This is an optimization exercise on Yosys and OpenROAD, whose aim is small area, not a production implementation. The RTL was checked by simulation tests, not by an equivalence proof against the original design. Some runs may be left out. An edit can pass the tests and still lose a function that they never use. No activity file was given, so power comes from the tool's default toggle rates.

<file path="flow/design.v">
module router_fifo (
    input clock,
    input resetn,
    input write_en,
    input read_en,
    input soft_reset,
    input [7:0] data_in,
    input lfd_state,
    output reg empty,
    output reg full,
    output reg [7:0] data_out
);
  integer i;
  reg [6:0] count;
  reg [8:0] fifo_memory[0:15];
  reg [4:0] write_ptr, read_ptr;
  reg fifo_full, fifo_empty;
  reg delay_lfd_state;
  always @(*) begin
    fifo_empty = (write_ptr[4:0] == read_ptr[4:0]);
    fifo_full  = (write_ptr[4] != read_ptr[4] && write_ptr[3:0] == read_ptr[3:0]);
  end
  always @(posedge clock) begin
    if (!resetn) delay_lfd_state <= 1'b0;
    else delay_lfd_state <= lfd_state;
  end
  always @(posedge clock) begin
    if (!resetn) begin
      for (i = 0; i < 16; i = i + 1) fifo_memory[i] <= 9'd0;
      count <= 7'd0;
      data_out <= 8'd0;
      empty <= 1'b1;
      full <= 1'b0;
      read_ptr <= 5'd0;
      write_ptr <= 5'd0;
    end else if (soft_reset) begin
      for (i = 0; i < 16; i = i + 1) fifo_memory[i] <= 9'd0;
      data_out <= 8'd0;
      count <= 7'd0;
      write_ptr <= 5'd0;
      read_ptr <= 5'd0;
      empty <= 1'b1;
      full <= 1'b0;
    end else begin
      empty <= fifo_empty;
      full  <= fifo_full;
      if ((write_en) && !(fifo_full)) begin
        fifo_memory[write_ptr[3:0]] <= {delay_lfd_state, data_in};
        write_ptr <= write_ptr + 5'd1;
      end
      if ((read_en) && !(fifo_empty)) begin
        if (fifo_memory[read_ptr[3:0]][8]) begin
          data_out <= fifo_memory[read_ptr[3:0]][7:0];
          count <= fifo_memory[read_ptr[3:0]][7:2] + 7'd1;
          read_ptr <= read_ptr + 5'd1;
        end else begin
          if (count > 0) begin
            data_out <= fifo_memory[read_ptr[3:0]][7:0];
            count <= count - 7'd1;
            read_ptr <= read_ptr + 5'd1;
          end else begin
            data_out <= 8'b0;
          end
        end
      end
    end
  end
endmodule
module router_fsm (
    input            clock,
    input            resetn,
    input            parity_done,
    input      [1:0] data_in,
    input      [2:0] soft_reset,
    input            fifo_full,
    input            packet_valid,
    input            low_packet_valid,
    input            fifo_empty_0,
    input            fifo_empty_1,
    input            fifo_empty_2,
    output reg       busy,
    output reg       detect_add,
    output reg       lfd_state,          
    output reg       ld_state,           
    output reg       laf_state,          
    output reg       full_state,
    output reg       write_enb_reg,
    output reg       rst_int_reg
);
  parameter Decode_address = 3'd0;
  parameter Load_first_data = 3'd1;
  parameter Wait_till_empty = 3'd2;
  parameter Load_data = 3'd3;
  parameter Fifo_full_state = 3'd4;
  parameter Load_parity = 3'd5;
  parameter Load_after_full = 3'd6;
  parameter Check_parity_error = 3'd7;
  reg [2:0] present_state, next_state;
  reg [1:0] dest_addr;
  reg [1:0] next_dest_addr;
  reg soft_reset_active;
  always @(posedge clock) begin
    if (!resetn) begin
      dest_addr <= 2'b11;
      present_state <= Decode_address;
    end else begin
      dest_addr <= next_dest_addr;
      present_state <= next_state;
    end
  end
  always @(*) begin
    case (dest_addr)
      2'b00:   soft_reset_active = soft_reset[0];
      2'b01:   soft_reset_active = soft_reset[1];
      2'b10:   soft_reset_active = soft_reset[2];
      default: soft_reset_active = 1'b0;
    endcase
  end
  always @(*) begin
    next_state = Decode_address;
    next_dest_addr = dest_addr;
    rst_int_reg = 1'b0;
    full_state = 1'b0;
    ld_state = 1'b0;
    detect_add = 1'b0;
    lfd_state = 1'b0;
    laf_state = 1'b0;
    busy = 1'b0;
    write_enb_reg = 1'b0;
    case (present_state)
      Decode_address: begin
        if ((packet_valid) && data_in[1:0] != 2'b11) begin
          next_dest_addr = data_in[1:0];
          detect_add = 1'b1;
          if ((data_in[1:0] == 2'b00 && (fifo_empty_0))
          || (data_in[1:0] == 2'b01 && (fifo_empty_1))
          || (data_in[1:0] == 2'b10 && (fifo_empty_2)))
            next_state = Load_first_data;
          else
            next_state = Wait_till_empty;
        end else begin
          next_dest_addr = dest_addr;
          next_state = Decode_address;
        end
      end
      Wait_till_empty: begin
        if (soft_reset_active) next_state = Decode_address;
        else begin
          busy = 1'b1;
          write_enb_reg = 1'b0;
          if (dest_addr == 2'b11) next_state = Decode_address;
          else if ((fifo_empty_0 && dest_addr == 2'b00) || 
           (fifo_empty_1 &&  dest_addr == 2'b01) || 
           (fifo_empty_2 && dest_addr == 2'b10))
            next_state = Load_first_data;
          else begin
            next_state = Wait_till_empty;
          end
        end
      end
      Load_first_data: begin
        if (soft_reset_active) next_state = Decode_address;
        else begin
          lfd_state = 1'b1;
          busy = 1'b1;
          write_enb_reg = 1'b1;
          next_state = Load_data;
        end
      end
      Load_data: begin
        if (soft_reset_active) next_state = Decode_address;
        else begin
          ld_state = 1'b1;
          busy = 1'b0;
          write_enb_reg = 1'b1;
          if (!fifo_full && !packet_valid) begin
            next_state = Load_parity;
          end else if (fifo_full) next_state = Fifo_full_state;
          else begin
            next_state = Load_data;
          end
        end
      end
      Fifo_full_state: begin
        if (soft_reset_active) next_state = Decode_address;
        else begin
          full_state = 1'b1;
          write_enb_reg = 1'b0;
          busy = 1'b1;
          if (!fifo_full) begin
            next_state = Load_after_full;
          end else begin
            next_state = Fifo_full_state;
          end
        end
      end
      Load_parity: begin
        if (soft_reset_active) next_state = Decode_address;
        else begin
          busy = 1'b1;
          write_enb_reg = 1'b0;
          next_state = Check_parity_error;
        end
      end
      Load_after_full: begin
        if (soft_reset_active) next_state = Decode_address;
        else begin
          laf_state = 1'b1;
          busy = 1'b1;
          write_enb_reg = 1'b1;
          if (!parity_done && low_packet_valid) next_state = Load_parity;
          else if (!parity_done && !low_packet_valid) next_state = Load_data;
          else next_state = Decode_address;
        end
      end
      Check_parity_error: begin
        if (soft_reset_active) next_state = Decode_address;
        else begin
          busy = 1'b1;
          rst_int_reg = 1'b1;
          if (!fifo_full) next_state = Decode_address;
          else next_state = Fifo_full_state;
        end
      end
    endcase
  end
endmodule
module router_register (
    input clock,
    input resetn,
    input packet_valid,
    input fifo_full,
    input rst_int_reg,
    input detect_add,
    input ld_state,
    input laf_state,
    input lfd_state,
    input full_state,
    input [7:0] data_in,
    output reg parity_done,
    output reg low_packet_valid,
    output reg error,
    output reg [7:0] dout
);
  reg [7:0] header_byte_register;
  reg [7:0] fifo_full_state_register;
  reg [7:0] packet_parity_register;
  reg [7:0] internal_parity_register;
  reg parity_check_pending;
  always @(posedge clock) begin
    if (!resetn) begin
      dout <= 8'b0;
      error <= 1'b0;
      parity_done <= 1'b0;
      low_packet_valid <= 1'b0;
      header_byte_register <= 8'd0;
      fifo_full_state_register <= 8'd0;
      packet_parity_register <= 8'b0;
      internal_parity_register <= 8'b0;
      parity_check_pending <= 1'b0;
    end
    else if (rst_int_reg) begin
      low_packet_valid <= 1'b0;
      error <= 1'b0;
    end else begin
      if (packet_valid && detect_add) begin
        header_byte_register <= data_in;
        parity_done <= 1'b0;
        low_packet_valid <= 1'b0;
        internal_parity_register <= data_in;
        fifo_full_state_register <= 8'd0;
      end else if (lfd_state) begin
        dout <= header_byte_register;
      end 
      else if ((ld_state)) begin
        if ((packet_valid) && !(fifo_full)) begin
          dout <= data_in;
          internal_parity_register <= internal_parity_register ^ data_in;
        end else if ((packet_valid) && (fifo_full)) begin
          fifo_full_state_register <= data_in;
        end else if (!(packet_valid) && !(fifo_full)) begin
          dout <= data_in;
          parity_done <= 1'b1;
          low_packet_valid <= 1'b1;
          packet_parity_register <= data_in;
          parity_check_pending <= 1'b1;
        end else if (!(packet_valid) && (fifo_full)) begin
          parity_done <= 1'b0;
          low_packet_valid <= 1'b1;
          packet_parity_register <= data_in;
        end
      end
      else if ((laf_state)) begin
        if ((low_packet_valid) && !(parity_done)) begin
          parity_done <= 1'b1;
          dout <= packet_parity_register;
        end else begin
          internal_parity_register <= internal_parity_register ^ fifo_full_state_register;
          dout <= fifo_full_state_register;
        end
      end 
      else if (parity_check_pending) begin
        error <= (internal_parity_register != packet_parity_register);
        parity_check_pending <= 1'b0;
      end
    end
  end
endmodule
module router_synchronizer (
    input clock,
    input resetn,
    input detect_add,
    input [1:0] data_in,
    input write_enb_reg,
    input [2:0] read_en,
    input empty_0,
    input empty_1,
    input empty_2,
    input full_0,
    input full_1,
    input full_2,
    output reg [2:0] write_enb,
    output reg [2:0] soft_reset,
    output reg fifo_full,
    output reg [2:0] vld_out
);
  integer i;
  parameter MAX_TIME = 30;
  reg [1:0] temp_reg;
  reg [4:0] counter  [2:0];
  always @(posedge clock) begin
    if (!resetn) begin
      temp_reg <= 2'd0;
      for (i = 0; i < 3; i = i + 1) counter[i] <= 5'd1;
      soft_reset <= 3'd0;
      write_enb <= 3'd0;
      vld_out <= 3'd0;
      fifo_full <= 1'b0;
    end else begin
      if (detect_add)
        temp_reg <= data_in; 
      if (write_enb_reg) begin   
        case (temp_reg)
          2'd0: write_enb <= 3'b001;
          2'd1: write_enb <= 3'b010;
          2'd2: write_enb <= 3'b100;
          default: write_enb <= 3'b000;
        endcase
      end else begin
        write_enb <= 3'b000;
      end
      vld_out[0] <= ~empty_0;
      vld_out[1] <= ~empty_1;
      vld_out[2] <= ~empty_2;
      for (i = 0; i < 3; i = i + 1) begin
        if (vld_out[i]) begin
          if (read_en[i]) begin
            counter[i] <= 5'd1;
            soft_reset[i] <= 1'b0;
          end else if (counter[i] != MAX_TIME) begin
            soft_reset[i] <= 1'b0;
            counter[i] <= counter[i] + 5'd1;
          end else begin
            counter[i] <= 5'd1;
            soft_reset[i] <= 1'b1;
          end
        end else begin
          counter[i] <= counter[i] + 5'd1;
          soft_reset[i] <= 1'b0;
        end
      end
      case (temp_reg)
        2'd0: fifo_full <= full_0;   
        2'd1: fifo_full <= full_1;
        2'd2: fifo_full <= full_2;
        default: fifo_full <= 1'b0;
      endcase
    end
  end
endmodule
module router_top_module (
    input clock,
    input resetn,
    input packet_valid,
    input [7:0] data_in,
    input [2:0] read_en,
    output [7:0] data_out_0,
    output [7:0] data_out_1,
    output [7:0] data_out_2,
    output [2:0] valid_out,
    output error,
    output busy
);
  wire lfd_state, ld_state, laf_state, full_state, write_enb_reg, rst_int_reg, detect_add;
  wire parity_done, low_packet_valid;
  wire fifo_full;
  wire [2:0] soft_reset;
  wire [2:0] write_enb;
  wire empty_0, empty_1, empty_2, full_0, full_1, full_2;
  wire [7:0] dout;
  router_fifo FIFO_0 (
      .clock(clock),
      .resetn(resetn),
      .write_en(write_enb[0]),
      .read_en(read_en[0]),
      .soft_reset(soft_reset[0]),
      .data_in(dout),
      .lfd_state(lfd_state),
      .empty(empty_0),
      .full(full_0),
      .data_out(data_out_0)
  );
  router_fifo FIFO_1 (
      .clock(clock),
      .resetn(resetn),
      .write_en(write_enb[1]),
      .read_en(read_en[1]),
      .soft_reset(soft_reset[1]),
      .data_in(dout),
      .lfd_state(lfd_state),
      .empty(empty_1),
      .full(full_1),
      .data_out(data_out_1)
  );
  router_fifo FIFO_2 (
      .clock(clock),
      .resetn(resetn),
      .write_en(write_enb[2]),
      .read_en(read_en[2]),
      .soft_reset(soft_reset[2]),
      .data_in(dout),
      .lfd_state(lfd_state),
      .empty(empty_2),
      .full(full_2),
      .data_out(data_out_2)
  );
  router_synchronizer Synchroniser (
      .clock(clock),
      .resetn(resetn),
      .detect_add(detect_add),
      .data_in(data_in[1:0]),
      .write_enb_reg(write_enb_reg),
      .read_en(read_en),
      .empty_0(empty_0),
      .empty_1(empty_1),
      .empty_2(empty_2),
      .full_0(full_0),
      .full_1(full_1),
      .full_2(full_2),
      .write_enb(write_enb),
      .soft_reset(soft_reset),
      .fifo_full(fifo_full),
      .vld_out(valid_out)
  );
  router_register Register (
      .clock(clock),
      .resetn(resetn),
      .packet_valid(packet_valid),
      .fifo_full(fifo_full),
      .rst_int_reg(rst_int_reg),
      .detect_add(detect_add),
      .ld_state(ld_state),
      .laf_state(laf_state),
      .lfd_state(lfd_state),
      .full_state(full_state),
      .data_in(data_in),
      .parity_done(parity_done),
      .low_packet_valid(low_packet_valid),
      .error(error),
      .dout(dout)
  );
  router_fsm FSM (
      .clock(clock),
      .resetn(resetn),
      .parity_done(parity_done),
      .data_in(data_in[1:0]),
      .soft_reset(soft_reset),
      .fifo_full(fifo_full),
      .packet_valid(packet_valid),
      .low_packet_valid(low_packet_valid),
      .fifo_empty_0(empty_0),
      .fifo_empty_1(empty_1),
      .fifo_empty_2(empty_2),
      .busy(busy),
      .detect_add(detect_add),
      .lfd_state(lfd_state),
      .ld_state(ld_state),
      .laf_state(laf_state),
      .full_state(full_state),
      .write_enb_reg(write_enb_reg),
      .rst_int_reg(rst_int_reg)
  );
endmodule
</file>
<file path="flow/run.sh">
#!/bin/bash
# synth_recipe.tcl (not shown) runs the flow's synth.tcl, then flattens the netlist and writes it again
# the make line also repeats each setting of config.mk as NAME=value (left out here)
make -C /OpenROAD-flow-scripts/flow DESIGN_CONFIG=/design/flow/config.mk WORK_HOME=/design/flow/orfs CLKGATE_MAP_FILE= SYNTH_SCRIPT=/design/flow/synth_recipe.tcl finish
</file>
<file path="flow/config.mk">
export PLATFORM = sky130hd
export DESIGN_NAME = router_top_module
export DESIGN_NICKNAME = router_top_module
export VERILOG_FILES = /design/flow/design.v
export SDC_FILE = /design/flow/constraint.sdc
export NUM_CORES = 4
export LEC_CHECK = 0
export CAP_MARGIN = 20
export CORE_MARGIN = 2
export CORE_UTILIZATION = 40
export SLEW_MARGIN = 20
</file>
<file path="flow/constraint.sdc">
create_clock -name core_clock -period 5.0 [get_ports {clock}]
set_input_delay 1.0000 -clock core_clock [delete_from_list [all_inputs] [get_ports {clock}]]
set_output_delay 1.0000 -clock core_clock [all_outputs]
set_load 0.01 [all_outputs]
</file>
Run 1, top view of the die:
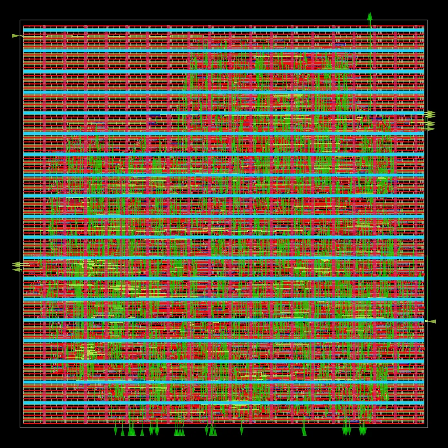
post-route cell area: 31,500 um2
aggregate routed wire length: 69.1 mm
die area: 71,700 um2
Die Wd: 268 um

Run 1, clock wires, drivers and flops:
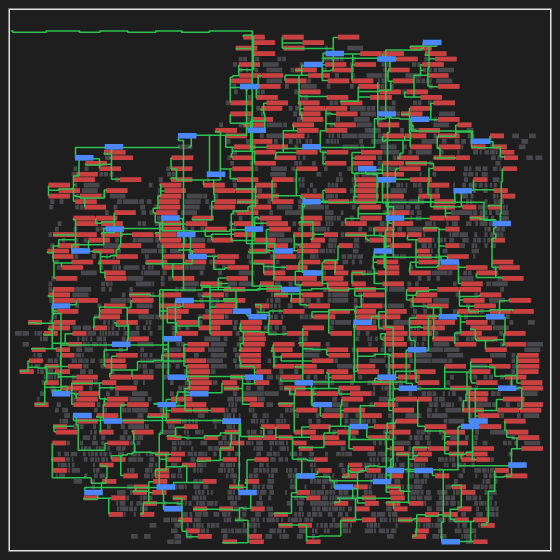
- blue: clock-net drivers (count 68)
- red: flip-flops (count 602)
- green: clock wires (length 7,750 um)
- routed clock nets: 69
- flops lie: spread over the die

Run 1, metal layers overlaid:
Bar = 100 um. Two of the layers only.
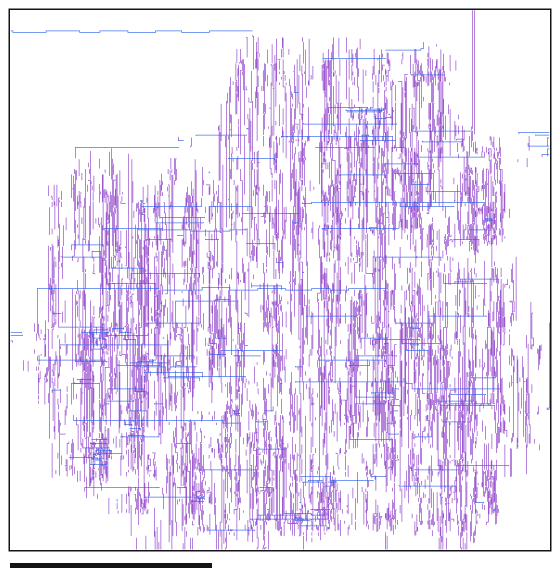
- blue: M3 (wire length 3,320 um)
- purple: M2 (wire length 33.5 mm)

==> implementation parameters, run 1 <==
Parameter                              Value

Timing
  Minimum period implied by the final worst setup slack ... 3840 ps
  Final worst clock skew ... 30.6 ps
  Final slew viol count ... 0
  Final setup viols ... 0
  Slew of the pin with the lowest slew margin ... 1070 ps
  Relative slew slack ... 0.282
  Unrepaired setup endpoints after global routing ... no

Finish
  Final Net Count ... 2,242
  Register Area ... between 15,000 and 20,000 um2
  Leading cell type in the layout, fill and taps excluded ... and2_1
  Buffer count excluding the clock tree in the final layout ... 78
  Leading cell types in the layout, fill and taps excluded ... and2_1 (440), edfxtp_1 (432), dfxtp_1 (159)
  ANT cells ... 2
  Share of cell area taken by flip-flops and latches ... 0.521

Synthesis
  Area share of xor/xnor cells in the synthesized design ... 0.0211
  Largest family of logic cells by synthesized area ... simple AND/OR/NAND/NOR gates
  Sequential element share of the synthesized area ... 0.589
  Predominant post-synthesis flop cell ... edfxtp_1
  FFs w/ async S/R, synth ... 0
  Adder-Cell Fraction of Synth Area ... 0.0135
  Share of the synthesized area in compound gates (AO/OA/AOI/OAI) ... 0.0683

Clock network
  Num Clock Sinks ... about 600

Power
  Power density of the placed cells ... between 300 and 400 nW/um2
  Internal power summed over all cells ... roughly 8.7 mW
  Group with the largest share of power ... sequential cells
  Final Total Pwr ... between 10 and 15 mW

Drt
  Post-route antenna net violation count ... 0
  Iter 0 DRT Violations ... 1,544
  Highest routed layer ... met4
  Router iterations before antenna repair ... 6
  Detailed route wirelength on metal3 ... ~3.3 mm

Global routing
  Met1 layer usage reported by global route ... 0.272
  M3 GR Usage ... 0.0260
  Via count of the first global-routing pass ... about 17,000
  Wire length of the first global-routing pass ... 107 mm
  Number of antenna violations at the first check in global routing ... 0
  Largest net degree at the start of global routing ... 53

Worst hold path
  Worst hold start ... Synchroniser.counter[0][0]
  Sink of the worst hold path ... Synchroniser.counter[0][0]

Worst setup path
  Start of the worst register-to-register path ... FIFO_2.write_ptr[2]
  Arrival @ worst endpoint ... between 4000 and 5000 ps
  Required time reported for the critical path endpoint ... 5240 ps

Placement
  Routability congestion estimate from global placement ... around 0.83
  Placed wire-length estimate after detailed placement ... about 46 mm
  Number of buffers added on ports ... 42

Floorplanning
  Count of pins on the block boundary ... 43
  Area of the placeable core ... approximately 69,000 um2
  Placement Rows ... 96

Outcome
  Status ... complete, no violations
[run 1: cell usage after synthesis, drive strengths merged (6+ instances only)]
cell    instances  area share
and2          440       0.099
edfxtp        432        0.47
dfxtp         170        0.12
nor2          148       0.020
mux4          122       0.099
clkbuf        108       0.015
nand2          95       0.013
o21ai          87       0.016
nand3          65       0.012
a22oi          47       0.013
a21boi         35      0.0094
xnor2          34       0.011
xor2           33       0.010
a21oi          32      0.0058
ha             30       0.013
inv            30      0.0040
buf            29      0.0053
mux2i          29       0.010
nand2b         28      0.0063
nor3           26      0.0047
nand4          24      0.0054
nor2b          20      0.0045
o211a          10      0.0036
a211o           9      0.0028
a31oi           8      0.0018
and3            8      0.0018
a32o            7      0.0025
nand3b          7      0.0019
o22ai           6      0.0013
or3             6      0.0013
[run 1: metrics by stage]
step / worst slack [ps] / hold WS, ps / instances
final: 1160 / 441 / 3184
after global routing: 836 / 460 / 3182
after CTS: 1280 / 443 / 3182
after detailed placement: 1200 / 425 / 3059
after global placement: 1320 / 413 / 3057
after floorplan: 2150 / 400 / 2187
==> run 2: a larger rewrite; changed files in full <==
==> flow/design.v <==
module router_fifo (
    input clock,
    input resetn,
    input write_en,
    input read_en,
    input soft_reset,
    input [7:0] data_in,
    input delay_lfd_state,
    output reg empty,
    output reg full,
    output reg [7:0] data_out
);
  integer i;
  reg [7:0] mem[0:15];
  reg [4:0] occ;
  reg [6:0] cnt;   
  reg hdr;
  wire fifo_empty = &occ;
  wire fifo_full = ~occ[4] & (&occ[3:0]);
  wire wr = write_en & ~fifo_full;
  wire rd = read_en & ~fifo_empty;
  wire [7:0] head = mem[occ[3:0]];
  wire take = hdr | ~cnt[6];
  wire pop = rd & take;
  always @(posedge clock) begin
    if (wr) begin
      mem[0] <= data_in;
      for (i = 1; i < 16; i = i + 1) mem[i] <= mem[i-1];
    end
  end
  always @(posedge clock) begin
    if (!resetn || soft_reset) begin
      occ <= 5'h1f;
      cnt <= 7'h7f;
      hdr <= 1'b0;
      data_out <= 8'd0;
      empty <= 1'b1;
      full <= 1'b0;
    end else begin
      empty <= fifo_empty;
      full <= fifo_full;
      occ <= occ + {{4{pop & ~wr}}, pop ^ wr};
      hdr <= (hdr & ~rd) | (wr & delay_lfd_state);
      if (rd) begin
        data_out <= take ? head : 8'd0;
        if (hdr) cnt <= {1'b0, head[7:2]};
        else if (~cnt[6]) cnt <= cnt - 7'd1;
      end
    end
  end
endmodule
module router_fsm (
    input            clock,
    input            resetn,
    input            parity_done,
    input      [1:0] data_in,
    input      [2:0] soft_reset,
    input      [2:0] full,
    input      [2:0] empty,
    input            packet_valid,
    input            low_packet_valid,
    output reg       fifo_full,
    output     [2:0] write_enb,
    output reg       delay_lfd_state,
    output reg       busy,
    output reg       detect_add,
    output reg       lfd_state,
    output reg       ld_state,
    output reg       laf_state,
    output reg       rst_int_reg
);
  localparam Decode_address = 3'd0;
  localparam Load_first_data = 3'd1;
  localparam Wait_till_empty = 3'd2;
  localparam Load_data = 3'd3;
  localparam Fifo_full_state = 3'd4;
  localparam Load_parity = 3'd5;
  localparam Load_after_full = 3'd6;
  localparam Check_parity_error = 3'd7;
  reg [2:0] present_state, next_state;
  reg [2:0] dest;
  reg write_enb_reg, write_enb_d;
  wire [2:0] in_dest = {data_in == 2'd2, data_in == 2'd1, data_in == 2'd0};
  wire soft_reset_active = |(dest & soft_reset);
  wire dest_empty = |(dest & empty);
  assign write_enb = {3{write_enb_d}} & dest;
  always @(posedge clock) begin
    if (!resetn) begin
      dest <= 3'b001;
      present_state <= Decode_address;
      write_enb_d <= 1'b0;
      fifo_full <= 1'b0;
      delay_lfd_state <= 1'b0;
    end else begin
      if (detect_add) dest <= in_dest;
      present_state <= next_state;
      write_enb_d <= write_enb_reg;
      fifo_full <= |(dest & full);
      delay_lfd_state <= lfd_state;
    end
  end
  always @(*) begin
    next_state = Decode_address;
    rst_int_reg = 1'b0;
    ld_state = 1'b0;
    detect_add = 1'b0;
    lfd_state = 1'b0;
    laf_state = 1'b0;
    busy = 1'b0;
    write_enb_reg = 1'b0;
    case (present_state)
      Decode_address: begin
        if (packet_valid && data_in != 2'b11) begin
          detect_add = 1'b1;
          if (|(in_dest & empty)) next_state = Load_first_data;
          else next_state = Wait_till_empty;
        end else next_state = Decode_address;
      end
      Wait_till_empty: begin
        if (!soft_reset_active) begin
          busy = 1'b1;
          if (dest_empty) next_state = Load_first_data;
          else next_state = Wait_till_empty;
        end
      end
      Load_first_data: begin
        if (!soft_reset_active) begin
          lfd_state = 1'b1;
          busy = 1'b1;
          write_enb_reg = 1'b1;
          next_state = Load_data;
        end
      end
      Load_data: begin
        if (!soft_reset_active) begin
          ld_state = 1'b1;
          write_enb_reg = 1'b1;
          if (fifo_full) next_state = Fifo_full_state;
          else if (!packet_valid) next_state = Load_parity;
          else next_state = Load_data;
        end
      end
      Fifo_full_state: begin
        if (!soft_reset_active) begin
          busy = 1'b1;
          if (!fifo_full) next_state = Load_after_full;
          else next_state = Fifo_full_state;
        end
      end
      Load_parity: begin
        if (!soft_reset_active) begin
          busy = 1'b1;
          next_state = Check_parity_error;
        end
      end
      Load_after_full: begin
        if (!soft_reset_active) begin
          laf_state = 1'b1;
          busy = 1'b1;
          write_enb_reg = 1'b1;
          if (!parity_done && low_packet_valid) next_state = Load_parity;
          else if (!parity_done && !low_packet_valid) next_state = Load_data;
          else next_state = Decode_address;
        end
      end
      Check_parity_error: begin
        if (!soft_reset_active) begin
          busy = 1'b1;
          rst_int_reg = 1'b1;
          if (!fifo_full) next_state = Decode_address;
          else next_state = Fifo_full_state;
        end
      end
    endcase
  end
endmodule
module router_register (
    input clock,
    input resetn,
    input packet_valid,
    input fifo_full,
    input rst_int_reg,
    input detect_add,
    input ld_state,
    input laf_state,
    input lfd_state,
    input [7:0] data_in,
    output reg parity_done,
    output reg low_packet_valid,
    output reg error,
    output reg [7:0] dout
);
  reg [7:0] fifo_full_state_register;
  reg [7:0] packet_parity_register;
  reg [7:0] internal_parity_register;
  reg parity_check_pending;
  always @(posedge clock) begin
    if (!resetn) begin
      dout <= 8'b0;
      error <= 1'b0;
      parity_done <= 1'b0;
      low_packet_valid <= 1'b0;
      fifo_full_state_register <= 8'd0;
      packet_parity_register <= 8'b0;
      internal_parity_register <= 8'b0;
      parity_check_pending <= 1'b0;
    end else if (rst_int_reg) begin
      low_packet_valid <= 1'b0;
      error <= 1'b0;
    end else if (detect_add) begin
      parity_done <= 1'b0;
      low_packet_valid <= 1'b0;
      internal_parity_register <= data_in;
      fifo_full_state_register <= 8'd0;
    end else if (lfd_state) begin
      dout <= internal_parity_register;
    end else if (ld_state) begin
      if (packet_valid) begin
        if (fifo_full) fifo_full_state_register <= data_in;
        else begin
          dout <= data_in;
          internal_parity_register <= internal_parity_register ^ data_in;
        end
      end else begin
        if (!fifo_full) begin
          dout <= data_in;
          parity_check_pending <= 1'b1;
        end
        parity_done <= !fifo_full;
        low_packet_valid <= 1'b1;
        packet_parity_register <= data_in;
      end
    end else if (laf_state) begin
      if (low_packet_valid && !parity_done) begin
        parity_done <= 1'b1;
        dout <= packet_parity_register;
      end else begin
        internal_parity_register <= internal_parity_register ^ fifo_full_state_register;
        dout <= fifo_full_state_register;
      end
    end else if (parity_check_pending) begin
      error <= (internal_parity_register != packet_parity_register);
      parity_check_pending <= 1'b0;
    end
  end
endmodule
module router_synchronizer (
    input clock,
    input resetn,
    input [2:0] read_en,
    input empty_0,
    input empty_1,
    input empty_2,
    output reg [2:0] soft_reset,
    output reg [2:0] vld_out
);
  integer i;
  reg [4:0] counter[0:2];
  always @(posedge clock) begin
    if (!resetn) begin
      for (i = 0; i < 3; i = i + 1) counter[i] <= 5'd1;
      soft_reset <= 3'd0;
      vld_out <= 3'd0;
    end else begin
      vld_out <= ~{empty_2, empty_1, empty_0};
      for (i = 0; i < 3; i = i + 1) begin
        if (vld_out[i] && (read_en[i] || counter[i] == 5'd30)) counter[i] <= 5'd1;
        else counter[i] <= counter[i] + 5'd1;
        soft_reset[i] <= vld_out[i] && !read_en[i] && counter[i] == 5'd30;
      end
    end
  end
endmodule
module router_top_module (
    input clock,
    input resetn,
    input packet_valid,
    input [7:0] data_in,
    input [2:0] read_en,
    output [7:0] data_out_0,
    output [7:0] data_out_1,
    output [7:0] data_out_2,
    output [2:0] valid_out,
    output error,
    output busy
);
  wire lfd_state, ld_state, laf_state, rst_int_reg, detect_add, delay_lfd_state;
  wire parity_done, low_packet_valid;
  wire fifo_full;
  wire [2:0] soft_reset;
  wire [2:0] write_enb;
  wire [2:0] empty, full;
  wire [7:0] dout;
  router_fifo FIFO_0 (
      .clock(clock), .resetn(resetn), .write_en(write_enb[0]), .read_en(read_en[0]),
      .soft_reset(soft_reset[0]), .data_in(dout), .delay_lfd_state(delay_lfd_state),
      .empty(empty[0]), .full(full[0]), .data_out(data_out_0)
  );
  router_fifo FIFO_1 (
      .clock(clock), .resetn(resetn), .write_en(write_enb[1]), .read_en(read_en[1]),
      .soft_reset(soft_reset[1]), .data_in(dout), .delay_lfd_state(delay_lfd_state),
      .empty(empty[1]), .full(full[1]), .data_out(data_out_1)
  );
  router_fifo FIFO_2 (
      .clock(clock), .resetn(resetn), .write_en(write_enb[2]), .read_en(read_en[2]),
      .soft_reset(soft_reset[2]), .data_in(dout), .delay_lfd_state(delay_lfd_state),
      .empty(empty[2]), .full(full[2]), .data_out(data_out_2)
  );
  router_synchronizer Synchroniser (
      .clock(clock), .resetn(resetn), .read_en(read_en),
      .empty_0(empty[0]), .empty_1(empty[1]), .empty_2(empty[2]),
      .soft_reset(soft_reset), .vld_out(valid_out)
  );
  router_register Register (
      .clock(clock), .resetn(resetn), .packet_valid(packet_valid), .fifo_full(fifo_full),
      .rst_int_reg(rst_int_reg), .detect_add(detect_add), .ld_state(ld_state),
      .laf_state(laf_state), .lfd_state(lfd_state), .data_in(data_in),
      .parity_done(parity_done), .low_packet_valid(low_packet_valid), .error(error), .dout(dout)
  );
  router_fsm FSM (
      .clock(clock), .resetn(resetn), .parity_done(parity_done), .data_in(data_in[1:0]),
      .soft_reset(soft_reset), .full(full), .empty(empty), .packet_valid(packet_valid),
      .low_packet_valid(low_packet_valid), .fifo_full(fifo_full), .write_enb(write_enb),
      .delay_lfd_state(delay_lfd_state), .busy(busy), .detect_add(detect_add),
      .lfd_state(lfd_state), .ld_state(ld_state), .laf_state(laf_state), .rst_int_reg(rst_int_reg)
  );
endmodule
==> flow/config.mk <==
export PLATFORM = sky130hd
export DESIGN_NAME = router_top_module
export DESIGN_NICKNAME = router_top_module
export VERILOG_FILES = /design/flow/design.v
export SDC_FILE = /design/flow/constraint.sdc
export NUM_CORES = 4
export LEC_CHECK = 0
export ABC_AREA = 1
export CAP_MARGIN = 20
export CORE_MARGIN = 2
export CORE_UTILIZATION = 40
export CTS_BUF_LIST = sky130_fd_sc_hd__clkbuf_4
export SLEW_MARGIN = 20
==> run 2 against run 1 <==
Net effect:
- still clean
- count of clock-buffer cells in the layout up 118
- worst setup slack better by 370 ps
- global-route usage decreased by 0.27 points
- flip-flop and latch count decreased by 83
- worst hold slack got worse by 26 ps
- first-iteration DRC count is 9.3% lower
- register-to-register slack improved by 630 ps
- die area shrank 23%
- sequential share of layout area grew 6.3 points
- wire length fell by 23%
- cell area decreased by 22%
- largest power group unchanged
==> implementation parameters, run 2 <==
Parameter                              Value

Outcome
  Status ... complete, no violations (unchanged)

Global routing
  M3 GR Usage ... 0.0575 (was 0.0260)
  Via count of the first global-routing pass ... 15,000 (was 17,400)
  Largest net degree at the start of global routing ... 89 (was 53)
  Met1 layer usage reported by global route ... 0.262 (was 0.272)
  Number of antenna violations at the first check in global routing ... 2 (was 0)

Synthesis
  Cell taking the most area after synthesis ... edfxtp_1 (unchanged)
  Predominant post-synthesis flop cell ... edfxtp_1 (unchanged)
  FFs w/ async S/R, synth ... 0 (unchanged)
  Most instantiated library cell after synthesis ... nand2_1 (was and2_1)
  Most instantiated cells after synthesis ... nand2_1 (680), edfxtp_1 (384), nor2_1 (209) (was and2_1 (440), edfxtp_1 (432), dfxtp_1 (170))
  Synth top area share ... 0.540 (was 0.466)
  Sequential element share of the synthesized area ... 0.666 (was 0.589)

Power
  Internal power summed over all cells ... 7.49 mW (was 8.71 mW)
  Power density of the placed cells ... 427 nW/um2 (was 360 nW/um2)

Finish
  Total area of multi-input combinational cells ... 6380 um2 (was 10,800 um2)
  Post-route cell area ... 24,400 um2 (was 31,500 um2)
  Final Net Count ... 2,265 (was 2,242)
  Buffer count excluding the clock tree in the final layout ... 51 (was 78)
  Leading cell types in the layout, fill and taps excluded ... nand2_1 (680), edfxtp_1 (384), clkbuf_4 (213) (was and2_1 (440), edfxtp_1 (432), dfxtp_1 (159))
  Share of cell area taken by flip-flops and latches ... 0.584 (was 0.521)
  Register Area ... 14,200 um2 (was 16,400 um2)
  Clock buffers ... 213 (was 95)

Placement
  Number of buffers added on ports ... 42 (unchanged)
  Pre-CTS setup slack ... 1320 ps (was 1200 ps)
  Routability congestion estimate from global placement ... 0.863 (was 0.832)
  Total instance count after detailed placement ... 2,774 (was 3,059)

Timing
  Unrepaired setup endpoints after global routing ... no (unchanged)
  Final worst clock skew ... 59.9 ps (was 30.6 ps)
  Final slew viol count ... 0 (unchanged)
  Achievable Freq ... 0.289 GHz (was 0.261 GHz)
  Period utilisation layout ... 0.693 (was 0.767)
  Slew of the pin with the lowest slew margin ... 1050 ps (was 1070 ps)
  Final setup viols ... 0 (unchanged)

Floorplanning
  Area of the placeable core ... 52,700 um2 (was 68,700 um2)
  Placement Rows ... 84 (was 96)
  Die area ... 55,300 um2 (was 71,700 um2)

Drt
  Iter 0 DRT Violations ... 1,400 (was 1,544)
  Detailed route wirelength on metal3 ... 3.56 mm (was 3.32 mm)
  Post-route antenna net violation count ... 0 (unchanged)

Worst setup path
  Required time reported for the critical path endpoint ... 4000 ps (was 5240 ps)
[run 2: cell types whose count changed in the layout (fill, tap and decap cells not counted), sizes merged, moves of 35 or more]
cell    previous run  this run
inv               35       163
and2             440         0
nor2             148       226
a21boi            35         0
nand2             95       698
edfxtp           432       384
mux4             122         0
clkbuf            95       213
a21oi             32        82
dfxtp            170       135
a22oi             47         2
[run 2: per-stage QoR]
stage	power, mW	hold slack, ps
CTS	10.5	428
finish	10.4	415
detailed placement	6.67	432
floorplan	6.22	413
global placement	6.63	430
global route	11.0	442
[run 2: cell families after synthesis]
kind of cell / count (synthesis) / synth area share
flip-flops: 519 / 0.666
AO/OA/AOI/OAI: 211 / 0.0554
adder cells (fa/ha/maj): 21 / 0.0126
buffers and inverters: 187 / 0.0358
AND/OR/NAND/NOR: 1098 / 0.220
XOR/XNOR: 25 / 0.0102
[run 2: worst paths after layout]
check	start	cells past startpoint	slack, ps	end
worst max-delay path	FSM.dest[0]	4	1530	busy
worst min-delay path	FIFO_0.mem[13][1]	0	410	FIFO_0.mem[14][1]
worst max register to register	FIFO_2.occ[2]	15	1790	FIFO_2.occ[4]
worst min register to register	FIFO_0.mem[13][1]	0	410	FIFO_0.mem[14][1]
Run 2, PDN straps and rails:
Bar = 50 um. Pins as bars on the die edge. Tap cells in grey.
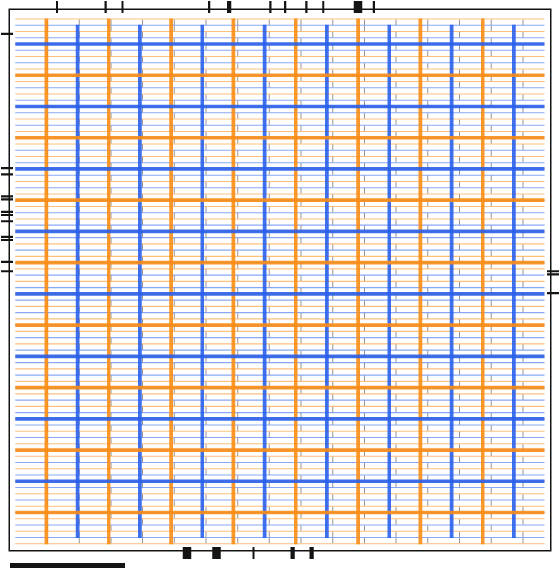
- orange: VSS
- blue: VDD
- met4 straps: 16
- met5 straps: 16

Run 2, metal layers overlaid:
Bar = 50 um. Two of the layers only.
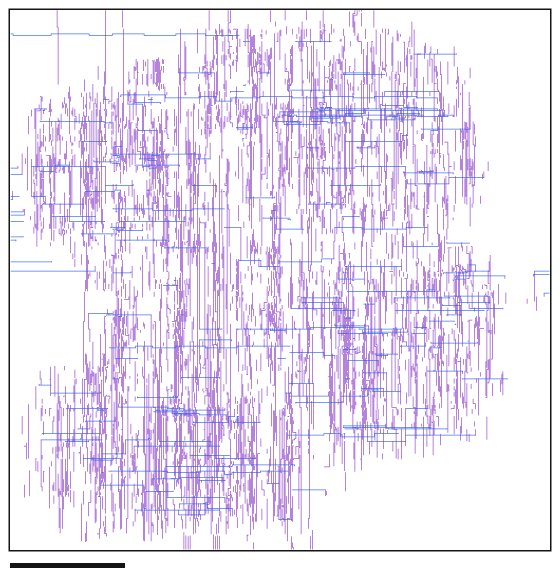
- purple: M2 (wire length 24.2 mm)
- blue: M3 (wire length 3,560 um)

Run 2, top view of the die:
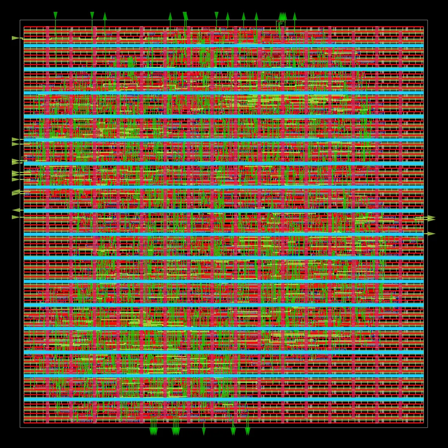
die height: 235 um
Die Wd: 235 um
number of cells in the finished layout apart from fillers: 3,023
aggregate routed wire length: 53.0 mm
count of pins on the block boundary: 43

Run 2, where the registers sit:
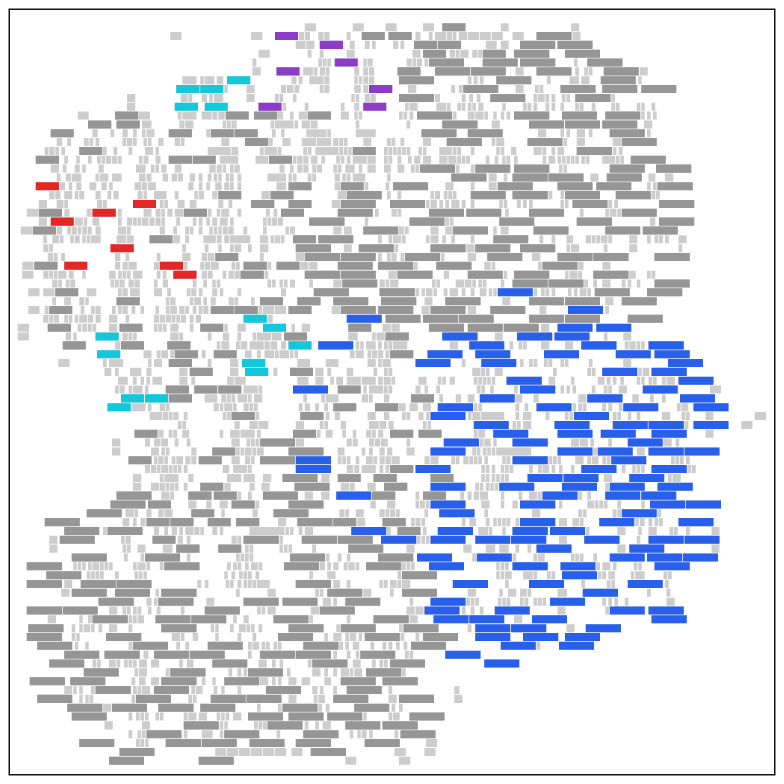
- cyan: Synchroniser.counter (flops 15)
- blue: FIFO_0.mem (flops 128)
- purple: FIFO_2.cnt (flops 7; where top middle)
- red: Register.internal_parity_register (flops 8)
- not coloured: 361

==> run 3, diff against run 2 <==
--- a/flow/config.mk
+++ b/flow/config.mk
@@ -7,3 +7,2 @@
 export LEC_CHECK = 0
-export ABC_AREA = 1
 export CAP_MARGIN = 20
@@ -11,3 +10,2 @@
 export CORE_UTILIZATION = 40
-export CTS_BUF_LIST = sky130_fd_sc_hd__clkbuf_4
 export SLEW_MARGIN = 20
==> run 3 against run 2 <==
Net effect:
- synthesized area grew 2.3%
- cell area is 1.2% higher
- count of clock-buffer cells in the layout fell by 137
- first-iteration DRC count grew 4.1%
- global-route usage shrank 0.86 points
- flip-flop and latch count unchanged
- fmax up 0.51%
- cell count shrank 18%
- power grew 2.3%
- combinational power increased by 15%
- die area up 2.3%
- synthesized cell count decreased by 17%
- critical endpoint unchanged
==> implementation parameters, run 3 <==
Parameter                              Value

Finish
  Share of cell area taken by flip-flops and latches ... 0.577 (was 0.584)
  Number of cells in the finished layout apart from fillers ... 2,483 (was 3,023)
  Buffer count excluding the clock tree in the final layout ... 69 (was 51)
  Leading cell type in the layout, fill and taps excluded ... edfxtp_1 (was nand2_1)
  Clock buffers ... 76 (was 213)
  Final Net Count ... 1,777 (was 2,265)
  Register Area ... 14,200 um2 (about the same)
  Leading cell types in the layout, fill and taps excluded ... edfxtp_1 (384), dfxtp_1 (133), nand2_1 (122) (was nand2_1 (680), edfxtp_1 (384), clkbuf_4 (213))
  Total area of multi-input combinational cells ... 6950 um2 (was 6380 um2)

Global routing
  Via count of the first global-routing pass ... 14,100 (was 15,000)
  Largest net degree at the start of global routing ... 93 (was 89)
  Number of antenna violations at the first check in global routing ... 0 (was 2)

Timing
  Minimum period implied by the final worst setup slack ... 3450 ps (was 3470 ps)
  Relative slew slack ... 0.261 (was 0.300)
  Final slew viol count ... 0 (unchanged)
  Worst setup margin ... 1550 ps (was 1530 ps)
  Post-route worst hold slack ... 434 ps (was 415 ps)
  Achievable Freq ... 0.290 GHz (was 0.289 GHz)
  Slew of the pin with the lowest slew margin ... 1110 ps (was 1050 ps)
  Final setup viols ... 0 (unchanged)
  Unrepaired setup endpoints after global routing ... no (unchanged)
  Period utilisation layout ... 0.690 (was 0.693)

Worst hold path
  Sink of the worst hold path ... Synchroniser.counter[0][0] (was FIFO_0.mem[14][1])
  Worst hold start ... Synchroniser.counter[0][0] (was FIFO_0.mem[13][1])
  Hold-critical path depth ... 1 (was 0)

Synthesis
  Synth top area share ... 0.527 (was 0.540)
  Cell taking the most area after synthesis ... edfxtp_1 (unchanged)
  Predominant post-synthesis flop cell ... edfxtp_1 (unchanged)
  Most instantiated cells after synthesis ... edfxtp_1 (384), dfxtp_1 (135), nand2_1 (122) (was nand2_1 (680), edfxtp_1 (384), nor2_1 (209))
  Sequential element share of the synthesized area ... 0.651 (was 0.666)
  Most instantiated library cell after synthesis ... edfxtp_1 (was nand2_1)

Placement
  Total instance count after detailed placement ... 2,383 (was 2,774)
  Pre-CTS setup slack ... 1230 ps (was 1320 ps)
  Number of buffers added on ports ... 42 (unchanged)
  Placed wire-length estimate after detailed placement ... 33.4 mm (was 34.3 mm)

Power
  Final Total Pwr ... 10.7 mW (was 10.4 mW)
  Internal power summed over all cells ... 7.77 mW (was 7.49 mW)

Worst setup path
  Register-to-Register Path Depth ... 12 (was 15)
  Critical Path Sink ... busy (unchanged)
  Arrival @ worst endpoint ... 2450 ps (was 2470 ps)
  Slack of the worst reg-to-reg path ... 1550 ps (was 1790 ps)
  Capture instance of the worst register-to-register path ... FIFO_0.occ[4] (was FIFO_2.occ[4])

Drt
  Router iterations before antenna repair ... 5 (unchanged)
  Aggregate routed wire length ... 52.6 mm (was 53.0 mm)

Clock network
  Num Clock Sinks ... 519 (unchanged)

Outcome
  Status ... complete, no violations (unchanged)

Floorplanning
  Count of pins on the block boundary ... 43 (unchanged)
## run 3: cell types whose count changed after synthesis, sizes merged, moves of 35 or more
| cell | change |
|---|---|
| inv | -98 |
| nor2 | -119 |
| a22o | +35 |
| nand2 | -575 |
| nand4 | -45 |
| buf | +50 |
| mux2i | +44 |
## run 3: cells by family (layout without fill, tap and decap cells)
kind of cell | count (synthesis) | count (layout) | synth area share
multiplexers | 66 | 66 | 0.0335
AO/OA/AOI/OAI | 471 | 471 | 0.157
AND/OR/NAND/NOR | 450 | 450 | 0.103
flip-flops | 519 | 519 | 0.651
buffers and inverters | 160 | 228 | 0.0312
XOR/XNOR | 32 | 32 | 0.0128
adder cells (fa/ha/maj) | 21 | 21 | 0.0124
## run 3: power groups by stage
stage / sequential, mW / clock [mW] / combinational (mW)
floorplan: 5.15 / 0 / 1.05
CTS: 5.17 / 4.13 / 1.41
global route: 5.20 / 4.31 / 1.56
finish: 5.17 / 4.06 / 1.43
global placement: 5.25 / 0 / 1.39
detailed placement: 5.26 / 0 / 1.41
## run 3: metal layers
layer,wire (um),track usage,up-vias
li1,-,-,6702
met1,23800,0.266,7237
met2,24300,0.285,492
met3,3360,0.0351,85
met4,1120,0.0476,0
met5,0,0,-
Run 3, clock wires, drivers and flops:
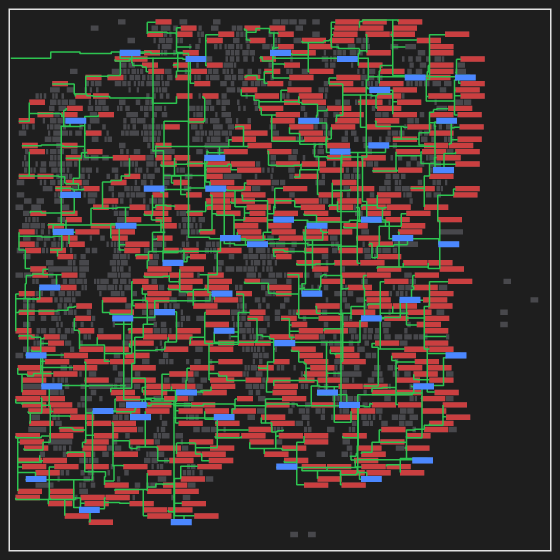
clock insertion delay at the later pin of the skew report: 630 ps
final worst clock skew: 25.8 ps
clock group total power: 4.06 mW
Clock Power Share: 0.381

Run 3, PDN straps and rails:
Bar = 50 um. Pins as bars on the die edge. Tap cells in grey.
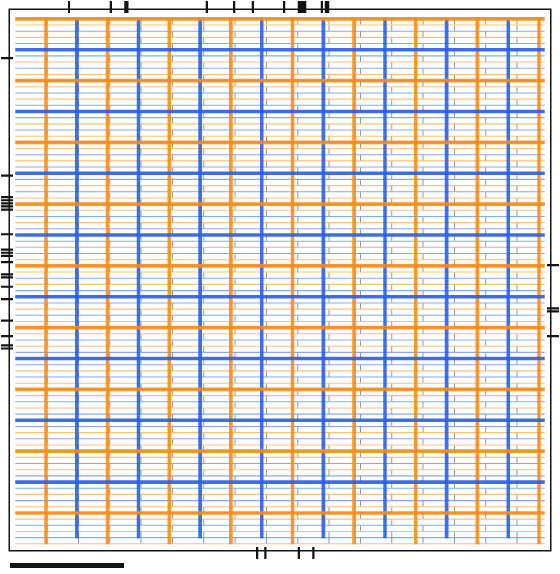
Die Wd: 238 um
worst voltage drop across the vdd grid: 265 uV

Run 3, metal layers overlaid:
Bar = 50 um. Two of the layers only.
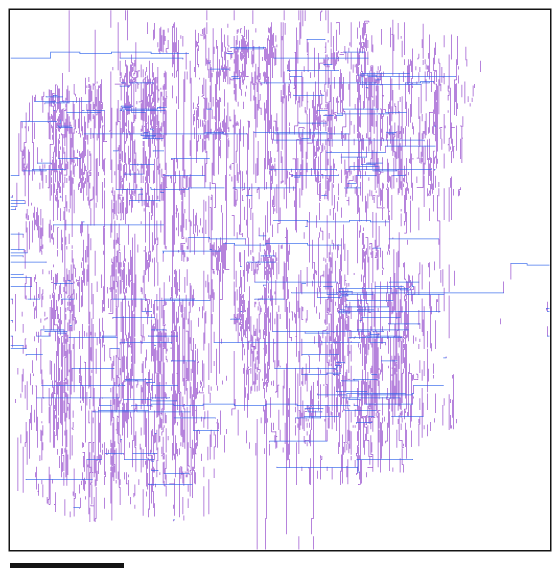
- purple: M2 (wire length 24.3 mm)
- blue: M3 (wire length 3,360 um)

Run 3, top view of the die:
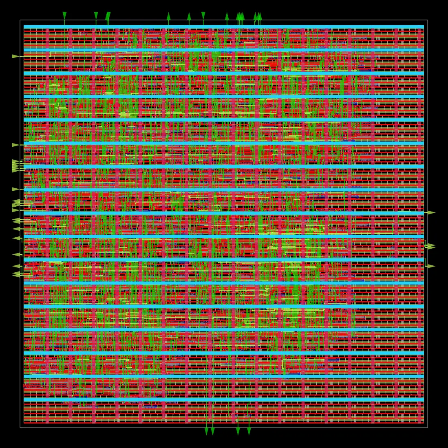
fraction of the core area covered by cells at the end of the flow: 0.458
Placement Rows: 85
post-route cell area: 24,700 um2

==> run 4, diff against run 3 <==
--- a/flow/config.mk
+++ b/flow/config.mk
@@ -7,2 +7,3 @@
 export LEC_CHECK = 0
+export ABC_AREA = 1
 export CAP_MARGIN = 20
@@ -10,2 +11,5 @@
 export CORE_UTILIZATION = 40
+export CTS_BUF_LIST = sky130_fd_sc_hd__clkbuf_16
+export CTS_CLUSTER_DIAMETER = 60
+export CTS_CLUSTER_SIZE = 25
 export SLEW_MARGIN = 20
==> run 4 against run 3 <==
Net effect:
- still clean on timing, DRC and antenna
- wire length decreased by 2.3%
- critical path depth increased by 11
- non-clock buffer count decreased by 18
- cell count increased by 14%
- die area decreased by 2.2%
- count of clock-buffer cells in the layout decreased by 39
- cell area decreased by 3.3%
- first-iteration DRC count increased by 2.8%
- largest power group unchanged
==> implementation parameters, run 4 <==
Parameter                              Value

Worst setup path
  Critical Path Sink ... FIFO_2.occ[4] (was busy)
  Required time reported for the critical path endpoint ... 5520 ps (was 4000 ps)
  Start of the worst register-to-register path ... FIFO_2.occ[2] (was FIFO_0.occ[3])

Finish
  Fraction of the core area covered by cells at the end of the flow ... 0.453 (was 0.458)
  Leading cell type in the layout, fill and taps excluded ... nand2_1 (was edfxtp_1)

Timing
  Achievable Freq ... 0.311 GHz (was 0.290 GHz)
  Final worst clock skew ... 29.1 ps (was 25.8 ps)
  Period utilisation layout ... 0.642 (was 0.690)
  Post-route worst hold slack ... 445 ps (was 434 ps)

Outcome
  Status ... complete, no violations (unchanged)

Drt
  Post-route antenna net violation count ... 0 (unchanged)
  Router iterations before antenna repair ... 5 (unchanged)
  Highest routed layer ... met4 (unchanged)
  Metal-1 WL ... 23.6 mm (was 23.8 mm)
  Met2 WL post-DR ... 23.6 mm (was 24.3 mm)

Power
  Clock group total power ... 3.26 mW (was 4.06 mW)
  Power density of the placed cells ... 412 nW/um2 (was 432 nW/um2)

Clock network
  Clock insertion delay at the later pin of the skew report ... 590 ps (was 630 ps)

Synthesis
  Largest cells by area after synthesis ... edfxtp_1 (54%), dfxtp_1 (13%), nand2_1 (12%), nor2_1 (3.7%), inv_1 (2.6%) (was edfxtp_1 (53%), dfxtp_1 (12%), nand2_1 (2.1%), mux2i_1 (2.0%), a21oi_1 (1.9%))

Global routing
  Wire length of the first global-routing pass ... 80.2 mm (was 82.1 mm)
  Largest net degree at the start of global routing ... 89 (was 93)
  Via count of the first global-routing pass ... 14,100 (about the same)

Placement
  Total instance count after detailed placement ... 2,774 (was 2,383)
  Routability congestion estimate from global placement ... 0.863 (was 0.842)

Worst hold path
  Sink of the worst hold path ... FIFO_2.mem[13][7] (was Synchroniser.counter[0][0])
  Worst hold start ... FIFO_2.mem[12][7] (was Synchroniser.counter[0][0])

Floorplanning
  Die area ... 55,300 um2 (was 56,600 um2)
==> run 4: changes by cell type after synthesis, moves of 31 or more <==
| cell | change |
|---|---|
| a22o_1 | -35 |
| a32oi_1 | -31 |
| buf_2 | -43 |
| inv_1 | +94 |
| mux2i_1 | -44 |
| nand2_1 | +558 |
| nand4_1 | +47 |
| nor2_1 | +105 |
==> run 4: layer usage <==
metal | GRT usage | up-vias
met5 | 0 | -
met4 | 0.0520 | 0
met3 | 0.0287 | 83
met2 | 0.289 | 378
met1 | 0.264 | 7027
li1 | - | 7087
==> run 4: logic make-up (layout without fill, tap and decap cells) <==
kind of cell               after synthesis  count (layout)  synth area share
and+or+nand+nor                       1098            1098             0.220
adders and majority gates               21              21            0.0126
xor gates and xnor gates                25              25            0.0102
DFF                                    519             519             0.666
AOI/OAI and AO/OA                      211             211            0.0554
buffers and inverters                  187             280            0.0358
==> run 4: final cells by class <==
class                           instances  area [um2]
Multi-Input combinational cell       1355        6380
Fill cell                            4886       28800
Clock buffer                           37         926
Timing Repair Buffer                   51         492
Tap cell                              688         861
Sequential cell                       519       14200
Clock inverter                         31         359
Inverter                              161         616
Run 4, top view of the die:
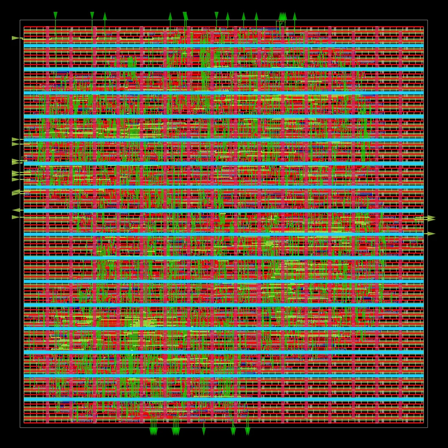
aggregate routed wire length: 51.4 mm
number of cells in the finished layout apart from fillers: 2,842
post-route cell area: 23,900 um2
Placement Rows: 84

Run 4, where the registers sit:
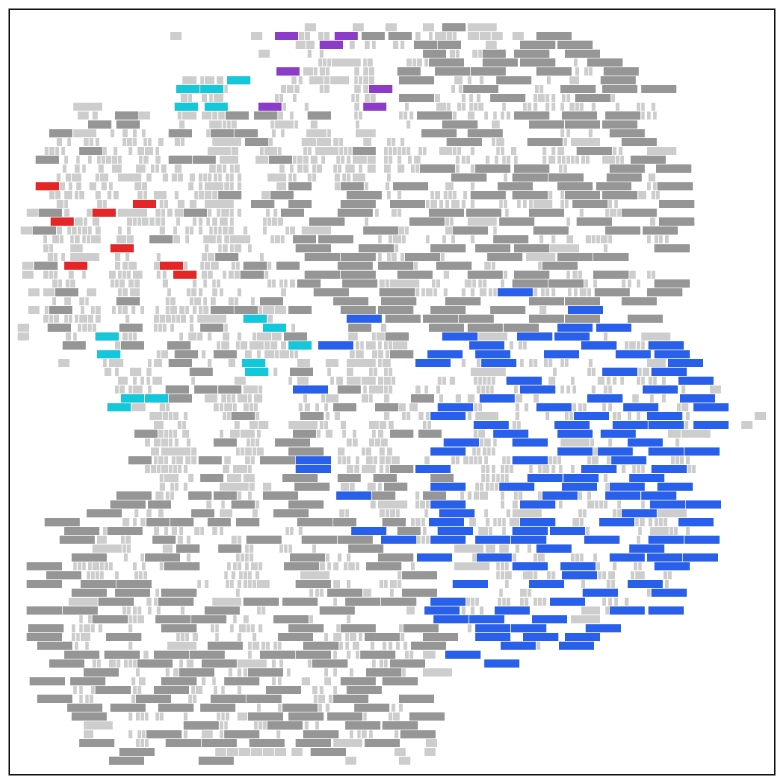
- cyan: Synchroniser.counter (flops 15)
- purple: FIFO_2.cnt (flops 7; where top middle)
- red: Register.internal_parity_register (flops 8)
- blue: FIFO_0.mem (flops 128)
- not coloured: 361

Run 4, metal layers overlaid:
Bar = 50 um. Two of the layers only.
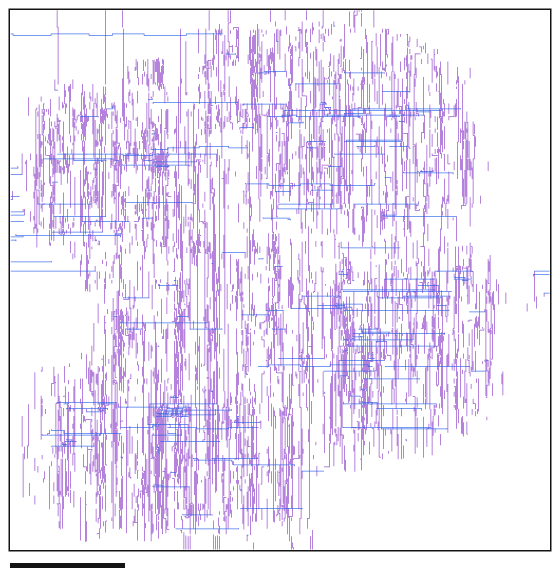
- purple: M2 (wire length 23.6 mm)
- blue: M3 (wire length 2,850 um)

Run 4, clock wires, drivers and flops:
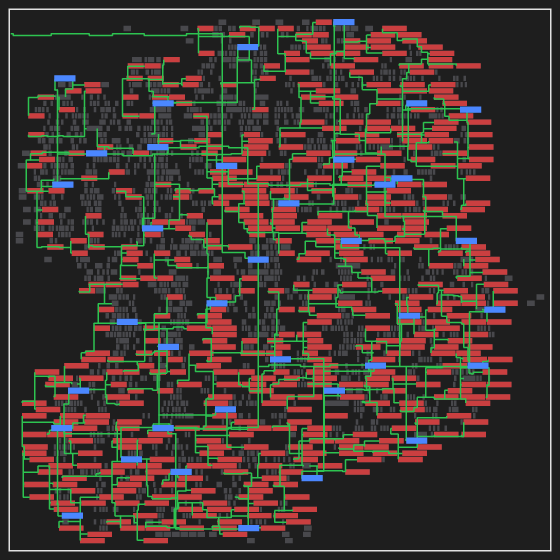
- red: flip-flops (count 519)
- blue: clock-net drivers (count 37)
- green: clock wires (length 6,170 um)
- flops lie: spread over the die
- routed clock nets: 38

==> run 5, diff against run 4 <==
--- a/flow/config.mk
+++ b/flow/config.mk
@@ -11,5 +11,5 @@
 export CORE_UTILIZATION = 40
-export CTS_BUF_LIST = sky130_fd_sc_hd__clkbuf_16
-export CTS_CLUSTER_DIAMETER = 60
-export CTS_CLUSTER_SIZE = 25
+export CTS_BUF_LIST = sky130_fd_sc_hd__clkbuf_8
+export CTS_CLUSTER_DIAMETER = 50
+export CTS_CLUSTER_SIZE = 18
 export SLEW_MARGIN = 20
==> run 5 against run 4 <==
Net effect:
- worst setup slack lost 2.1 ps
- count of clock-buffer cells in the layout grew 14
- via count grew 1.0%
- cell count grew 0.84%
- first-iteration DRC count grew 5.0%
- global-route usage grew 0.067 points
- clock power shrank 9.5%
- highest routed layer unchanged
- critical path depth is the same
- register-to-register slack is essentially flat
- largest cell class unchanged
- sequential power is essentially flat
==> implementation parameters, run 5 <==
Parameter                              Value

Worst setup path
  Capture instance of the worst register-to-register path ... FIFO_2.occ[4] (unchanged)
  Required time reported for the critical path endpoint ... 5610 ps (was 5520 ps)
  Start of the worst register-to-register path ... FIFO_2.occ[2] (unchanged)
  Setup crit start ... FIFO_2.occ[2] (unchanged)
  Slack of the worst reg-to-reg path ... 1790 ps (about the same)
  Arrival @ worst endpoint ... 3820 ps (was 3730 ps)

Synthesis
  Largest cells by area after synthesis ... edfxtp_1 (54%), dfxtp_1 (13%), nand2_1 (12%), nor2_1 (3.7%), inv_1 (2.6%) (unchanged)
  Synthesized-area fraction occupied by and/or/nand/nor cells ... 0.220 (unchanged)
  FFs w/ async S/R, synth ... 0 (unchanged)
  Largest family of logic cells by synthesized area ... simple AND/OR/NAND/NOR gates (unchanged)
  Cell taking the most area after synthesis ... edfxtp_1 (unchanged)
  Most instantiated cells after synthesis ... nand2_1 (680), edfxtp_1 (384), nor2_1 (209) (unchanged)
  Most instantiated library cell after synthesis ... nand2_1 (unchanged)
  Sequential element share of the synthesized area ... 0.666 (unchanged)

Timing
  Achievable Freq ... 0.311 GHz (about the same)
  Relative slew slack ... 0.297 (was 0.305)
  Final worst clock skew ... 24.9 ps (was 29.1 ps)
  Minimum period implied by the final worst setup slack ... 3210 ps (about the same)
  Unrepaired setup endpoints after global routing ... no (unchanged)
  Final setup viols ... 0 (unchanged)

Finish
  Final-layout non-clock buffer area share ... 0.0207 (was 0.0206)
  Share of cell area taken by multi-input logic gates ... 0.269 (was 0.267)
  Share of final layout cell area taken by clock buffers and inverters ... 0.0483 (was 0.0538)
  Leading cell type in the layout, fill and taps excluded ... nand2_1 (unchanged)
  Register Area ... 14,200 um2 (unchanged)
  Inverters ... 161 (unchanged)
  Leading cell category by total area ... flip-flops and latches (unchanged)
  Final Net Count ... 2,173 (was 2,160)
  Share of cell area taken by flip-flops and latches ... 0.600 (was 0.596)
  Leading cell types in the layout, fill and taps excluded ... nand2_1 (680), edfxtp_1 (384), nor2_1 (209) (unchanged)
  ANT cells ... 1 (was 0)

Placement
  Number of buffers added on ports ... 42 (unchanged)
  Placed wire-length estimate after detailed placement ... 34.3 mm (unchanged)
  Total instance count after detailed placement ... 2,774 (unchanged)
  Pre-CTS setup slack ... 1320 ps (unchanged)

Worst hold path
  Sink of the worst hold path ... FIFO_2.mem[5][3] (was FIFO_2.mem[13][7])
  Hold-critical path depth ... 0 (unchanged)

Drt
  Post-route antenna net violation count ... 0 (unchanged)
  Iter 0 DRT Violations ... 1,573 (was 1,498)
  Router iterations before antenna repair ... 6 (was 5)

Clock network
  Num Clock Sinks ... 519 (unchanged)

Floorplanning
  Die Wd ... 235 um (unchanged)
  Die height ... 235 um (unchanged)
  Area of the placeable core ... 52,700 um2 (unchanged)
  Placement Rows ... 84 (unchanged)

Power
  Comb group ... 1.23 mW (about the same)
  Sequential group power ... 5.33 mW (about the same)
  Power density of the placed cells ... 401 nW/um2 (was 412 nW/um2)
  Internal power summed over all cells ... 6.67 mW (was 7.00 mW)
  Worst voltage drop across the vdd grid ... 222 uV (was 235 uV)
  Clock Power Share ... 0.310 (was 0.332)
  Clock group total power ... 2.95 mW (was 3.26 mW)

Outcome
  Status ... complete, no violations (unchanged)
[run 5: cell counts after synthesis]
No cell type changed its count.
[run 5: worst max-delay path by stage]
stage | cells past startpoint | slack, ps | end
after global placement | 7 | 1380 | FIFO_1.cnt[1]
after floorplan | 5 | 1250 | FIFO_1.mem[0][0]
final | 15 | 1790 | FIFO_2.occ[4]
after CTS | 4 | 1680 | busy
after detailed placement | 7 | 1320 | FIFO_1.cnt[1]
after global routing | 15 | 1550 | FIFO_2.occ[4]
[run 5: through the flow]
stage	power, mW	util	cell area, um2
3_5_place_dp	6.67	0.429	22600
6_report	9.52	0.451	23700
4_1_cts	9.61	0.451	23700
5_1_grt	9.95	0.451	23700
3_3_place_gp	6.63	0.429	22600
2_1_floorplan	6.22	-	21400
[run 5: per-layer routing]
layer	vias to the layer above	share of wire	track usage
met2	406	0.46	0.291
met4	0	0.027	0.0526
met5	-	0	0
met3	92	0.058	0.0290
met1	7115	0.46	0.264
li1	7108	-	-
[run 5: logic make-up (layout without fill, tap and decap cells)]
family,count (synthesis),in the layout
other,0,1
AOI/OAI and AO/OA,211,211
DFF,519,519
and+or+nand+nor,1098,1098
xor gates and xnor gates,25,25
buffers and inverters,187,303
adders and majority gates,21,21
Run 5, where the registers sit:
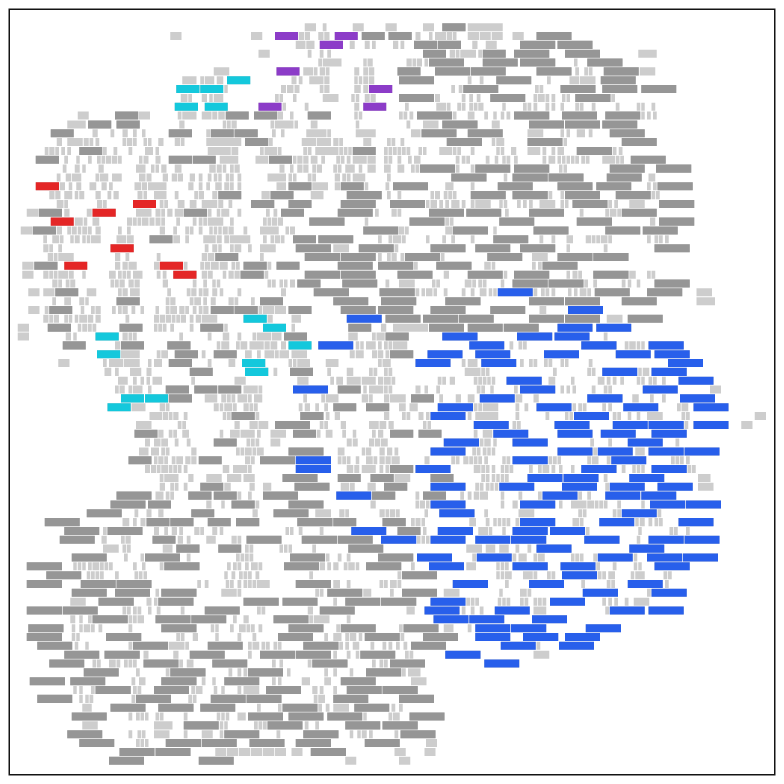
- purple: FIFO_2.cnt (flops 7; where top middle)
- red: Register.internal_parity_register (flops 8)
- cyan: Synchroniser.counter (flops 15)
- blue: FIFO_0.mem (flops 128)
- not coloured: 361

Run 5, clock wires, drivers and flops:
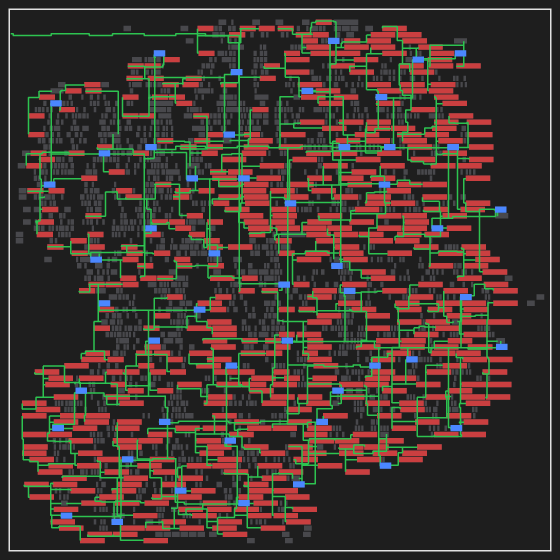
- blue: clock-net drivers (count 50)
- green: clock wires (length 6,520 um)
- red: flip-flops (count 519)
- routed clock nets: 51
- flops lie: spread over the die

Run 5, top view of the die:
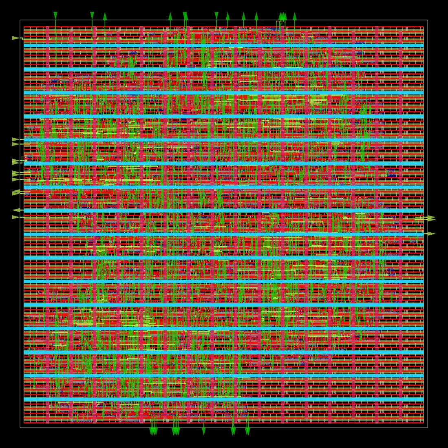
aggregate routed wire length: 51.7 mm
die area: 55,300 um2

Run 5, metal layers overlaid:
Bar = 50 um. Two of the layers only.
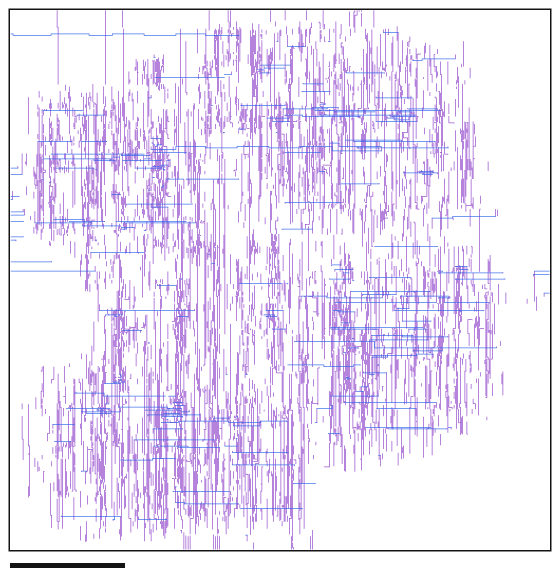
- blue: M3 (wire length 3,010 um)
- purple: M2 (wire length 23.6 mm)

==> run 6, diff against run 5 <==
--- a/flow/design.v
+++ b/flow/design.v
@@ -21,3 +21,8 @@
   wire rd = read_en & ~fifo_empty;
-  wire [7:0] head = mem[occ[3:0]];
+  wire [7:0] l0, l1, l2, l3, head;
+  router_mux4 m0 (.a(mem[0]), .b(mem[1]), .c(mem[2]), .d(mem[3]), .s(occ[1:0]), .y(l0));
+  router_mux4 m1 (.a(mem[4]), .b(mem[5]), .c(mem[6]), .d(mem[7]), .s(occ[1:0]), .y(l1));
+  router_mux4 m2 (.a(mem[8]), .b(mem[9]), .c(mem[10]), .d(mem[11]), .s(occ[1:0]), .y(l2));
+  router_mux4 m3 (.a(mem[12]), .b(mem[13]), .c(mem[14]), .d(mem[15]), .s(occ[1:0]), .y(l3));
+  router_mux4 m4 (.a(l0), .b(l1), .c(l2), .d(l3), .s(occ[3:2]), .y(head));
   wire take = hdr | ~cnt[6];
@@ -51,2 +56,12 @@
 endmodule
+module router_mux4 (
+    input [7:0] a,
+    input [7:0] b,
+    input [7:0] c,
+    input [7:0] d,
+    input [1:0] s,
+    output [7:0] y
+);
+  assign y = s[1] ? (s[0] ? d : c) : (s[0] ? b : a);
+endmodule
 module router_fsm (
--- a/flow/config.mk
+++ b/flow/config.mk
@@ -7,3 +7,2 @@
 export LEC_CHECK = 0
-export ABC_AREA = 1
 export CAP_MARGIN = 20
@@ -15 +14,2 @@
 export SLEW_MARGIN = 20
+export SYNTH_HIERARCHICAL = 1
==> run 6 against run 5 <==
Net effect:
- still clean
- die area is 0.53% higher
- register-to-register slack worse by 240 ps
- cell count is 28% lower
- worst hold slack worse by 13 ps
- clock skew is 5.4 ps higher
- synthesized area is 0.54% higher
- count of clock-buffer cells in the layout is 3 lower
- critical path type is now flip-flop to output pin
- largest power group unchanged
- highest routed layer is now met5
==> implementation parameters, run 6 <==
Parameter                              Value

Finish
  Buffer count excluding the clock tree in the final layout ... 55 (was 51)
  Multi-In Gates ... 684 (was 1,355)
  Clock buffers ... 48 (was 51)
  Leading cell types in the layout, fill and taps excluded ... edfxtp_1 (384), dfxtp_1 (132), mux4_2 (120) (was nand2_1 (680), edfxtp_1 (384), nor2_1 (209))
  Share of final layout cell area taken by clock buffers and inverters ... 0.0485 (was 0.0483)
  Filler cells ... 4,541 (was 4,928)
  Inverters ... 37 (was 161)
  Final Net Count ... 1,385 (was 2,173)
  Share of cell area taken by multi-input logic gates ... 0.282 (was 0.269)
  Final-layout non-clock buffer area share ... 0.0226 (was 0.0207)
  Total area of multi-input combinational cells ... 6630 um2 (was 6380 um2)
  Leading cell category by total area ... flip-flops and latches (unchanged)
  Count of flip-flops and latches ... 519 (unchanged)

Global routing
  Wire length of the first global-routing pass ... 66.4 mm (was 80.5 mm)
  Number of antenna violations at the first check in global routing ... 8 (was 1)

Timing
  Slew of the pin with the lowest slew margin ... 971 ps (was 1050 ps)
  Period utilisation layout ... 0.694 (was 0.643)
  Final slew viol count ... 0 (unchanged)
  Unrepaired setup endpoints after global routing ... no (unchanged)
  Achievable Freq ... 0.288 GHz (was 0.311 GHz)
  Relative slew slack ... 0.347 (was 0.297)
  Worst setup margin ... 1530 ps (was 1790 ps)

Worst setup path
  Required time reported for the critical path endpoint ... 4000 ps (was 5610 ps)
  Arrival @ worst endpoint ... 2470 ps (was 3820 ps)

Power
  Clock Power Share ... 0.294 (was 0.310)
  Worst voltage drop across the vdd grid ... 213 uV (was 222 uV)
  Comb group ... 1.50 mW (was 1.23 mW)
  Internal power summed over all cells ... 7.11 mW (was 6.67 mW)
  Power density of the placed cells ... 421 nW/um2 (was 401 nW/um2)

Placement
  Pre-CTS setup slack ... 1140 ps (was 1320 ps)
  Area post-placement ... 22,400 um2 (was 22,600 um2)
  Total instance count after detailed placement ... 1,983 (was 2,774)

Outcome
  Status ... complete, no violations (unchanged)

Floorplanning
  Die Wd ... 236 um (was 235 um)
  Area of the placeable core ... 52,900 um2 (was 52,700 um2)

Synthesis
  FFs w/ async S/R, synth ... 0 (unchanged)
  Predominant post-synthesis flop cell ... edfxtp_1 (unchanged)
  Most instantiated cells after synthesis ... edfxtp_1 (384), dfxtp_1 (135), mux4_2 (120) (was nand2_1 (680), edfxtp_1 (384), nor2_1 (209))

Clock network
  Num Clock Sinks ... 519 (unchanged)

Drt
  Router iterations before antenna repair ... 5 (was 6)
  Iter 0 DRT Violations ... 840 (was 1,573)
run 6: cell count changes after synthesis, moves of 17 or more:
cell / delta
nand2_1: -618
nor2_1: -138
inv_1: -120
mux4_2: +120
o21ai_0: -52
nand4_1: -48
nand3_1: -32
a21oi_1: -26
nand2b_1: +23
buf_6: +18
nor3_1: +17
run 6: cell families after synthesis:
family / after synthesis / share of synthesized area
AND/OR/NAND/NOR: 287 / 0.0733
XOR/XNOR: 30 / 0.0122
buffers and inverters: 108 / 0.0296
AO/OA/AOI/OAI: 203 / 0.0718
multiplexers: 137 / 0.134
adder cells (fa/ha/maj): 27 / 0.0168
flip-flops: 519 / 0.663
run 6: final timing paths:
| check | to | cells after the start | from |
|---|---|---|---|
| min reg2reg | FIFO_1.mem[12][5] | 0 | FIFO_1.mem[11][5] |
| max reg2reg | Register.internal_parity_register[2] | 8 | Synchroniser.soft_reset[1] |
| min | FIFO_1.mem[12][5] | 0 | FIFO_1.mem[11][5] |
| max | busy | 4 | Synchroniser.soft_reset[1] |
run 6: metal layers:
metal  global-route usage  wire [um]  vias to the layer above
li1                     -          -                     5239
met1                0.210      18700                     5786
met2                0.232      19300                      217
met3               0.0335       2110                       66
met4               0.0490        917                       12
met5                    0         69                        -
Run 6, PDN straps and rails:
Bar = 50 um. Pins as bars on the die edge. Tap cells in grey.
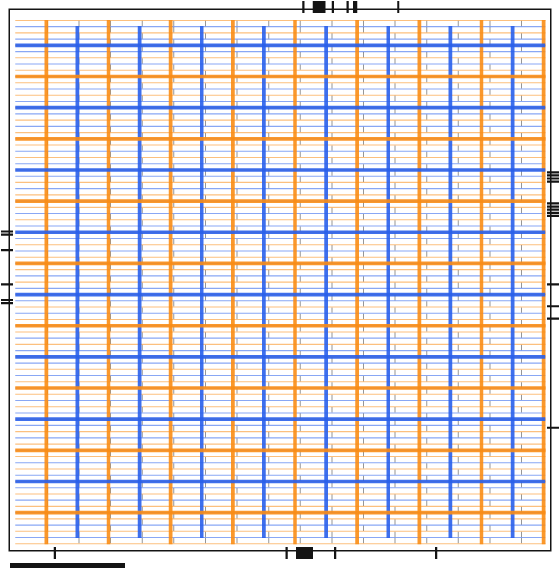
- orange: VSS
- blue: VDD
- tap cells: 688
- rows: 84
- met4 straps: 17

Run 6, top view of the die:
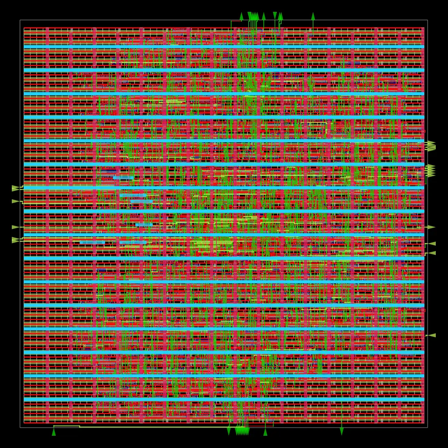
post-route cell area: 23,600 um2
die height: 236 um
number of cells in the finished layout apart from fillers: 2,071
die area: 55,600 um2
fraction of the core area covered by cells at the end of the flow: 0.446

Run 6, metal layers overlaid:
Bar = 50 um. Two of the layers only.
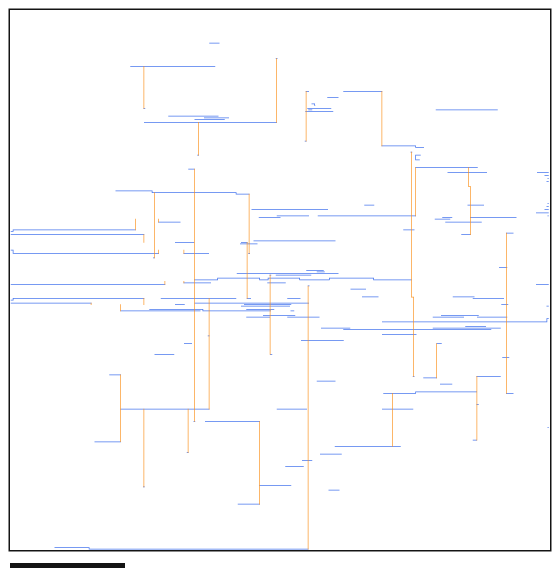
- blue: M3 (wire length 2,110 um)
- orange: M4 (wire length 918 um)

Run 6, clock wires, drivers and flops:
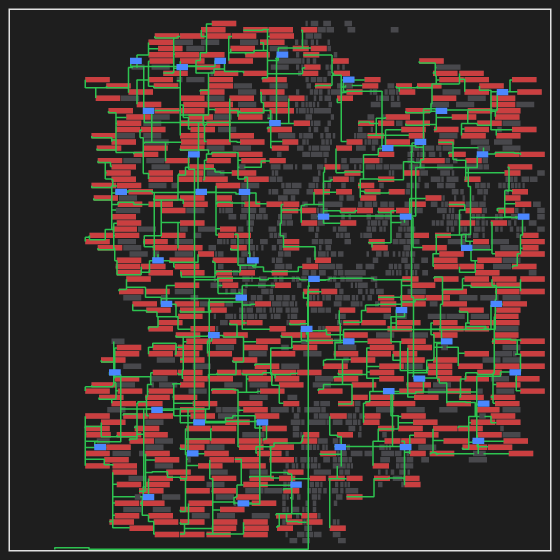
- green: clock wires (length 6,260 um)
- blue: clock-net drivers (count 47)
- red: flip-flops (count 519)
- routed clock nets: 48

==> run 7, diff against run 6 <==
--- a/flow/config.mk
+++ b/flow/config.mk
@@ -11,4 +11,4 @@
 export CTS_BUF_LIST = sky130_fd_sc_hd__clkbuf_8
-export CTS_CLUSTER_DIAMETER = 50
-export CTS_CLUSTER_SIZE = 18
+export CTS_CLUSTER_DIAMETER = 40
+export CTS_CLUSTER_SIZE = 22
 export SLEW_MARGIN = 20
==> run 7 against run 6 <==
Net effect:
- still clean
- clock skew is 11 ps higher
- core utilization is 0.75 points higher
- die area stayed put
- cell area is 1.7% higher
- sequential share of layout area is 1.0 points lower
- synthesized area stayed put
==> implementation parameters, run 7 <==
Parameter                              Value

Worst setup path
  Register-to-Register Path Depth ... 8 (unchanged)
  Required time reported for the critical path endpoint ... 4000 ps (about the same)
  Arrival @ worst endpoint ... 2470 ps (about the same)

Power
  Comb group ... 1.51 mW (was 1.50 mW)
  Clock group total power ... 3.50 mW (was 2.92 mW)
  Group with the largest share of power ... sequential cells (unchanged)
  Internal power summed over all cells ... 7.49 mW (was 7.11 mW)
  Clock Power Share ... 0.333 (was 0.294)

Finish
  Inverters ... 37 (unchanged)
  Multi-In Gates ... 684 (unchanged)
  Total area of multi-input combinational cells ... 6630 um2 (unchanged)
  Leading cell types in the layout, fill and taps excluded ... edfxtp_1 (384), dfxtp_1 (132), mux4_2 (120) (unchanged)
  Final Net Count ... 1,408 (was 1,385)
  Share of final layout cell area taken by clock buffers and inverters ... 0.0643 (was 0.0485)
  Clock buffers ... 74 (was 48)
  ANT cells ... 2 (unchanged)
  Share of cell area taken by multi-input logic gates ... 0.277 (was 0.282)
  Buffer count excluding the clock tree in the final layout ... 55 (unchanged)

Worst hold path
  Worst hold start ... FIFO_0.mem[10][3] (was FIFO_1.mem[11][5])
  Hold-critical path depth ... 0 (unchanged)

Drt
  Iter 0 DRT Violations ... 867 (was 840)

Synthesis
  Cell taking the most area after synthesis ... edfxtp_1 (unchanged)
  Synth top area share ... 0.537 (unchanged)
  Predominant post-synthesis flop cell ... edfxtp_1 (unchanged)
  FFs w/ async S/R, synth ... 0 (unchanged)

Placement
  Routability congestion estimate from global placement ... 0.798 (unchanged)
  Number of buffers added on ports ... 42 (unchanged)
  Area post-placement ... 22,400 um2 (unchanged)

Timing
  Achievable Freq ... 0.288 GHz (about the same)
  Worst setup margin ... 1530 ps (about the same)
  Final setup viols ... 0 (unchanged)
  Period utilisation layout ... 0.695 (was 0.694)

Floorplanning
  Count of pins on the block boundary ... 43 (unchanged)
  Area of the placeable core ... 52,900 um2 (unchanged)

Outcome
  Status ... complete, no violations (unchanged)
-- run 7: cell counts after synthesis --
No cell type changed its count.
-- run 7: layer usage --
metal,wire length (um),track usage
met2,19300,0.231
met1,19000,0.211
met4,930,0.0564
met3,2390,0.0383
met5,71,0
-- run 7: path summary, 6_finish.rpt --
kind / end / slack [ps]
worst min register to register: FIFO_0.mem[11][3] / 420
worst min-delay path: FIFO_0.mem[11][3] / 420
worst max register to register: Register.internal_parity_register[6] / 1550
worst max-delay path: busy / 1530
-- run 7: kinds of logic (layout without fill, tap and decap cells) --
logic type               count (synthesis)  count (layout)  share of synthesized area
AO/OA/AOI/OAI                          203             203                     0.0718
buffers and inverters                  108             221                     0.0296
adder cells (fa/ha/maj)                 27              27                     0.0168
flip-flops                             519             519                      0.663
multiplexers                           137             137                      0.134
AND/OR/NAND/NOR                        287             287                     0.0733
other                                    0               2                          0
XOR/XNOR                                30              30                     0.0122
-- run 7: per-module statistics from Yosys (local to each module, per instance), excerpt --
module               cell area (um2)  flip-flops and latches
router_register                 2090                      36
router_synchronizer              860                      21
router_fsm                       564                       9
router_mux4                      196                       0
router_fifo                     5010                     151
Run 7, metal layers overlaid:
Bar = 50 um. Two of the layers only.
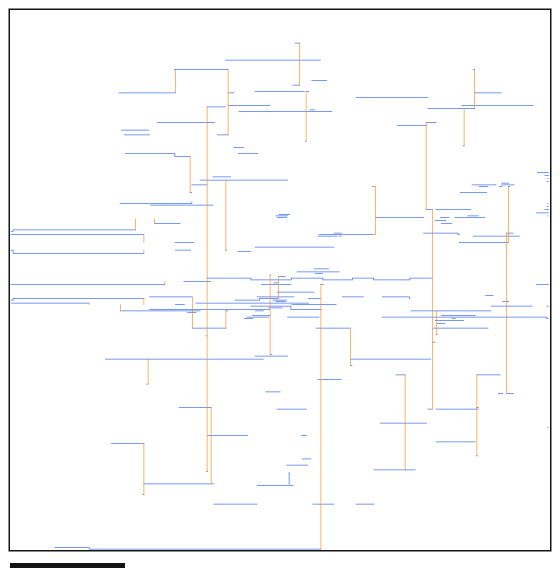
- blue: M3 (wire length 2,390 um)
- orange: M4 (wire length 930 um)

Run 7, top view of the die:
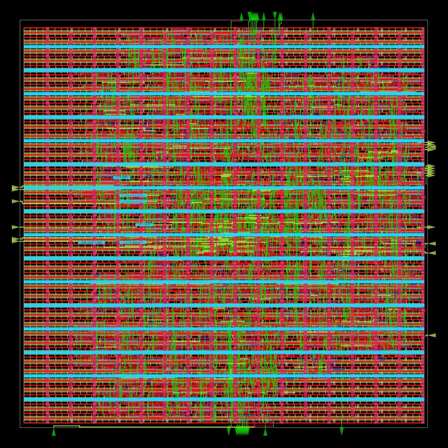
number of cells in the finished layout apart from fillers: 2,114
Die Wd: 236 um
aggregate routed wire length: 41.6 mm
post-route cell area: 24,000 um2

Run 7, where the registers sit:
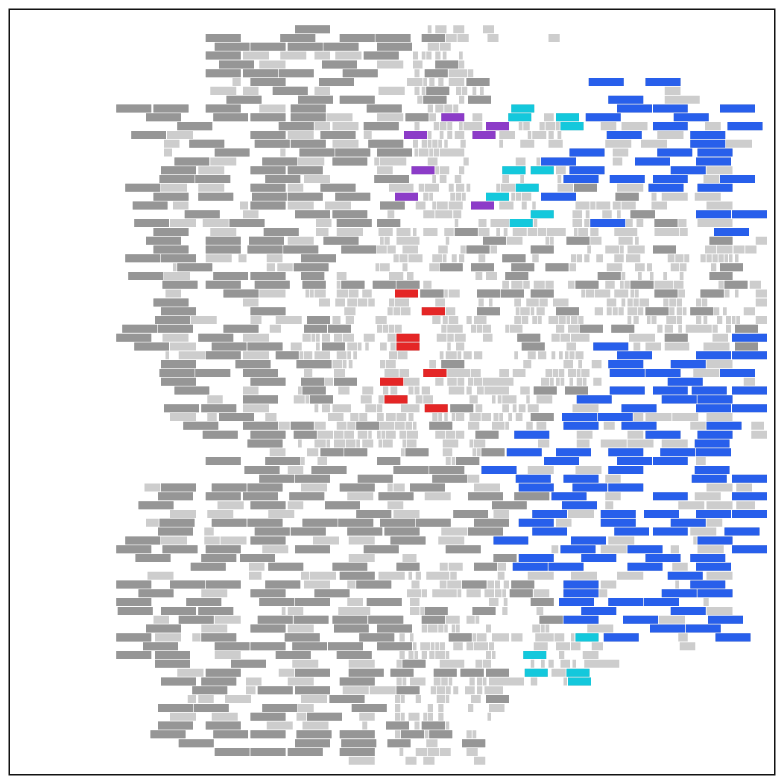
Register Area: 14,200 um2
share of cell area taken by flip-flops and latches: 0.594
fraction of the core area covered by cells at the end of the flow: 0.453
sequential group power: 5.50 mW

Run 7, clock wires, drivers and flops:
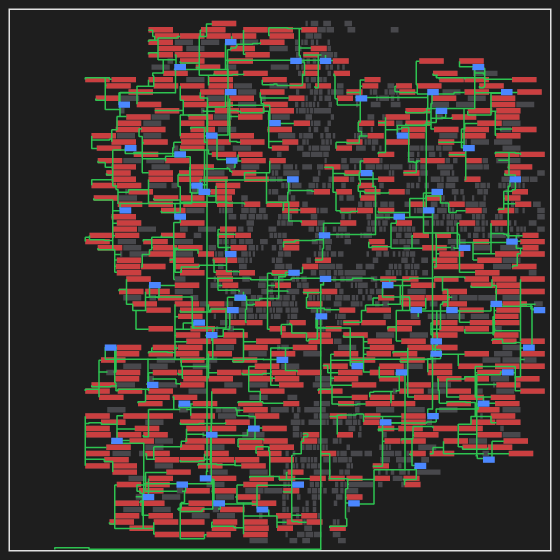
- green: clock wires (length 6,710 um)
- blue: clock-net drivers (count 70)
- red: flip-flops (count 519)
- routed clock nets: 71
- flops lie: spread over the die

==> run 8, diff against run 7 <==
==> flow/flow/run.sh (new file) <==
#!/bin/bash
# Layout: the standard flow, with clock tree synthesis told not to add
# dummy loads and to build the tree from clkbuf_8 cells.
set -euo pipefail
export CTS_ARGS="-sink_clustering_enable -repair_clock_nets -dont_use_dummy_load -buf_list sky130_fd_sc_hd__clkbuf_8 -sink_clustering_size 18 -sink_clustering_max_diameter 50"
bash standard.sh finish > flow_standard.log 2>&1
==> flow/standard.sh (new file) <==
#!/bin/bash
# synth_recipe.tcl (not shown) runs the flow's synth.tcl, then flattens the netlist and writes it again
# the make line also repeats each setting of config.mk as NAME=value (left out here)
make -C /OpenROAD-flow-scripts/flow DESIGN_CONFIG=/design/flow/config.mk WORK_HOME=/design/flow/orfs CLKGATE_MAP_FILE= SYNTH_SCRIPT=/design/flow/synth_recipe.tcl "${@:-finish}"
--- a/flow/config.mk
+++ b/flow/config.mk
@@ -10,5 +10,2 @@
 export CORE_UTILIZATION = 40
-export CTS_BUF_LIST = sky130_fd_sc_hd__clkbuf_8
-export CTS_CLUSTER_DIAMETER = 40
-export CTS_CLUSTER_SIZE = 22
 export SLEW_MARGIN = 20
removed: flow/run.sh
==> run 8 against run 7 <==
Net effect:
- still clean
- flip-flop and latch count stayed put
- synthesized area stayed put
- core utilization is 1.7 points lower
- wire length is 2.1% lower
- largest power group unchanged
- highest routed layer unchanged
==> implementation parameters, run 8 <==
Parameter                              Value

Drt
  Post-route antenna net violation count ... 0 (unchanged)
  Router iterations before antenna repair ... 4 (was 5)
  Aggregate routed wire length ... 40.8 mm (was 41.6 mm)
  Highest routed layer ... met5 (unchanged)
  Met2 WL post-DR ... 19.1 mm (was 19.3 mm)
  Iter 0 DRT Violations ... 847 (was 867)

Clock network
  Num Clock Sinks ... 519 (unchanged)
  Clock insertion delay at the later pin of the skew report ... 650 ps (about the same)

Timing
  Final setup viols ... 0 (unchanged)
  Period utilisation layout ... 0.695 (about the same)
  Post-route worst hold slack ... 393 ps (was 420 ps)
  Worst setup margin ... 1530 ps (about the same)

Worst setup path
  Register-to-Register Path Depth ... 8 (unchanged)
  Capture instance of the worst register-to-register path ... Register.internal_parity_register[6] (unchanged)
  Slack of the worst reg-to-reg path ... 1550 ps (about the same)

Placement
  Pre-CTS setup slack ... 1140 ps (unchanged)
  Area post-placement ... 22,400 um2 (unchanged)
  Number of buffers added on ports ... 42 (unchanged)
  Routability congestion estimate from global placement ... 0.798 (unchanged)

Synthesis
  FFs w/ async S/R, synth ... 0 (unchanged)
  Cell taking the most area after synthesis ... edfxtp_1 (unchanged)
  Most instantiated cells after synthesis ... edfxtp_1 (384), dfxtp_1 (135), mux4_2 (120) (unchanged)
  Adder-Cell Fraction of Synth Area ... 0.0168 (unchanged)
  Most instantiated library cell after synthesis ... edfxtp_1 (unchanged)
  Largest cells by area after synthesis ... edfxtp_1 (54%), dfxtp_1 (13%), mux4_2 (13%), ha_1 (1.4%), a21oi_1 (1.3%) (unchanged)
  Largest family of logic cells by synthesized area ... multiplexers (unchanged)
  Synthesized-area fraction occupied by and/or/nand/nor cells ... 0.0733 (unchanged)
  Share of the synthesized area in compound gates (AO/OA/AOI/OAI) ... 0.0718 (unchanged)

Floorplanning
  Die height ... 236 um (unchanged)
  Die Wd ... 236 um (unchanged)
  Die area ... 55,600 um2 (unchanged)
  Area of the placeable core ... 52,900 um2 (unchanged)

Global routing
  Largest net degree at the start of global routing ... 90 (unchanged)
  Via count of the first global-routing pass ... 11,400 (was 11,700)
  Number of antenna violations at the first check in global routing ... 8 (unchanged)

Finish
  Total area of multi-input combinational cells ... 6630 um2 (unchanged)
  Post-route cell area ... 23,100 um2 (was 24,000 um2)

Power
  Clock Power Share ... 0.234 (was 0.333)
  Worst voltage drop across the vdd grid ... 202 uV (was 222 uV)
  Comb group ... 1.50 mW (was 1.51 mW)
  Final Total Pwr ... 9.15 mW (was 10.5 mW)
  Internal power summed over all cells ... 6.64 mW (was 7.49 mW)
  Clock group total power ... 2.14 mW (was 3.50 mW)
  Group with the largest share of power ... sequential cells (unchanged)
  Power density of the placed cells ... 397 nW/um2 (was 438 nW/um2)

Worst hold path
  Sink of the worst hold path ... FIFO_1.mem[8][7] (was FIFO_0.mem[11][3])

Outcome
  Status ... complete, no violations (unchanged)
run 8: cell counts after synthesis:
Identical to the previous run, type by type.
run 8: metal layers:
layer,vias up,GRT usage
met4,12,0.0521
met1,5768,0.207
met3,64,0.0339
met5,-,0
met2,217,0.229
li1,5185,-
run 8: worst max-delay path by stage:
stage                                from                                    to  slack, ps
2_1_floorplan               FIFO_0.occ[0]                      FIFO_0.mem[0][0]       1390
3_3_place_gp                 packet_valid  Register.internal_parity_register[1]       1370
3_5_place_dp                 packet_valid  Register.internal_parity_register[2]       1140
4_1_cts        Synchroniser.soft_reset[1]                                  busy       1440
5_1_grt        Synchroniser.soft_reset[1]  Register.internal_parity_register[1]       1320
6_report       Synchroniser.soft_reset[1]                                  busy       1530
run 8: per-module statistics from Yosys (local to each module, per instance), excerpt:
module	cell area, um2	copies in the design	cells
router_fifo	5010	3	259
router_register	2090	1	233
router_synchronizer	860	1	81
router_fsm	564	1	70
router_mux4	196	15	10
run 8: area by class of cell:
class,instances,area share
Inverter,37,0.00646
Tap cell,688,0.0373
Clock buffer,47,0.0280
Multi-Input combinational cell,684,0.288
Antenna cell,2,0.000217
Timing Repair Buffer,55,0.0231
Sequential cell,519,0.617
Run 8, top view of the die:
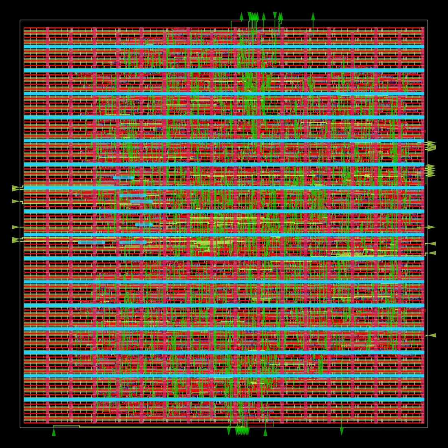
number of cells in the finished layout apart from fillers: 2,032
fraction of the core area covered by cells at the end of the flow: 0.436

Run 8, where the registers sit:
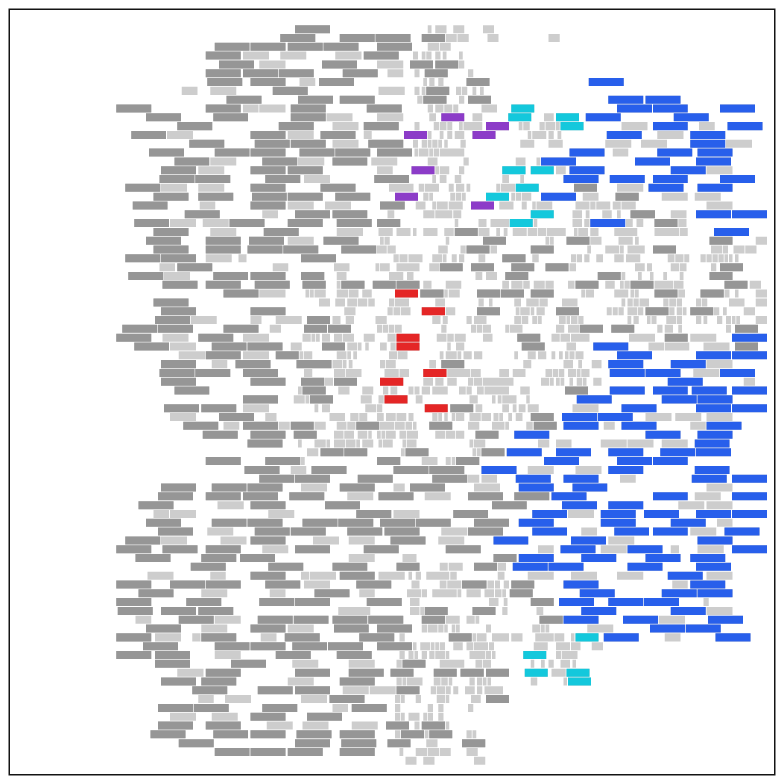
share of cell area taken by flip-flops and latches: 0.617

Run 8, metal layers overlaid:
Bar = 50 um. Two of the layers only.
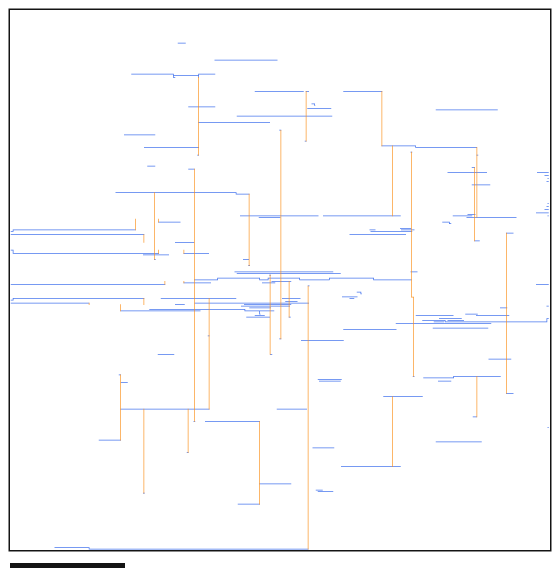
- orange: M4 (wire length 1,010 um)
- blue: M3 (wire length 2,070 um)

Run 8, clock wires, drivers and flops:
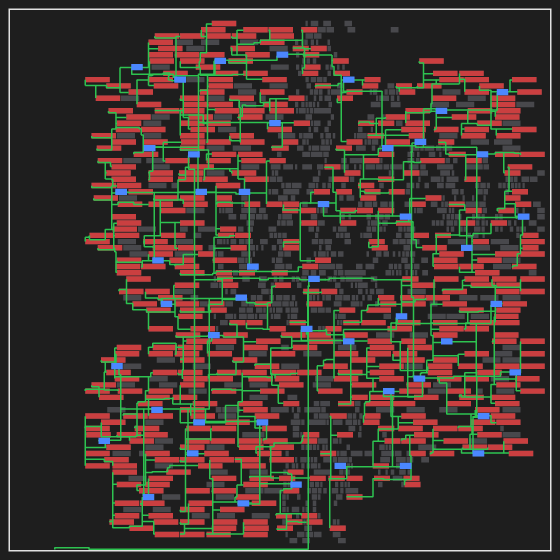
- blue: clock-net drivers (count 47)
- red: flip-flops (count 519)
- green: clock wires (length 6,150 um)
- routed clock nets: 48

==> run 9, diff against run 8 <==
--- a/flow/config.mk
+++ b/flow/config.mk
@@ -11,2 +11 @@
 export SLEW_MARGIN = 20
-export SYNTH_HIERARCHICAL = 1
==> run 9 against run 8 <==
Net effect:
- cell count rose by 3.9%
- register-to-register slack gained 80 ps
- sequential power shrank 4.2%
- worst setup slack got worse by 100 ps
- flip-flop and latch count did not move
- fmax fell by 2.9%
- count of clock-buffer cells in the layout increased by 1
- via count increased by 4.1%
- still clean
- critical path depth grew 1
- wire length increased by 3.7%
==> implementation parameters, run 9 <==
Parameter                              Value

Finish
  Register Area ... 14,200 um2 (unchanged)
  Leading cell type in the layout, fill and taps excluded ... edfxtp_1 (unchanged)
  Total area of multi-input combinational cells ... 6390 um2 (was 6630 um2)

Placement
  Total instance count after detailed placement ... 2,060 (was 1,983)
  Number of buffers added on ports ... 42 (unchanged)
  Pre-CTS setup slack ... 993 ps (was 1140 ps)
  Routability congestion estimate from global placement ... 0.836 (was 0.798)

Synthesis
  Most instantiated cells after synthesis ... edfxtp_1 (384), dfxtp_1 (135), mux2i_1 (89) (was edfxtp_1 (384), dfxtp_1 (135), mux4_2 (120))
  Synth top area share ... 0.546 (was 0.537)
  Most instantiated library cell after synthesis ... edfxtp_1 (unchanged)

Drt
  Router iterations before antenna repair ... 6 (was 4)
  Post-route antenna net violation count ... 0 (unchanged)

Power
  Final Total Pwr ... 8.83 mW (was 9.15 mW)
  Power density of the placed cells ... 385 nW/um2 (was 397 nW/um2)
  Worst voltage drop across the vdd grid ... 187 uV (was 202 uV)

Global routing
  Largest net degree at the start of global routing ... 98 (was 90)
  Via count of the first global-routing pass ... 11,600 (was 11,400)
  Wire length of the first global-routing pass ... 67.4 mm (was 65.9 mm)

Outcome
  Status ... complete, no violations (unchanged)

Worst setup path
  Start of the worst register-to-register path ... FIFO_0.occ[1] (was Synchroniser.soft_reset[1])

Worst hold path
  Sink of the worst hold path ... FIFO_2.mem[12][1] (was FIFO_1.mem[8][7])

Floorplanning
  Count of pins on the block boundary ... 43 (unchanged)

Timing
  Period utilisation layout ... 0.716 (was 0.695)
  Final setup viols ... 0 (unchanged)
  Final worst clock skew ... 52.7 ps (was 63.4 ps)
## run 9: cells by family (layout without fill, tap and decap cells)
group                    count (synthesis)  in the layout  synth area share
AND/OR/NAND/NOR                        263            263            0.0596
multiplexers                           172            172             0.128
flip-flops                             519            519             0.674
AO/OA/AOI/OAI                          256            256            0.0857
buffers and inverters                  108            155            0.0235
adder cells (fa/ha/maj)                 27             27            0.0171
XOR/XNOR                                30             30            0.0124
other                                    0              1                 0
## run 9: routing by layer
| metal | part of all wire | track usage | up-vias |
|---|---|---|---|
| li1 | - | - | 5440 |
| met5 | 0.00080 | 0 | - |
| met2 | 0.45 | 0.237 | 284 |
| met4 | 0.031 | 0.0597 | 6 |
| met3 | 0.049 | 0.0288 | 85 |
| met1 | 0.47 | 0.229 | 5888 |
## run 9: final cells by class
cell class                      instances  area share
Timing Repair Buffer                   66      0.0271
Inverter                               41     0.00715
Antenna cell                            1    0.000109
Sequential cell                       519       0.621
Multi-Input combinational cell        748       0.279
Clock buffer                           48      0.0288
Tap cell                              688      0.0375
## run 9: report_power, final
group / switching [mW] / internal [mW] / total, mW
Sequential: 0.270 / 5.00 / 5.27
Clock: 1.33 / 0.855 / 2.19
Combinational: 0.808 / 0.565 / 1.37
Run 9, metal layers overlaid:
Bar = 50 um. Two of the layers only.
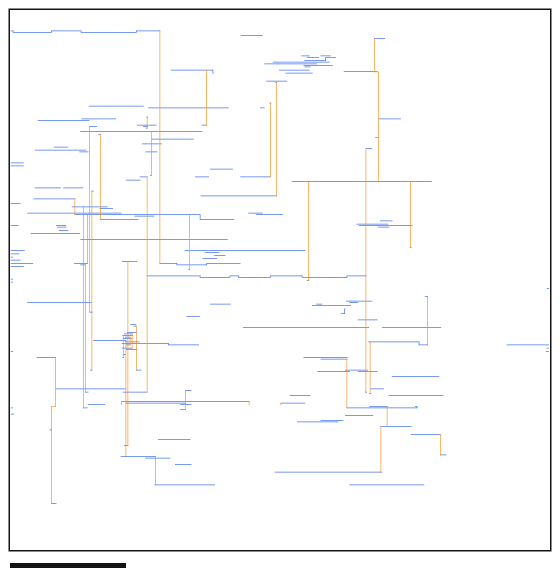
- blue: M3 (wire length 2,080 um)
- orange: M4 (wire length 1,310 um)

Run 9, top view of the die:
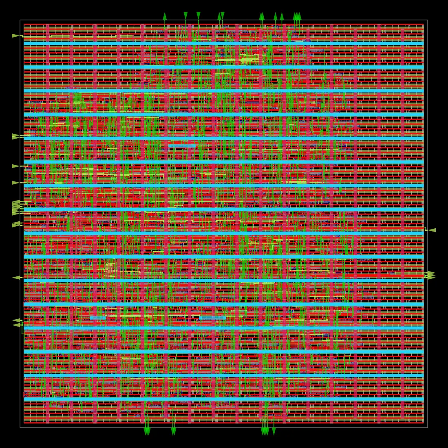
fraction of the core area covered by cells at the end of the flow: 0.438
Die Wd: 234 um

Run 9, PDN straps and rails:
Bar = 50 um. Pins as bars on the die edge. Tap cells in grey.
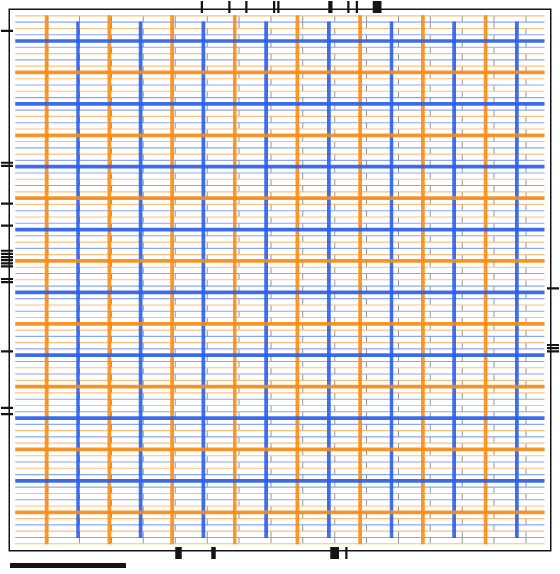
- orange: VSS
- blue: VDD
- rows: 84
- met5 straps: 16
- tap cells: 688
- signal pins: 43
- met1 rails: 85

Run 9, where the registers sit:
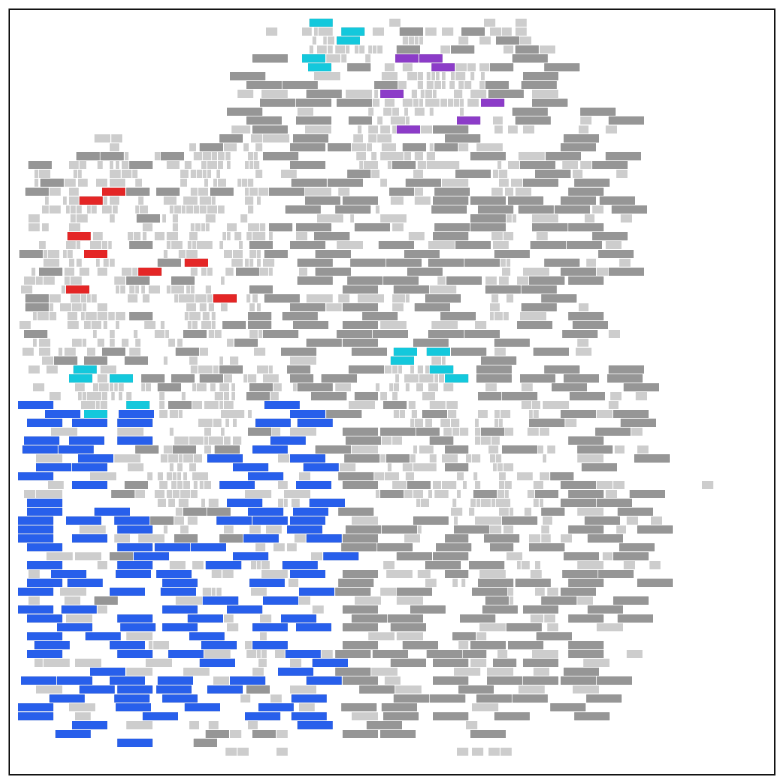
- red: Register.internal_parity_register (flops 8)
- purple: FIFO_2.cnt (flops 7; where top middle)
- blue: FIFO_0.mem (flops 128)
- cyan: Synchroniser.counter (flops 15)
- not coloured: 361

==> run 10, diff against run 9 <==
==> flow/flow/run.sh (replaced) <==
#!/bin/bash
# Layout: the standard flow, with clock tree synthesis told not to add
# dummy loads and to build the tree from clkbuf_8 cells; synthesis buffers
# removed at floorplan, ports buffered with buf_1, and gates off the critical
# paths downsized after global routing.
set -euo pipefail
export CTS_ARGS="-sink_clustering_enable -repair_clock_nets -dont_use_dummy_load -buf_list sky130_fd_sc_hd__clkbuf_8 -sink_clustering_size 18 -sink_clustering_max_diameter 50"
export REMOVE_ABC_BUFFERS=1
export BUFFER_PORTS_ARGS="-buffer_cell sky130_fd_sc_hd__buf_1"
export RECOVER_POWER=100
bash standard.sh finish > flow_standard.log 2>&1
==> run 10 against run 9 <==
Net effect:
- the layout now fails its checks (capacitance limit, slew limit)
- die area unchanged
- power down 1.0%
- cell area down 1.9%
- first-iteration DRC count down 7.8%
- count of clock-buffer cells in the layout down 2
- synthesized cell count unchanged
- non-clock buffer count down 7
- core utilization down 0.82 points
==> implementation parameters, run 10 <==
Parameter                              Value

Timing
  Final slew viol count ... 145 (was 0)
  Slew of the pin with the lowest slew margin ... 2200 ps (was 996 ps)
  Final setup viols ... 0 (unchanged)
  Final worst clock skew ... 98.5 ps (was 52.7 ps)

Power
  Power density of the placed cells ... 389 nW/um2 (was 385 nW/um2)
  Internal power summed over all cells ... 6.37 mW (was 6.42 mW)
  Group with the largest share of power ... sequential cells (unchanged)
  Net switching share of the total power ... 0.272 (was 0.273)
  Sequential group power ... 5.27 mW (about the same)

Run
  Maximum capacitance violations ... 4 (was 0)

Finish
  Total area of multi-input combinational cells ... 6360 um2 (was 6390 um2)
  Leading cell types in the layout, fill and taps excluded ... edfxtp_1 (384), dfxtp_1 (135), mux2i_1 (89) (was edfxtp_1 (384), dfxtp_1 (132), mux2i_1 (89))
  Leading cell type in the layout, fill and taps excluded ... edfxtp_1 (unchanged)

Worst hold path
  Sink of the worst hold path ... FIFO_1.mem[3][6] (was FIFO_2.mem[12][1])
  Hold-critical path depth ... 0 (unchanged)
  Worst hold start ... FIFO_1.mem[2][6] (was FIFO_2.mem[11][1])

Floorplanning
  Placement Rows ... 84 (unchanged)
  Area of the placeable core ... 52,300 um2 (unchanged)

Global routing
  Number of antenna violations at the first check in global routing ... 2 (unchanged)

Placement
  Placed wire-length estimate after detailed placement ... 25.7 mm (was 26.0 mm)

Outcome
  Causes of the layout check failure ... capacitance limit, slew limit
  Status ... finished with violations (was complete, no violations)

Clock network
  Num Clock Sinks ... 519 (unchanged)

Drt
  Iter 0 DRT Violations ... 854 (was 926)

Synthesis
  Largest cells by area after synthesis ... edfxtp_1 (55%), dfxtp_1 (13%), mux4_2 (8.2%), mux2i_1 (4.2%), nand2_1 (1.5%) (unchanged)
  Most instantiated cells after synthesis ... edfxtp_1 (384), dfxtp_1 (135), mux2i_1 (89) (unchanged)

Worst setup path
  Register-to-Register Path Depth ... 12 (was 14)
run 10: cell counts after synthesis:
No cell type changed its count.
run 10: logic make-up (layout without fill, tap and decap cells):
| family | after synthesis | count (layout) | synth area share |
|---|---|---|---|
| buf+inv | 108 | 146 | 0.0235 |
| fa+ha+maj | 27 | 27 | 0.0171 |
| xor+xnor | 30 | 30 | 0.0124 |
| compound gates | 256 | 256 | 0.0857 |
| flops | 519 | 519 | 0.674 |
| mux | 172 | 172 | 0.128 |
| simple gates | 263 | 263 | 0.0596 |
run 10: area by class of cell:
| type | instances | area share |
|---|---|---|
| tap | 688 | 0.0382 |
| timing repair buffer | 59 | 0.0112 |
| clock buffer | 46 | 0.0281 |
| inverter | 41 | 0.00728 |
| sequential | 519 | 0.632 |
| multi-input combinational | 748 | 0.283 |
run 10: through the flow:
step | cells | total power, mW
3_3_place_gp | 2055 | 6.70
2_1_floorplan | 1308 | 6.25
5_1_grt | 2101 | 9.16
4_1_cts | 2101 | 8.86
6_report | 2101 | 8.75
3_5_place_dp | 2055 | 6.73
run 10: metal layers:
layer	share of wire	wire length [um]	track usage
met2	0.46	19000	0.236
met4	0.025	1040	0.0461
met5	0.00027	11	0
met1	0.47	19500	0.222
met3	0.046	1890	0.0289
Run 10, where the registers sit:
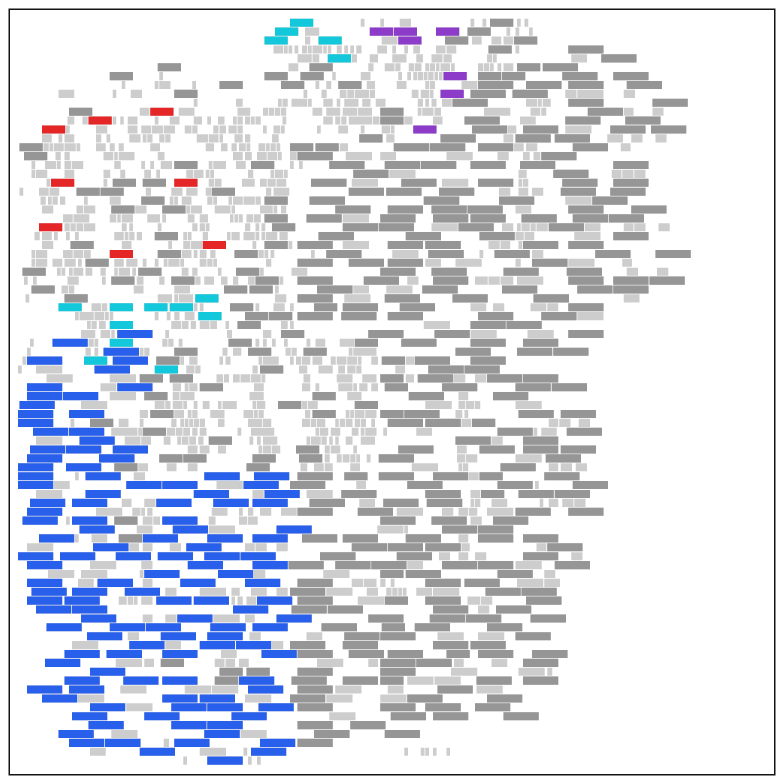
- cyan: Synchroniser.counter (flops 15)
- purple: FIFO_2.cnt (flops 7; where top middle)
- red: Register.internal_parity_register (flops 8; where top left)
- blue: FIFO_0.mem (flops 128)
- not coloured: 361

Run 10, top view of the die:
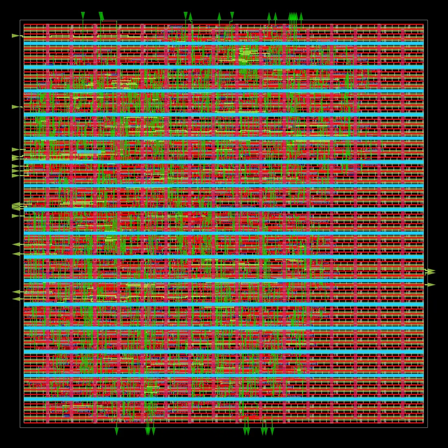
die height: 234 um
post-route cell area: 22,500 um2
aggregate routed wire length: 41.5 mm
number of cells in the finished layout apart from fillers: 2,101
fraction of the core area covered by cells at the end of the flow: 0.430

Run 10, metal layers overlaid:
Bar = 50 um. Two of the layers only.
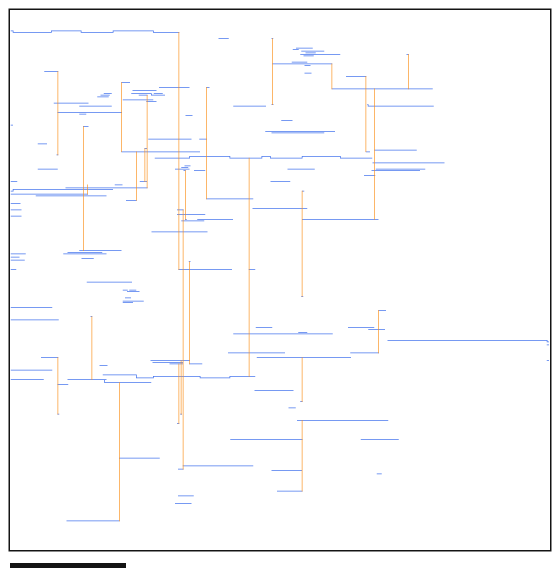
number of vias after detailed routing: 11,600
GR Util All Layers: 0.154
DR WL/cell: 19.7 um

Run 10, PDN straps and rails:
Bar = 50 um. Pins as bars on the die edge. Tap cells in grey.
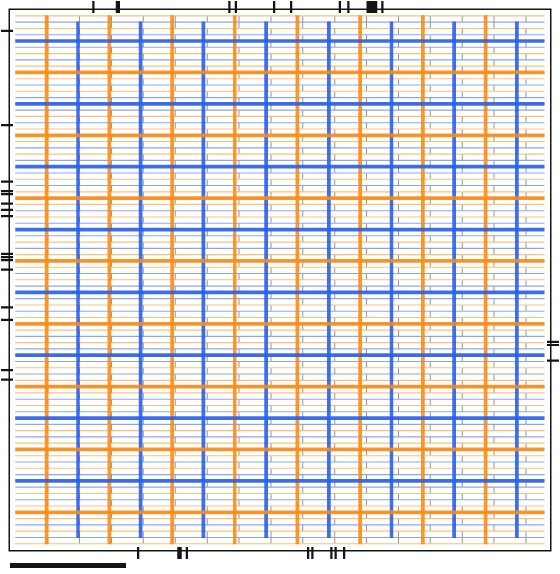
- blue: VDD
- orange: VSS
- rows: 84
- met4 straps: 16
- met5 straps: 16

==> run 11, diff against run 10 <==
==> flow/flow/run.sh (replaced) <==
#!/bin/bash
# Layout: the standard flow, with synthesis buffers removed at floorplan,
# ports buffered with buf_1, and clock tree synthesis told not to add dummy
# loads and to build the tree from clkbuf_16 cells.
set -euo pipefail
export CTS_ARGS="-sink_clustering_enable -repair_clock_nets -dont_use_dummy_load -buf_list sky130_fd_sc_hd__clkbuf_16 -sink_clustering_size 30 -sink_clustering_max_diameter 60"
export REMOVE_ABC_BUFFERS=1
export BUFFER_PORTS_ARGS="-buffer_cell sky130_fd_sc_hd__buf_1"
bash standard.sh finish > flow_standard.log 2>&1
==> run 11 against run 10 <==
Net effect:
- the run now finishes clean
- core utilization is 0.64 points higher
- first-iteration DRC count is 5.2% higher
- clock skew is 41 ps lower
- global-route usage hardly changed
- sequential share of layout area is 0.92 points lower
- non-clock buffer count stayed put
- critical path depth is 1 higher
==> implementation parameters, run 11 <==
Parameter                              Value

Global routing
  Via count of the first global-routing pass ... 11,400 (was 11,500)
  Wire length of the first global-routing pass ... 65.4 mm (was 65.8 mm)

Outcome
  Status ... complete, no violations (was finished with violations)

Synthesis
  Most instantiated cells after synthesis ... edfxtp_1 (384), dfxtp_1 (135), mux2i_1 (89) (unchanged)
  Sequential element share of the synthesized area ... 0.674 (unchanged)
  FFs w/ async S/R, synth ... 0 (unchanged)
  Adder-Cell Fraction of Synth Area ... 0.0171 (unchanged)
  Synthesized-area fraction occupied by and/or/nand/nor cells ... 0.0596 (unchanged)
  Predominant post-synthesis flop cell ... edfxtp_1 (unchanged)
  Largest family of logic cells by synthesized area ... multiplexers (unchanged)
  Largest cells by area after synthesis ... edfxtp_1 (55%), dfxtp_1 (13%), mux4_2 (8.2%), mux2i_1 (4.2%), nand2_1 (1.5%) (unchanged)

Worst setup path
  Required time reported for the critical path endpoint ... 5410 ps (was 5470 ps)
  Worst path depth ... 13 (was 12)
  Slack of the worst reg-to-reg path ... 1620 ps (was 1240 ps)
  Register-to-Register Path Depth ... 13 (was 12)
  Critical Path Sink ... FIFO_2.occ[4] (was FIFO_1.occ[4])

Placement
  Placed wire-length estimate after detailed placement ... 25.7 mm (unchanged)
  Area post-placement ... 21,900 um2 (unchanged)
  Number of buffers added on ports ... 42 (unchanged)
  Routability congestion estimate from global placement ... 0.827 (unchanged)

Run
  Maximum capacitance violations ... 0 (was 4)

Power
  Final Total Pwr ... 9.25 mW (was 8.75 mW)
  Worst voltage drop across the vdd grid ... 304 uV (was 242 uV)
  Net switching share of the total power ... 0.262 (was 0.272)
  Net switching component of the power ... 2.43 mW (was 2.38 mW)
  Fraction of power consumed by sequential logic ... 0.570 (was 0.603)

Floorplanning
  Count of pins on the block boundary ... 43 (unchanged)
  Die area ... 54,600 um2 (unchanged)
  Die height ... 234 um (unchanged)
  Placement Rows ... 84 (unchanged)
  Die Wd ... 234 um (unchanged)

Timing
  Relative slew slack ... 0.295 (was -0.478)
  Period utilisation layout ... 0.676 (was 0.752)
  Achievable Freq ... 0.296 GHz (was 0.266 GHz)

Worst hold path
  Sink of the worst hold path ... FIFO_1.mem[7][2] (was FIFO_1.mem[3][6])

Clock network
  Num Clock Sinks ... 519 (unchanged)

Drt
  Iter 0 DRT Violations ... 898 (was 854)

Finish
  Filler cells ... 4,652 (was 4,717)
  Final Net Count ... 1,446 (was 1,456)
run 11: power by group through the flow:
stage | clock [mW] | sequential (mW) | combinational (mW)
2_1_floorplan | 0 | 5.33 | 0.921
3_3_place_gp | 0 | 5.36 | 1.34
3_5_place_dp | 0 | 5.37 | 1.36
4_1_cts | 2.73 | 5.28 | 1.36
5_1_grt | 2.86 | 5.31 | 1.49
6_report | 2.63 | 5.27 | 1.35
run 11: layer usage:
metal	wire length, um	vias to the layer above	track usage
met5	11	-	0
met4	1010	2	0.0520
met3	1770	61	0.0243
met2	19000	237	0.237
met1	19700	5857	0.221
li1	-	5409	-
run 11: per-stage QoR:
step           hold WS [ps]  cells  utilization
3_3_place_gp            414   2055        0.419
2_1_floorplan           398   1308            -
5_1_grt                 420   2091        0.436
6_report                410   2091        0.436
3_5_place_dp            430   2055        0.419
4_1_cts                 415   2091        0.436
run 11: area by class of cell:
class	instances	area, um2	area share
Timing Repair Buffer	59	285	0.0125
Inverter	41	164	0.00717
Multi-Input combinational cell	748	6400	0.280
Sequential cell	519	14200	0.623
Clock buffer	36	901	0.0394
Tap cell	688	861	0.0377
Run 11, top view of the die:
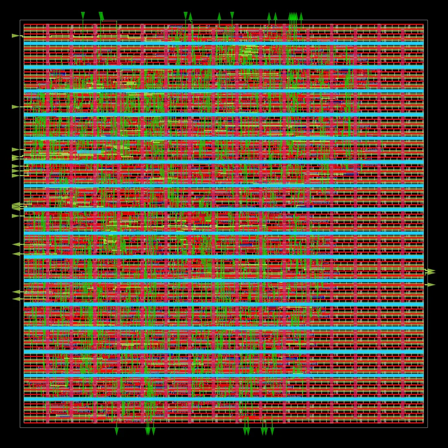
number of cells in the finished layout apart from fillers: 2,091
fraction of the core area covered by cells at the end of the flow: 0.436
aggregate routed wire length: 41.5 mm

Run 11, metal layers overlaid:
Bar = 50 um. Two of the layers only.
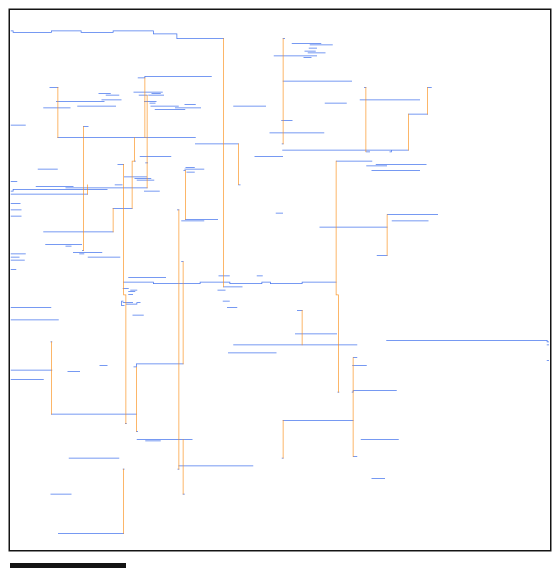
- blue: M3 (wire length 1,770 um)
- orange: M4 (wire length 1,010 um)

Run 11, where the registers sit:
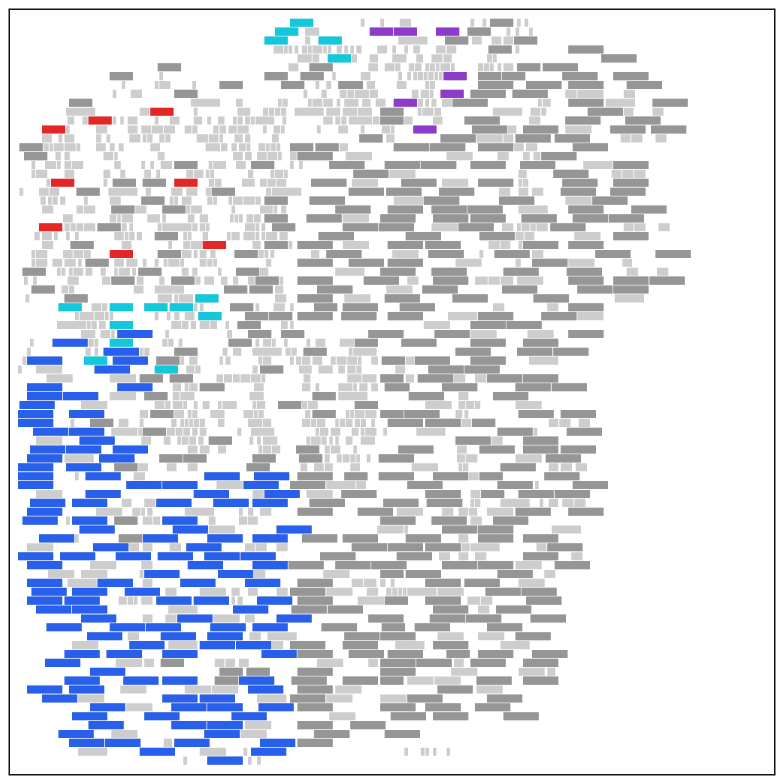
sequential group power: 5.27 mW
share of cell area taken by flip-flops and latches: 0.623

Run 11, clock wires, drivers and flops:
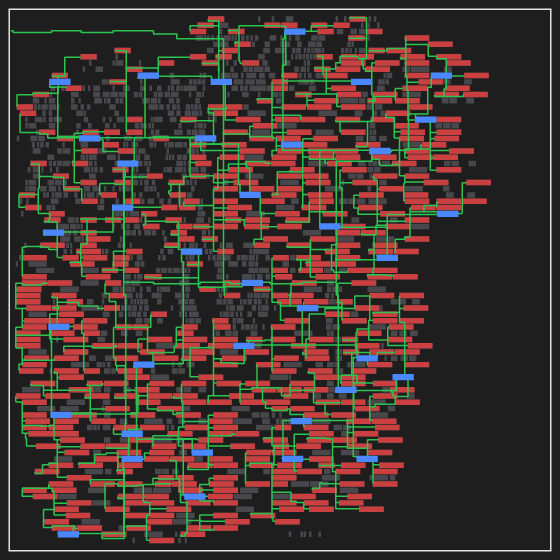
clock insertion delay at the later pin of the skew report: 580 ps
clock group total power: 2.63 mW
Clock Power Share: 0.284
final worst clock skew: 57.7 ps


==> screenshots <==
Where the registers sit.
panel A
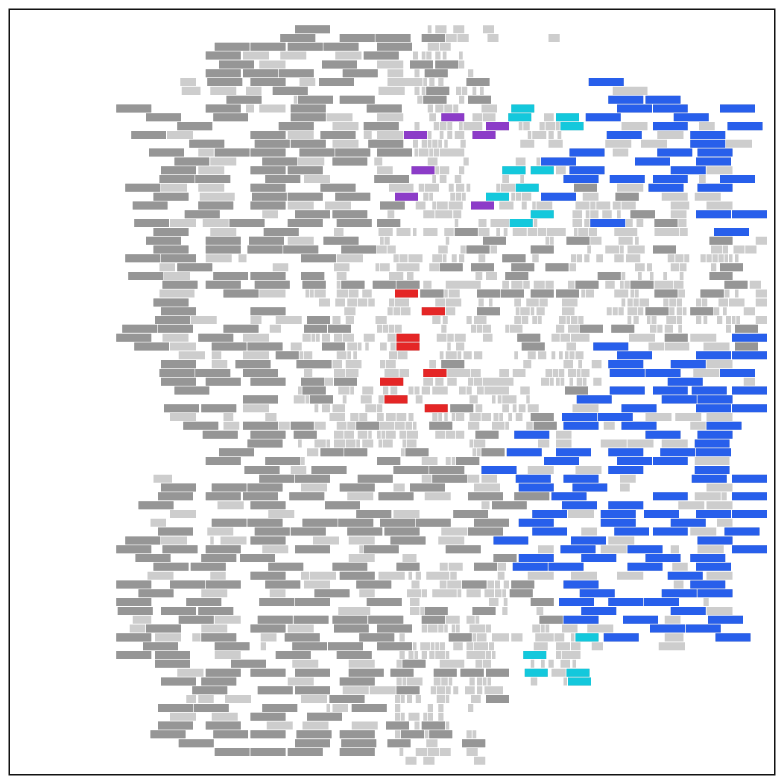
panel B
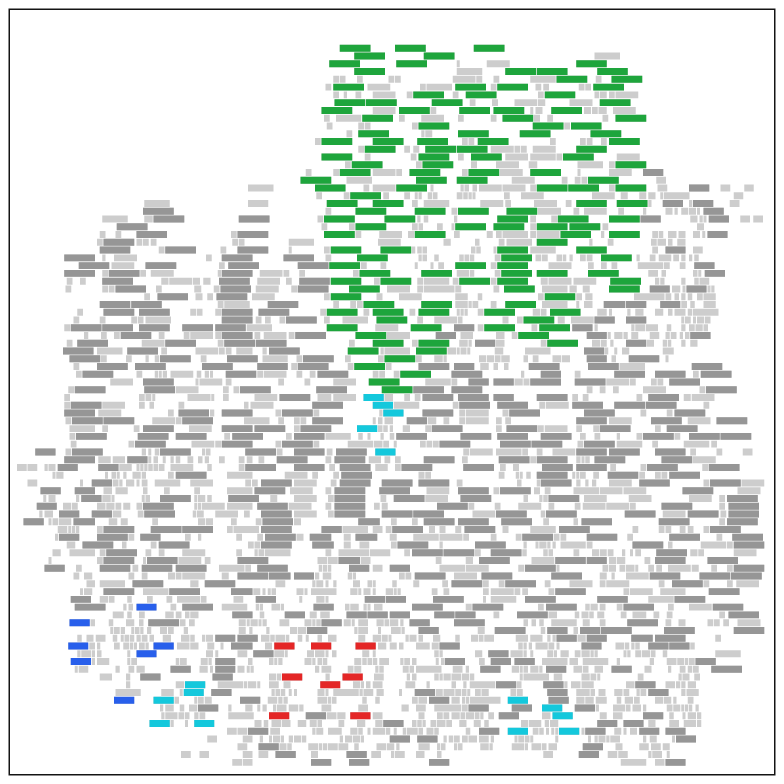
panel C
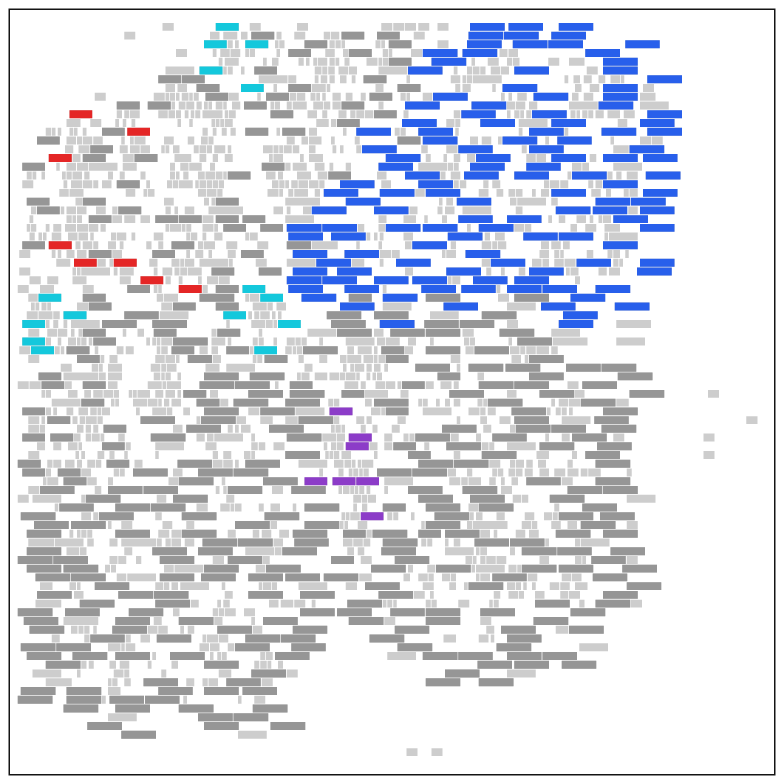
| from | picture |
|---|---|
| run 6 | panel A |
| run 3 | panel C |
| run 1 | panel B |
Of these, most sequential cells: panel B
Of these, fewest cells: panel A

Key to panel B:
- red: Register.internal_parity_register (flops 8; where bottom middle)
- green: FIFO_2.fifo_memory (flops 144)
- cyan: Synchroniser.counter (flops 15)
- blue: FIFO_0.count (flops 7; where bottom left)
- not coloured: 428

## re-timing with driven ports
In the flow no input, the clock included, has a driving cell. The finished layouts below were timed again as built, in two steps.
Step 1 sets driving cells, clkbuf_16 on the clock port and buf_2 on the other inputs (assumed; they add their load-dependent delay and slew).
Step 2 also shifts input and output timing later by t, the mid clock arrival at the registers, as if the neighbouring blocks saw the same clock.
a / b / c = no drivers / after step 1 / after step 2; a / b = the first two.
run | shift t [ns] | setup WS [ns] | worst setup path after step 2 | worst register clock-pin slew, ns
run 1 | 0.651 | 1.163 / 1.163 / 1.137 | input to register | 0.06 / 0.06
run 2 | 0.980 | 1.534 / 1.481 / 1.377 | input to register | 0.08 / 0.08
run 3 | 0.667 | 1.551 / 1.499 / 1.195 | input to register | 0.07 / 0.07
run 4 | 0.628 | 1.789 / 1.789 / 1.360 | input to register | 0.10 / 0.10
run 5 | 0.720 | 1.787 / 1.737 / 1.317 | input to register | 0.11 / 0.11
run 6 | 0.688 | 1.528 / 1.476 / 1.076 | input to register | 0.11 / 0.11
run 7 | 0.685 | 1.527 / 1.475 / 1.046 | input to register | 0.09 / 0.09
run 8 | 0.667 | 1.526 / 1.473 / 1.079 | input to register | 0.11 / 0.11
run 9 | 0.677 | 1.421 / 1.370 / 0.977 | input to register | 0.11 / 0.11
run 10 | 0.661 | 1.239 / 1.239 / 0.849 | input to register | 0.11 / 0.11
run 11 | 0.604 | 1.621 / 1.621 / 1.217 | input to register | 0.10 / 0.10
The setup slack of run 7, which loses most, moves by -0.052 ns with the drivers and by -0.481 ns with both steps.
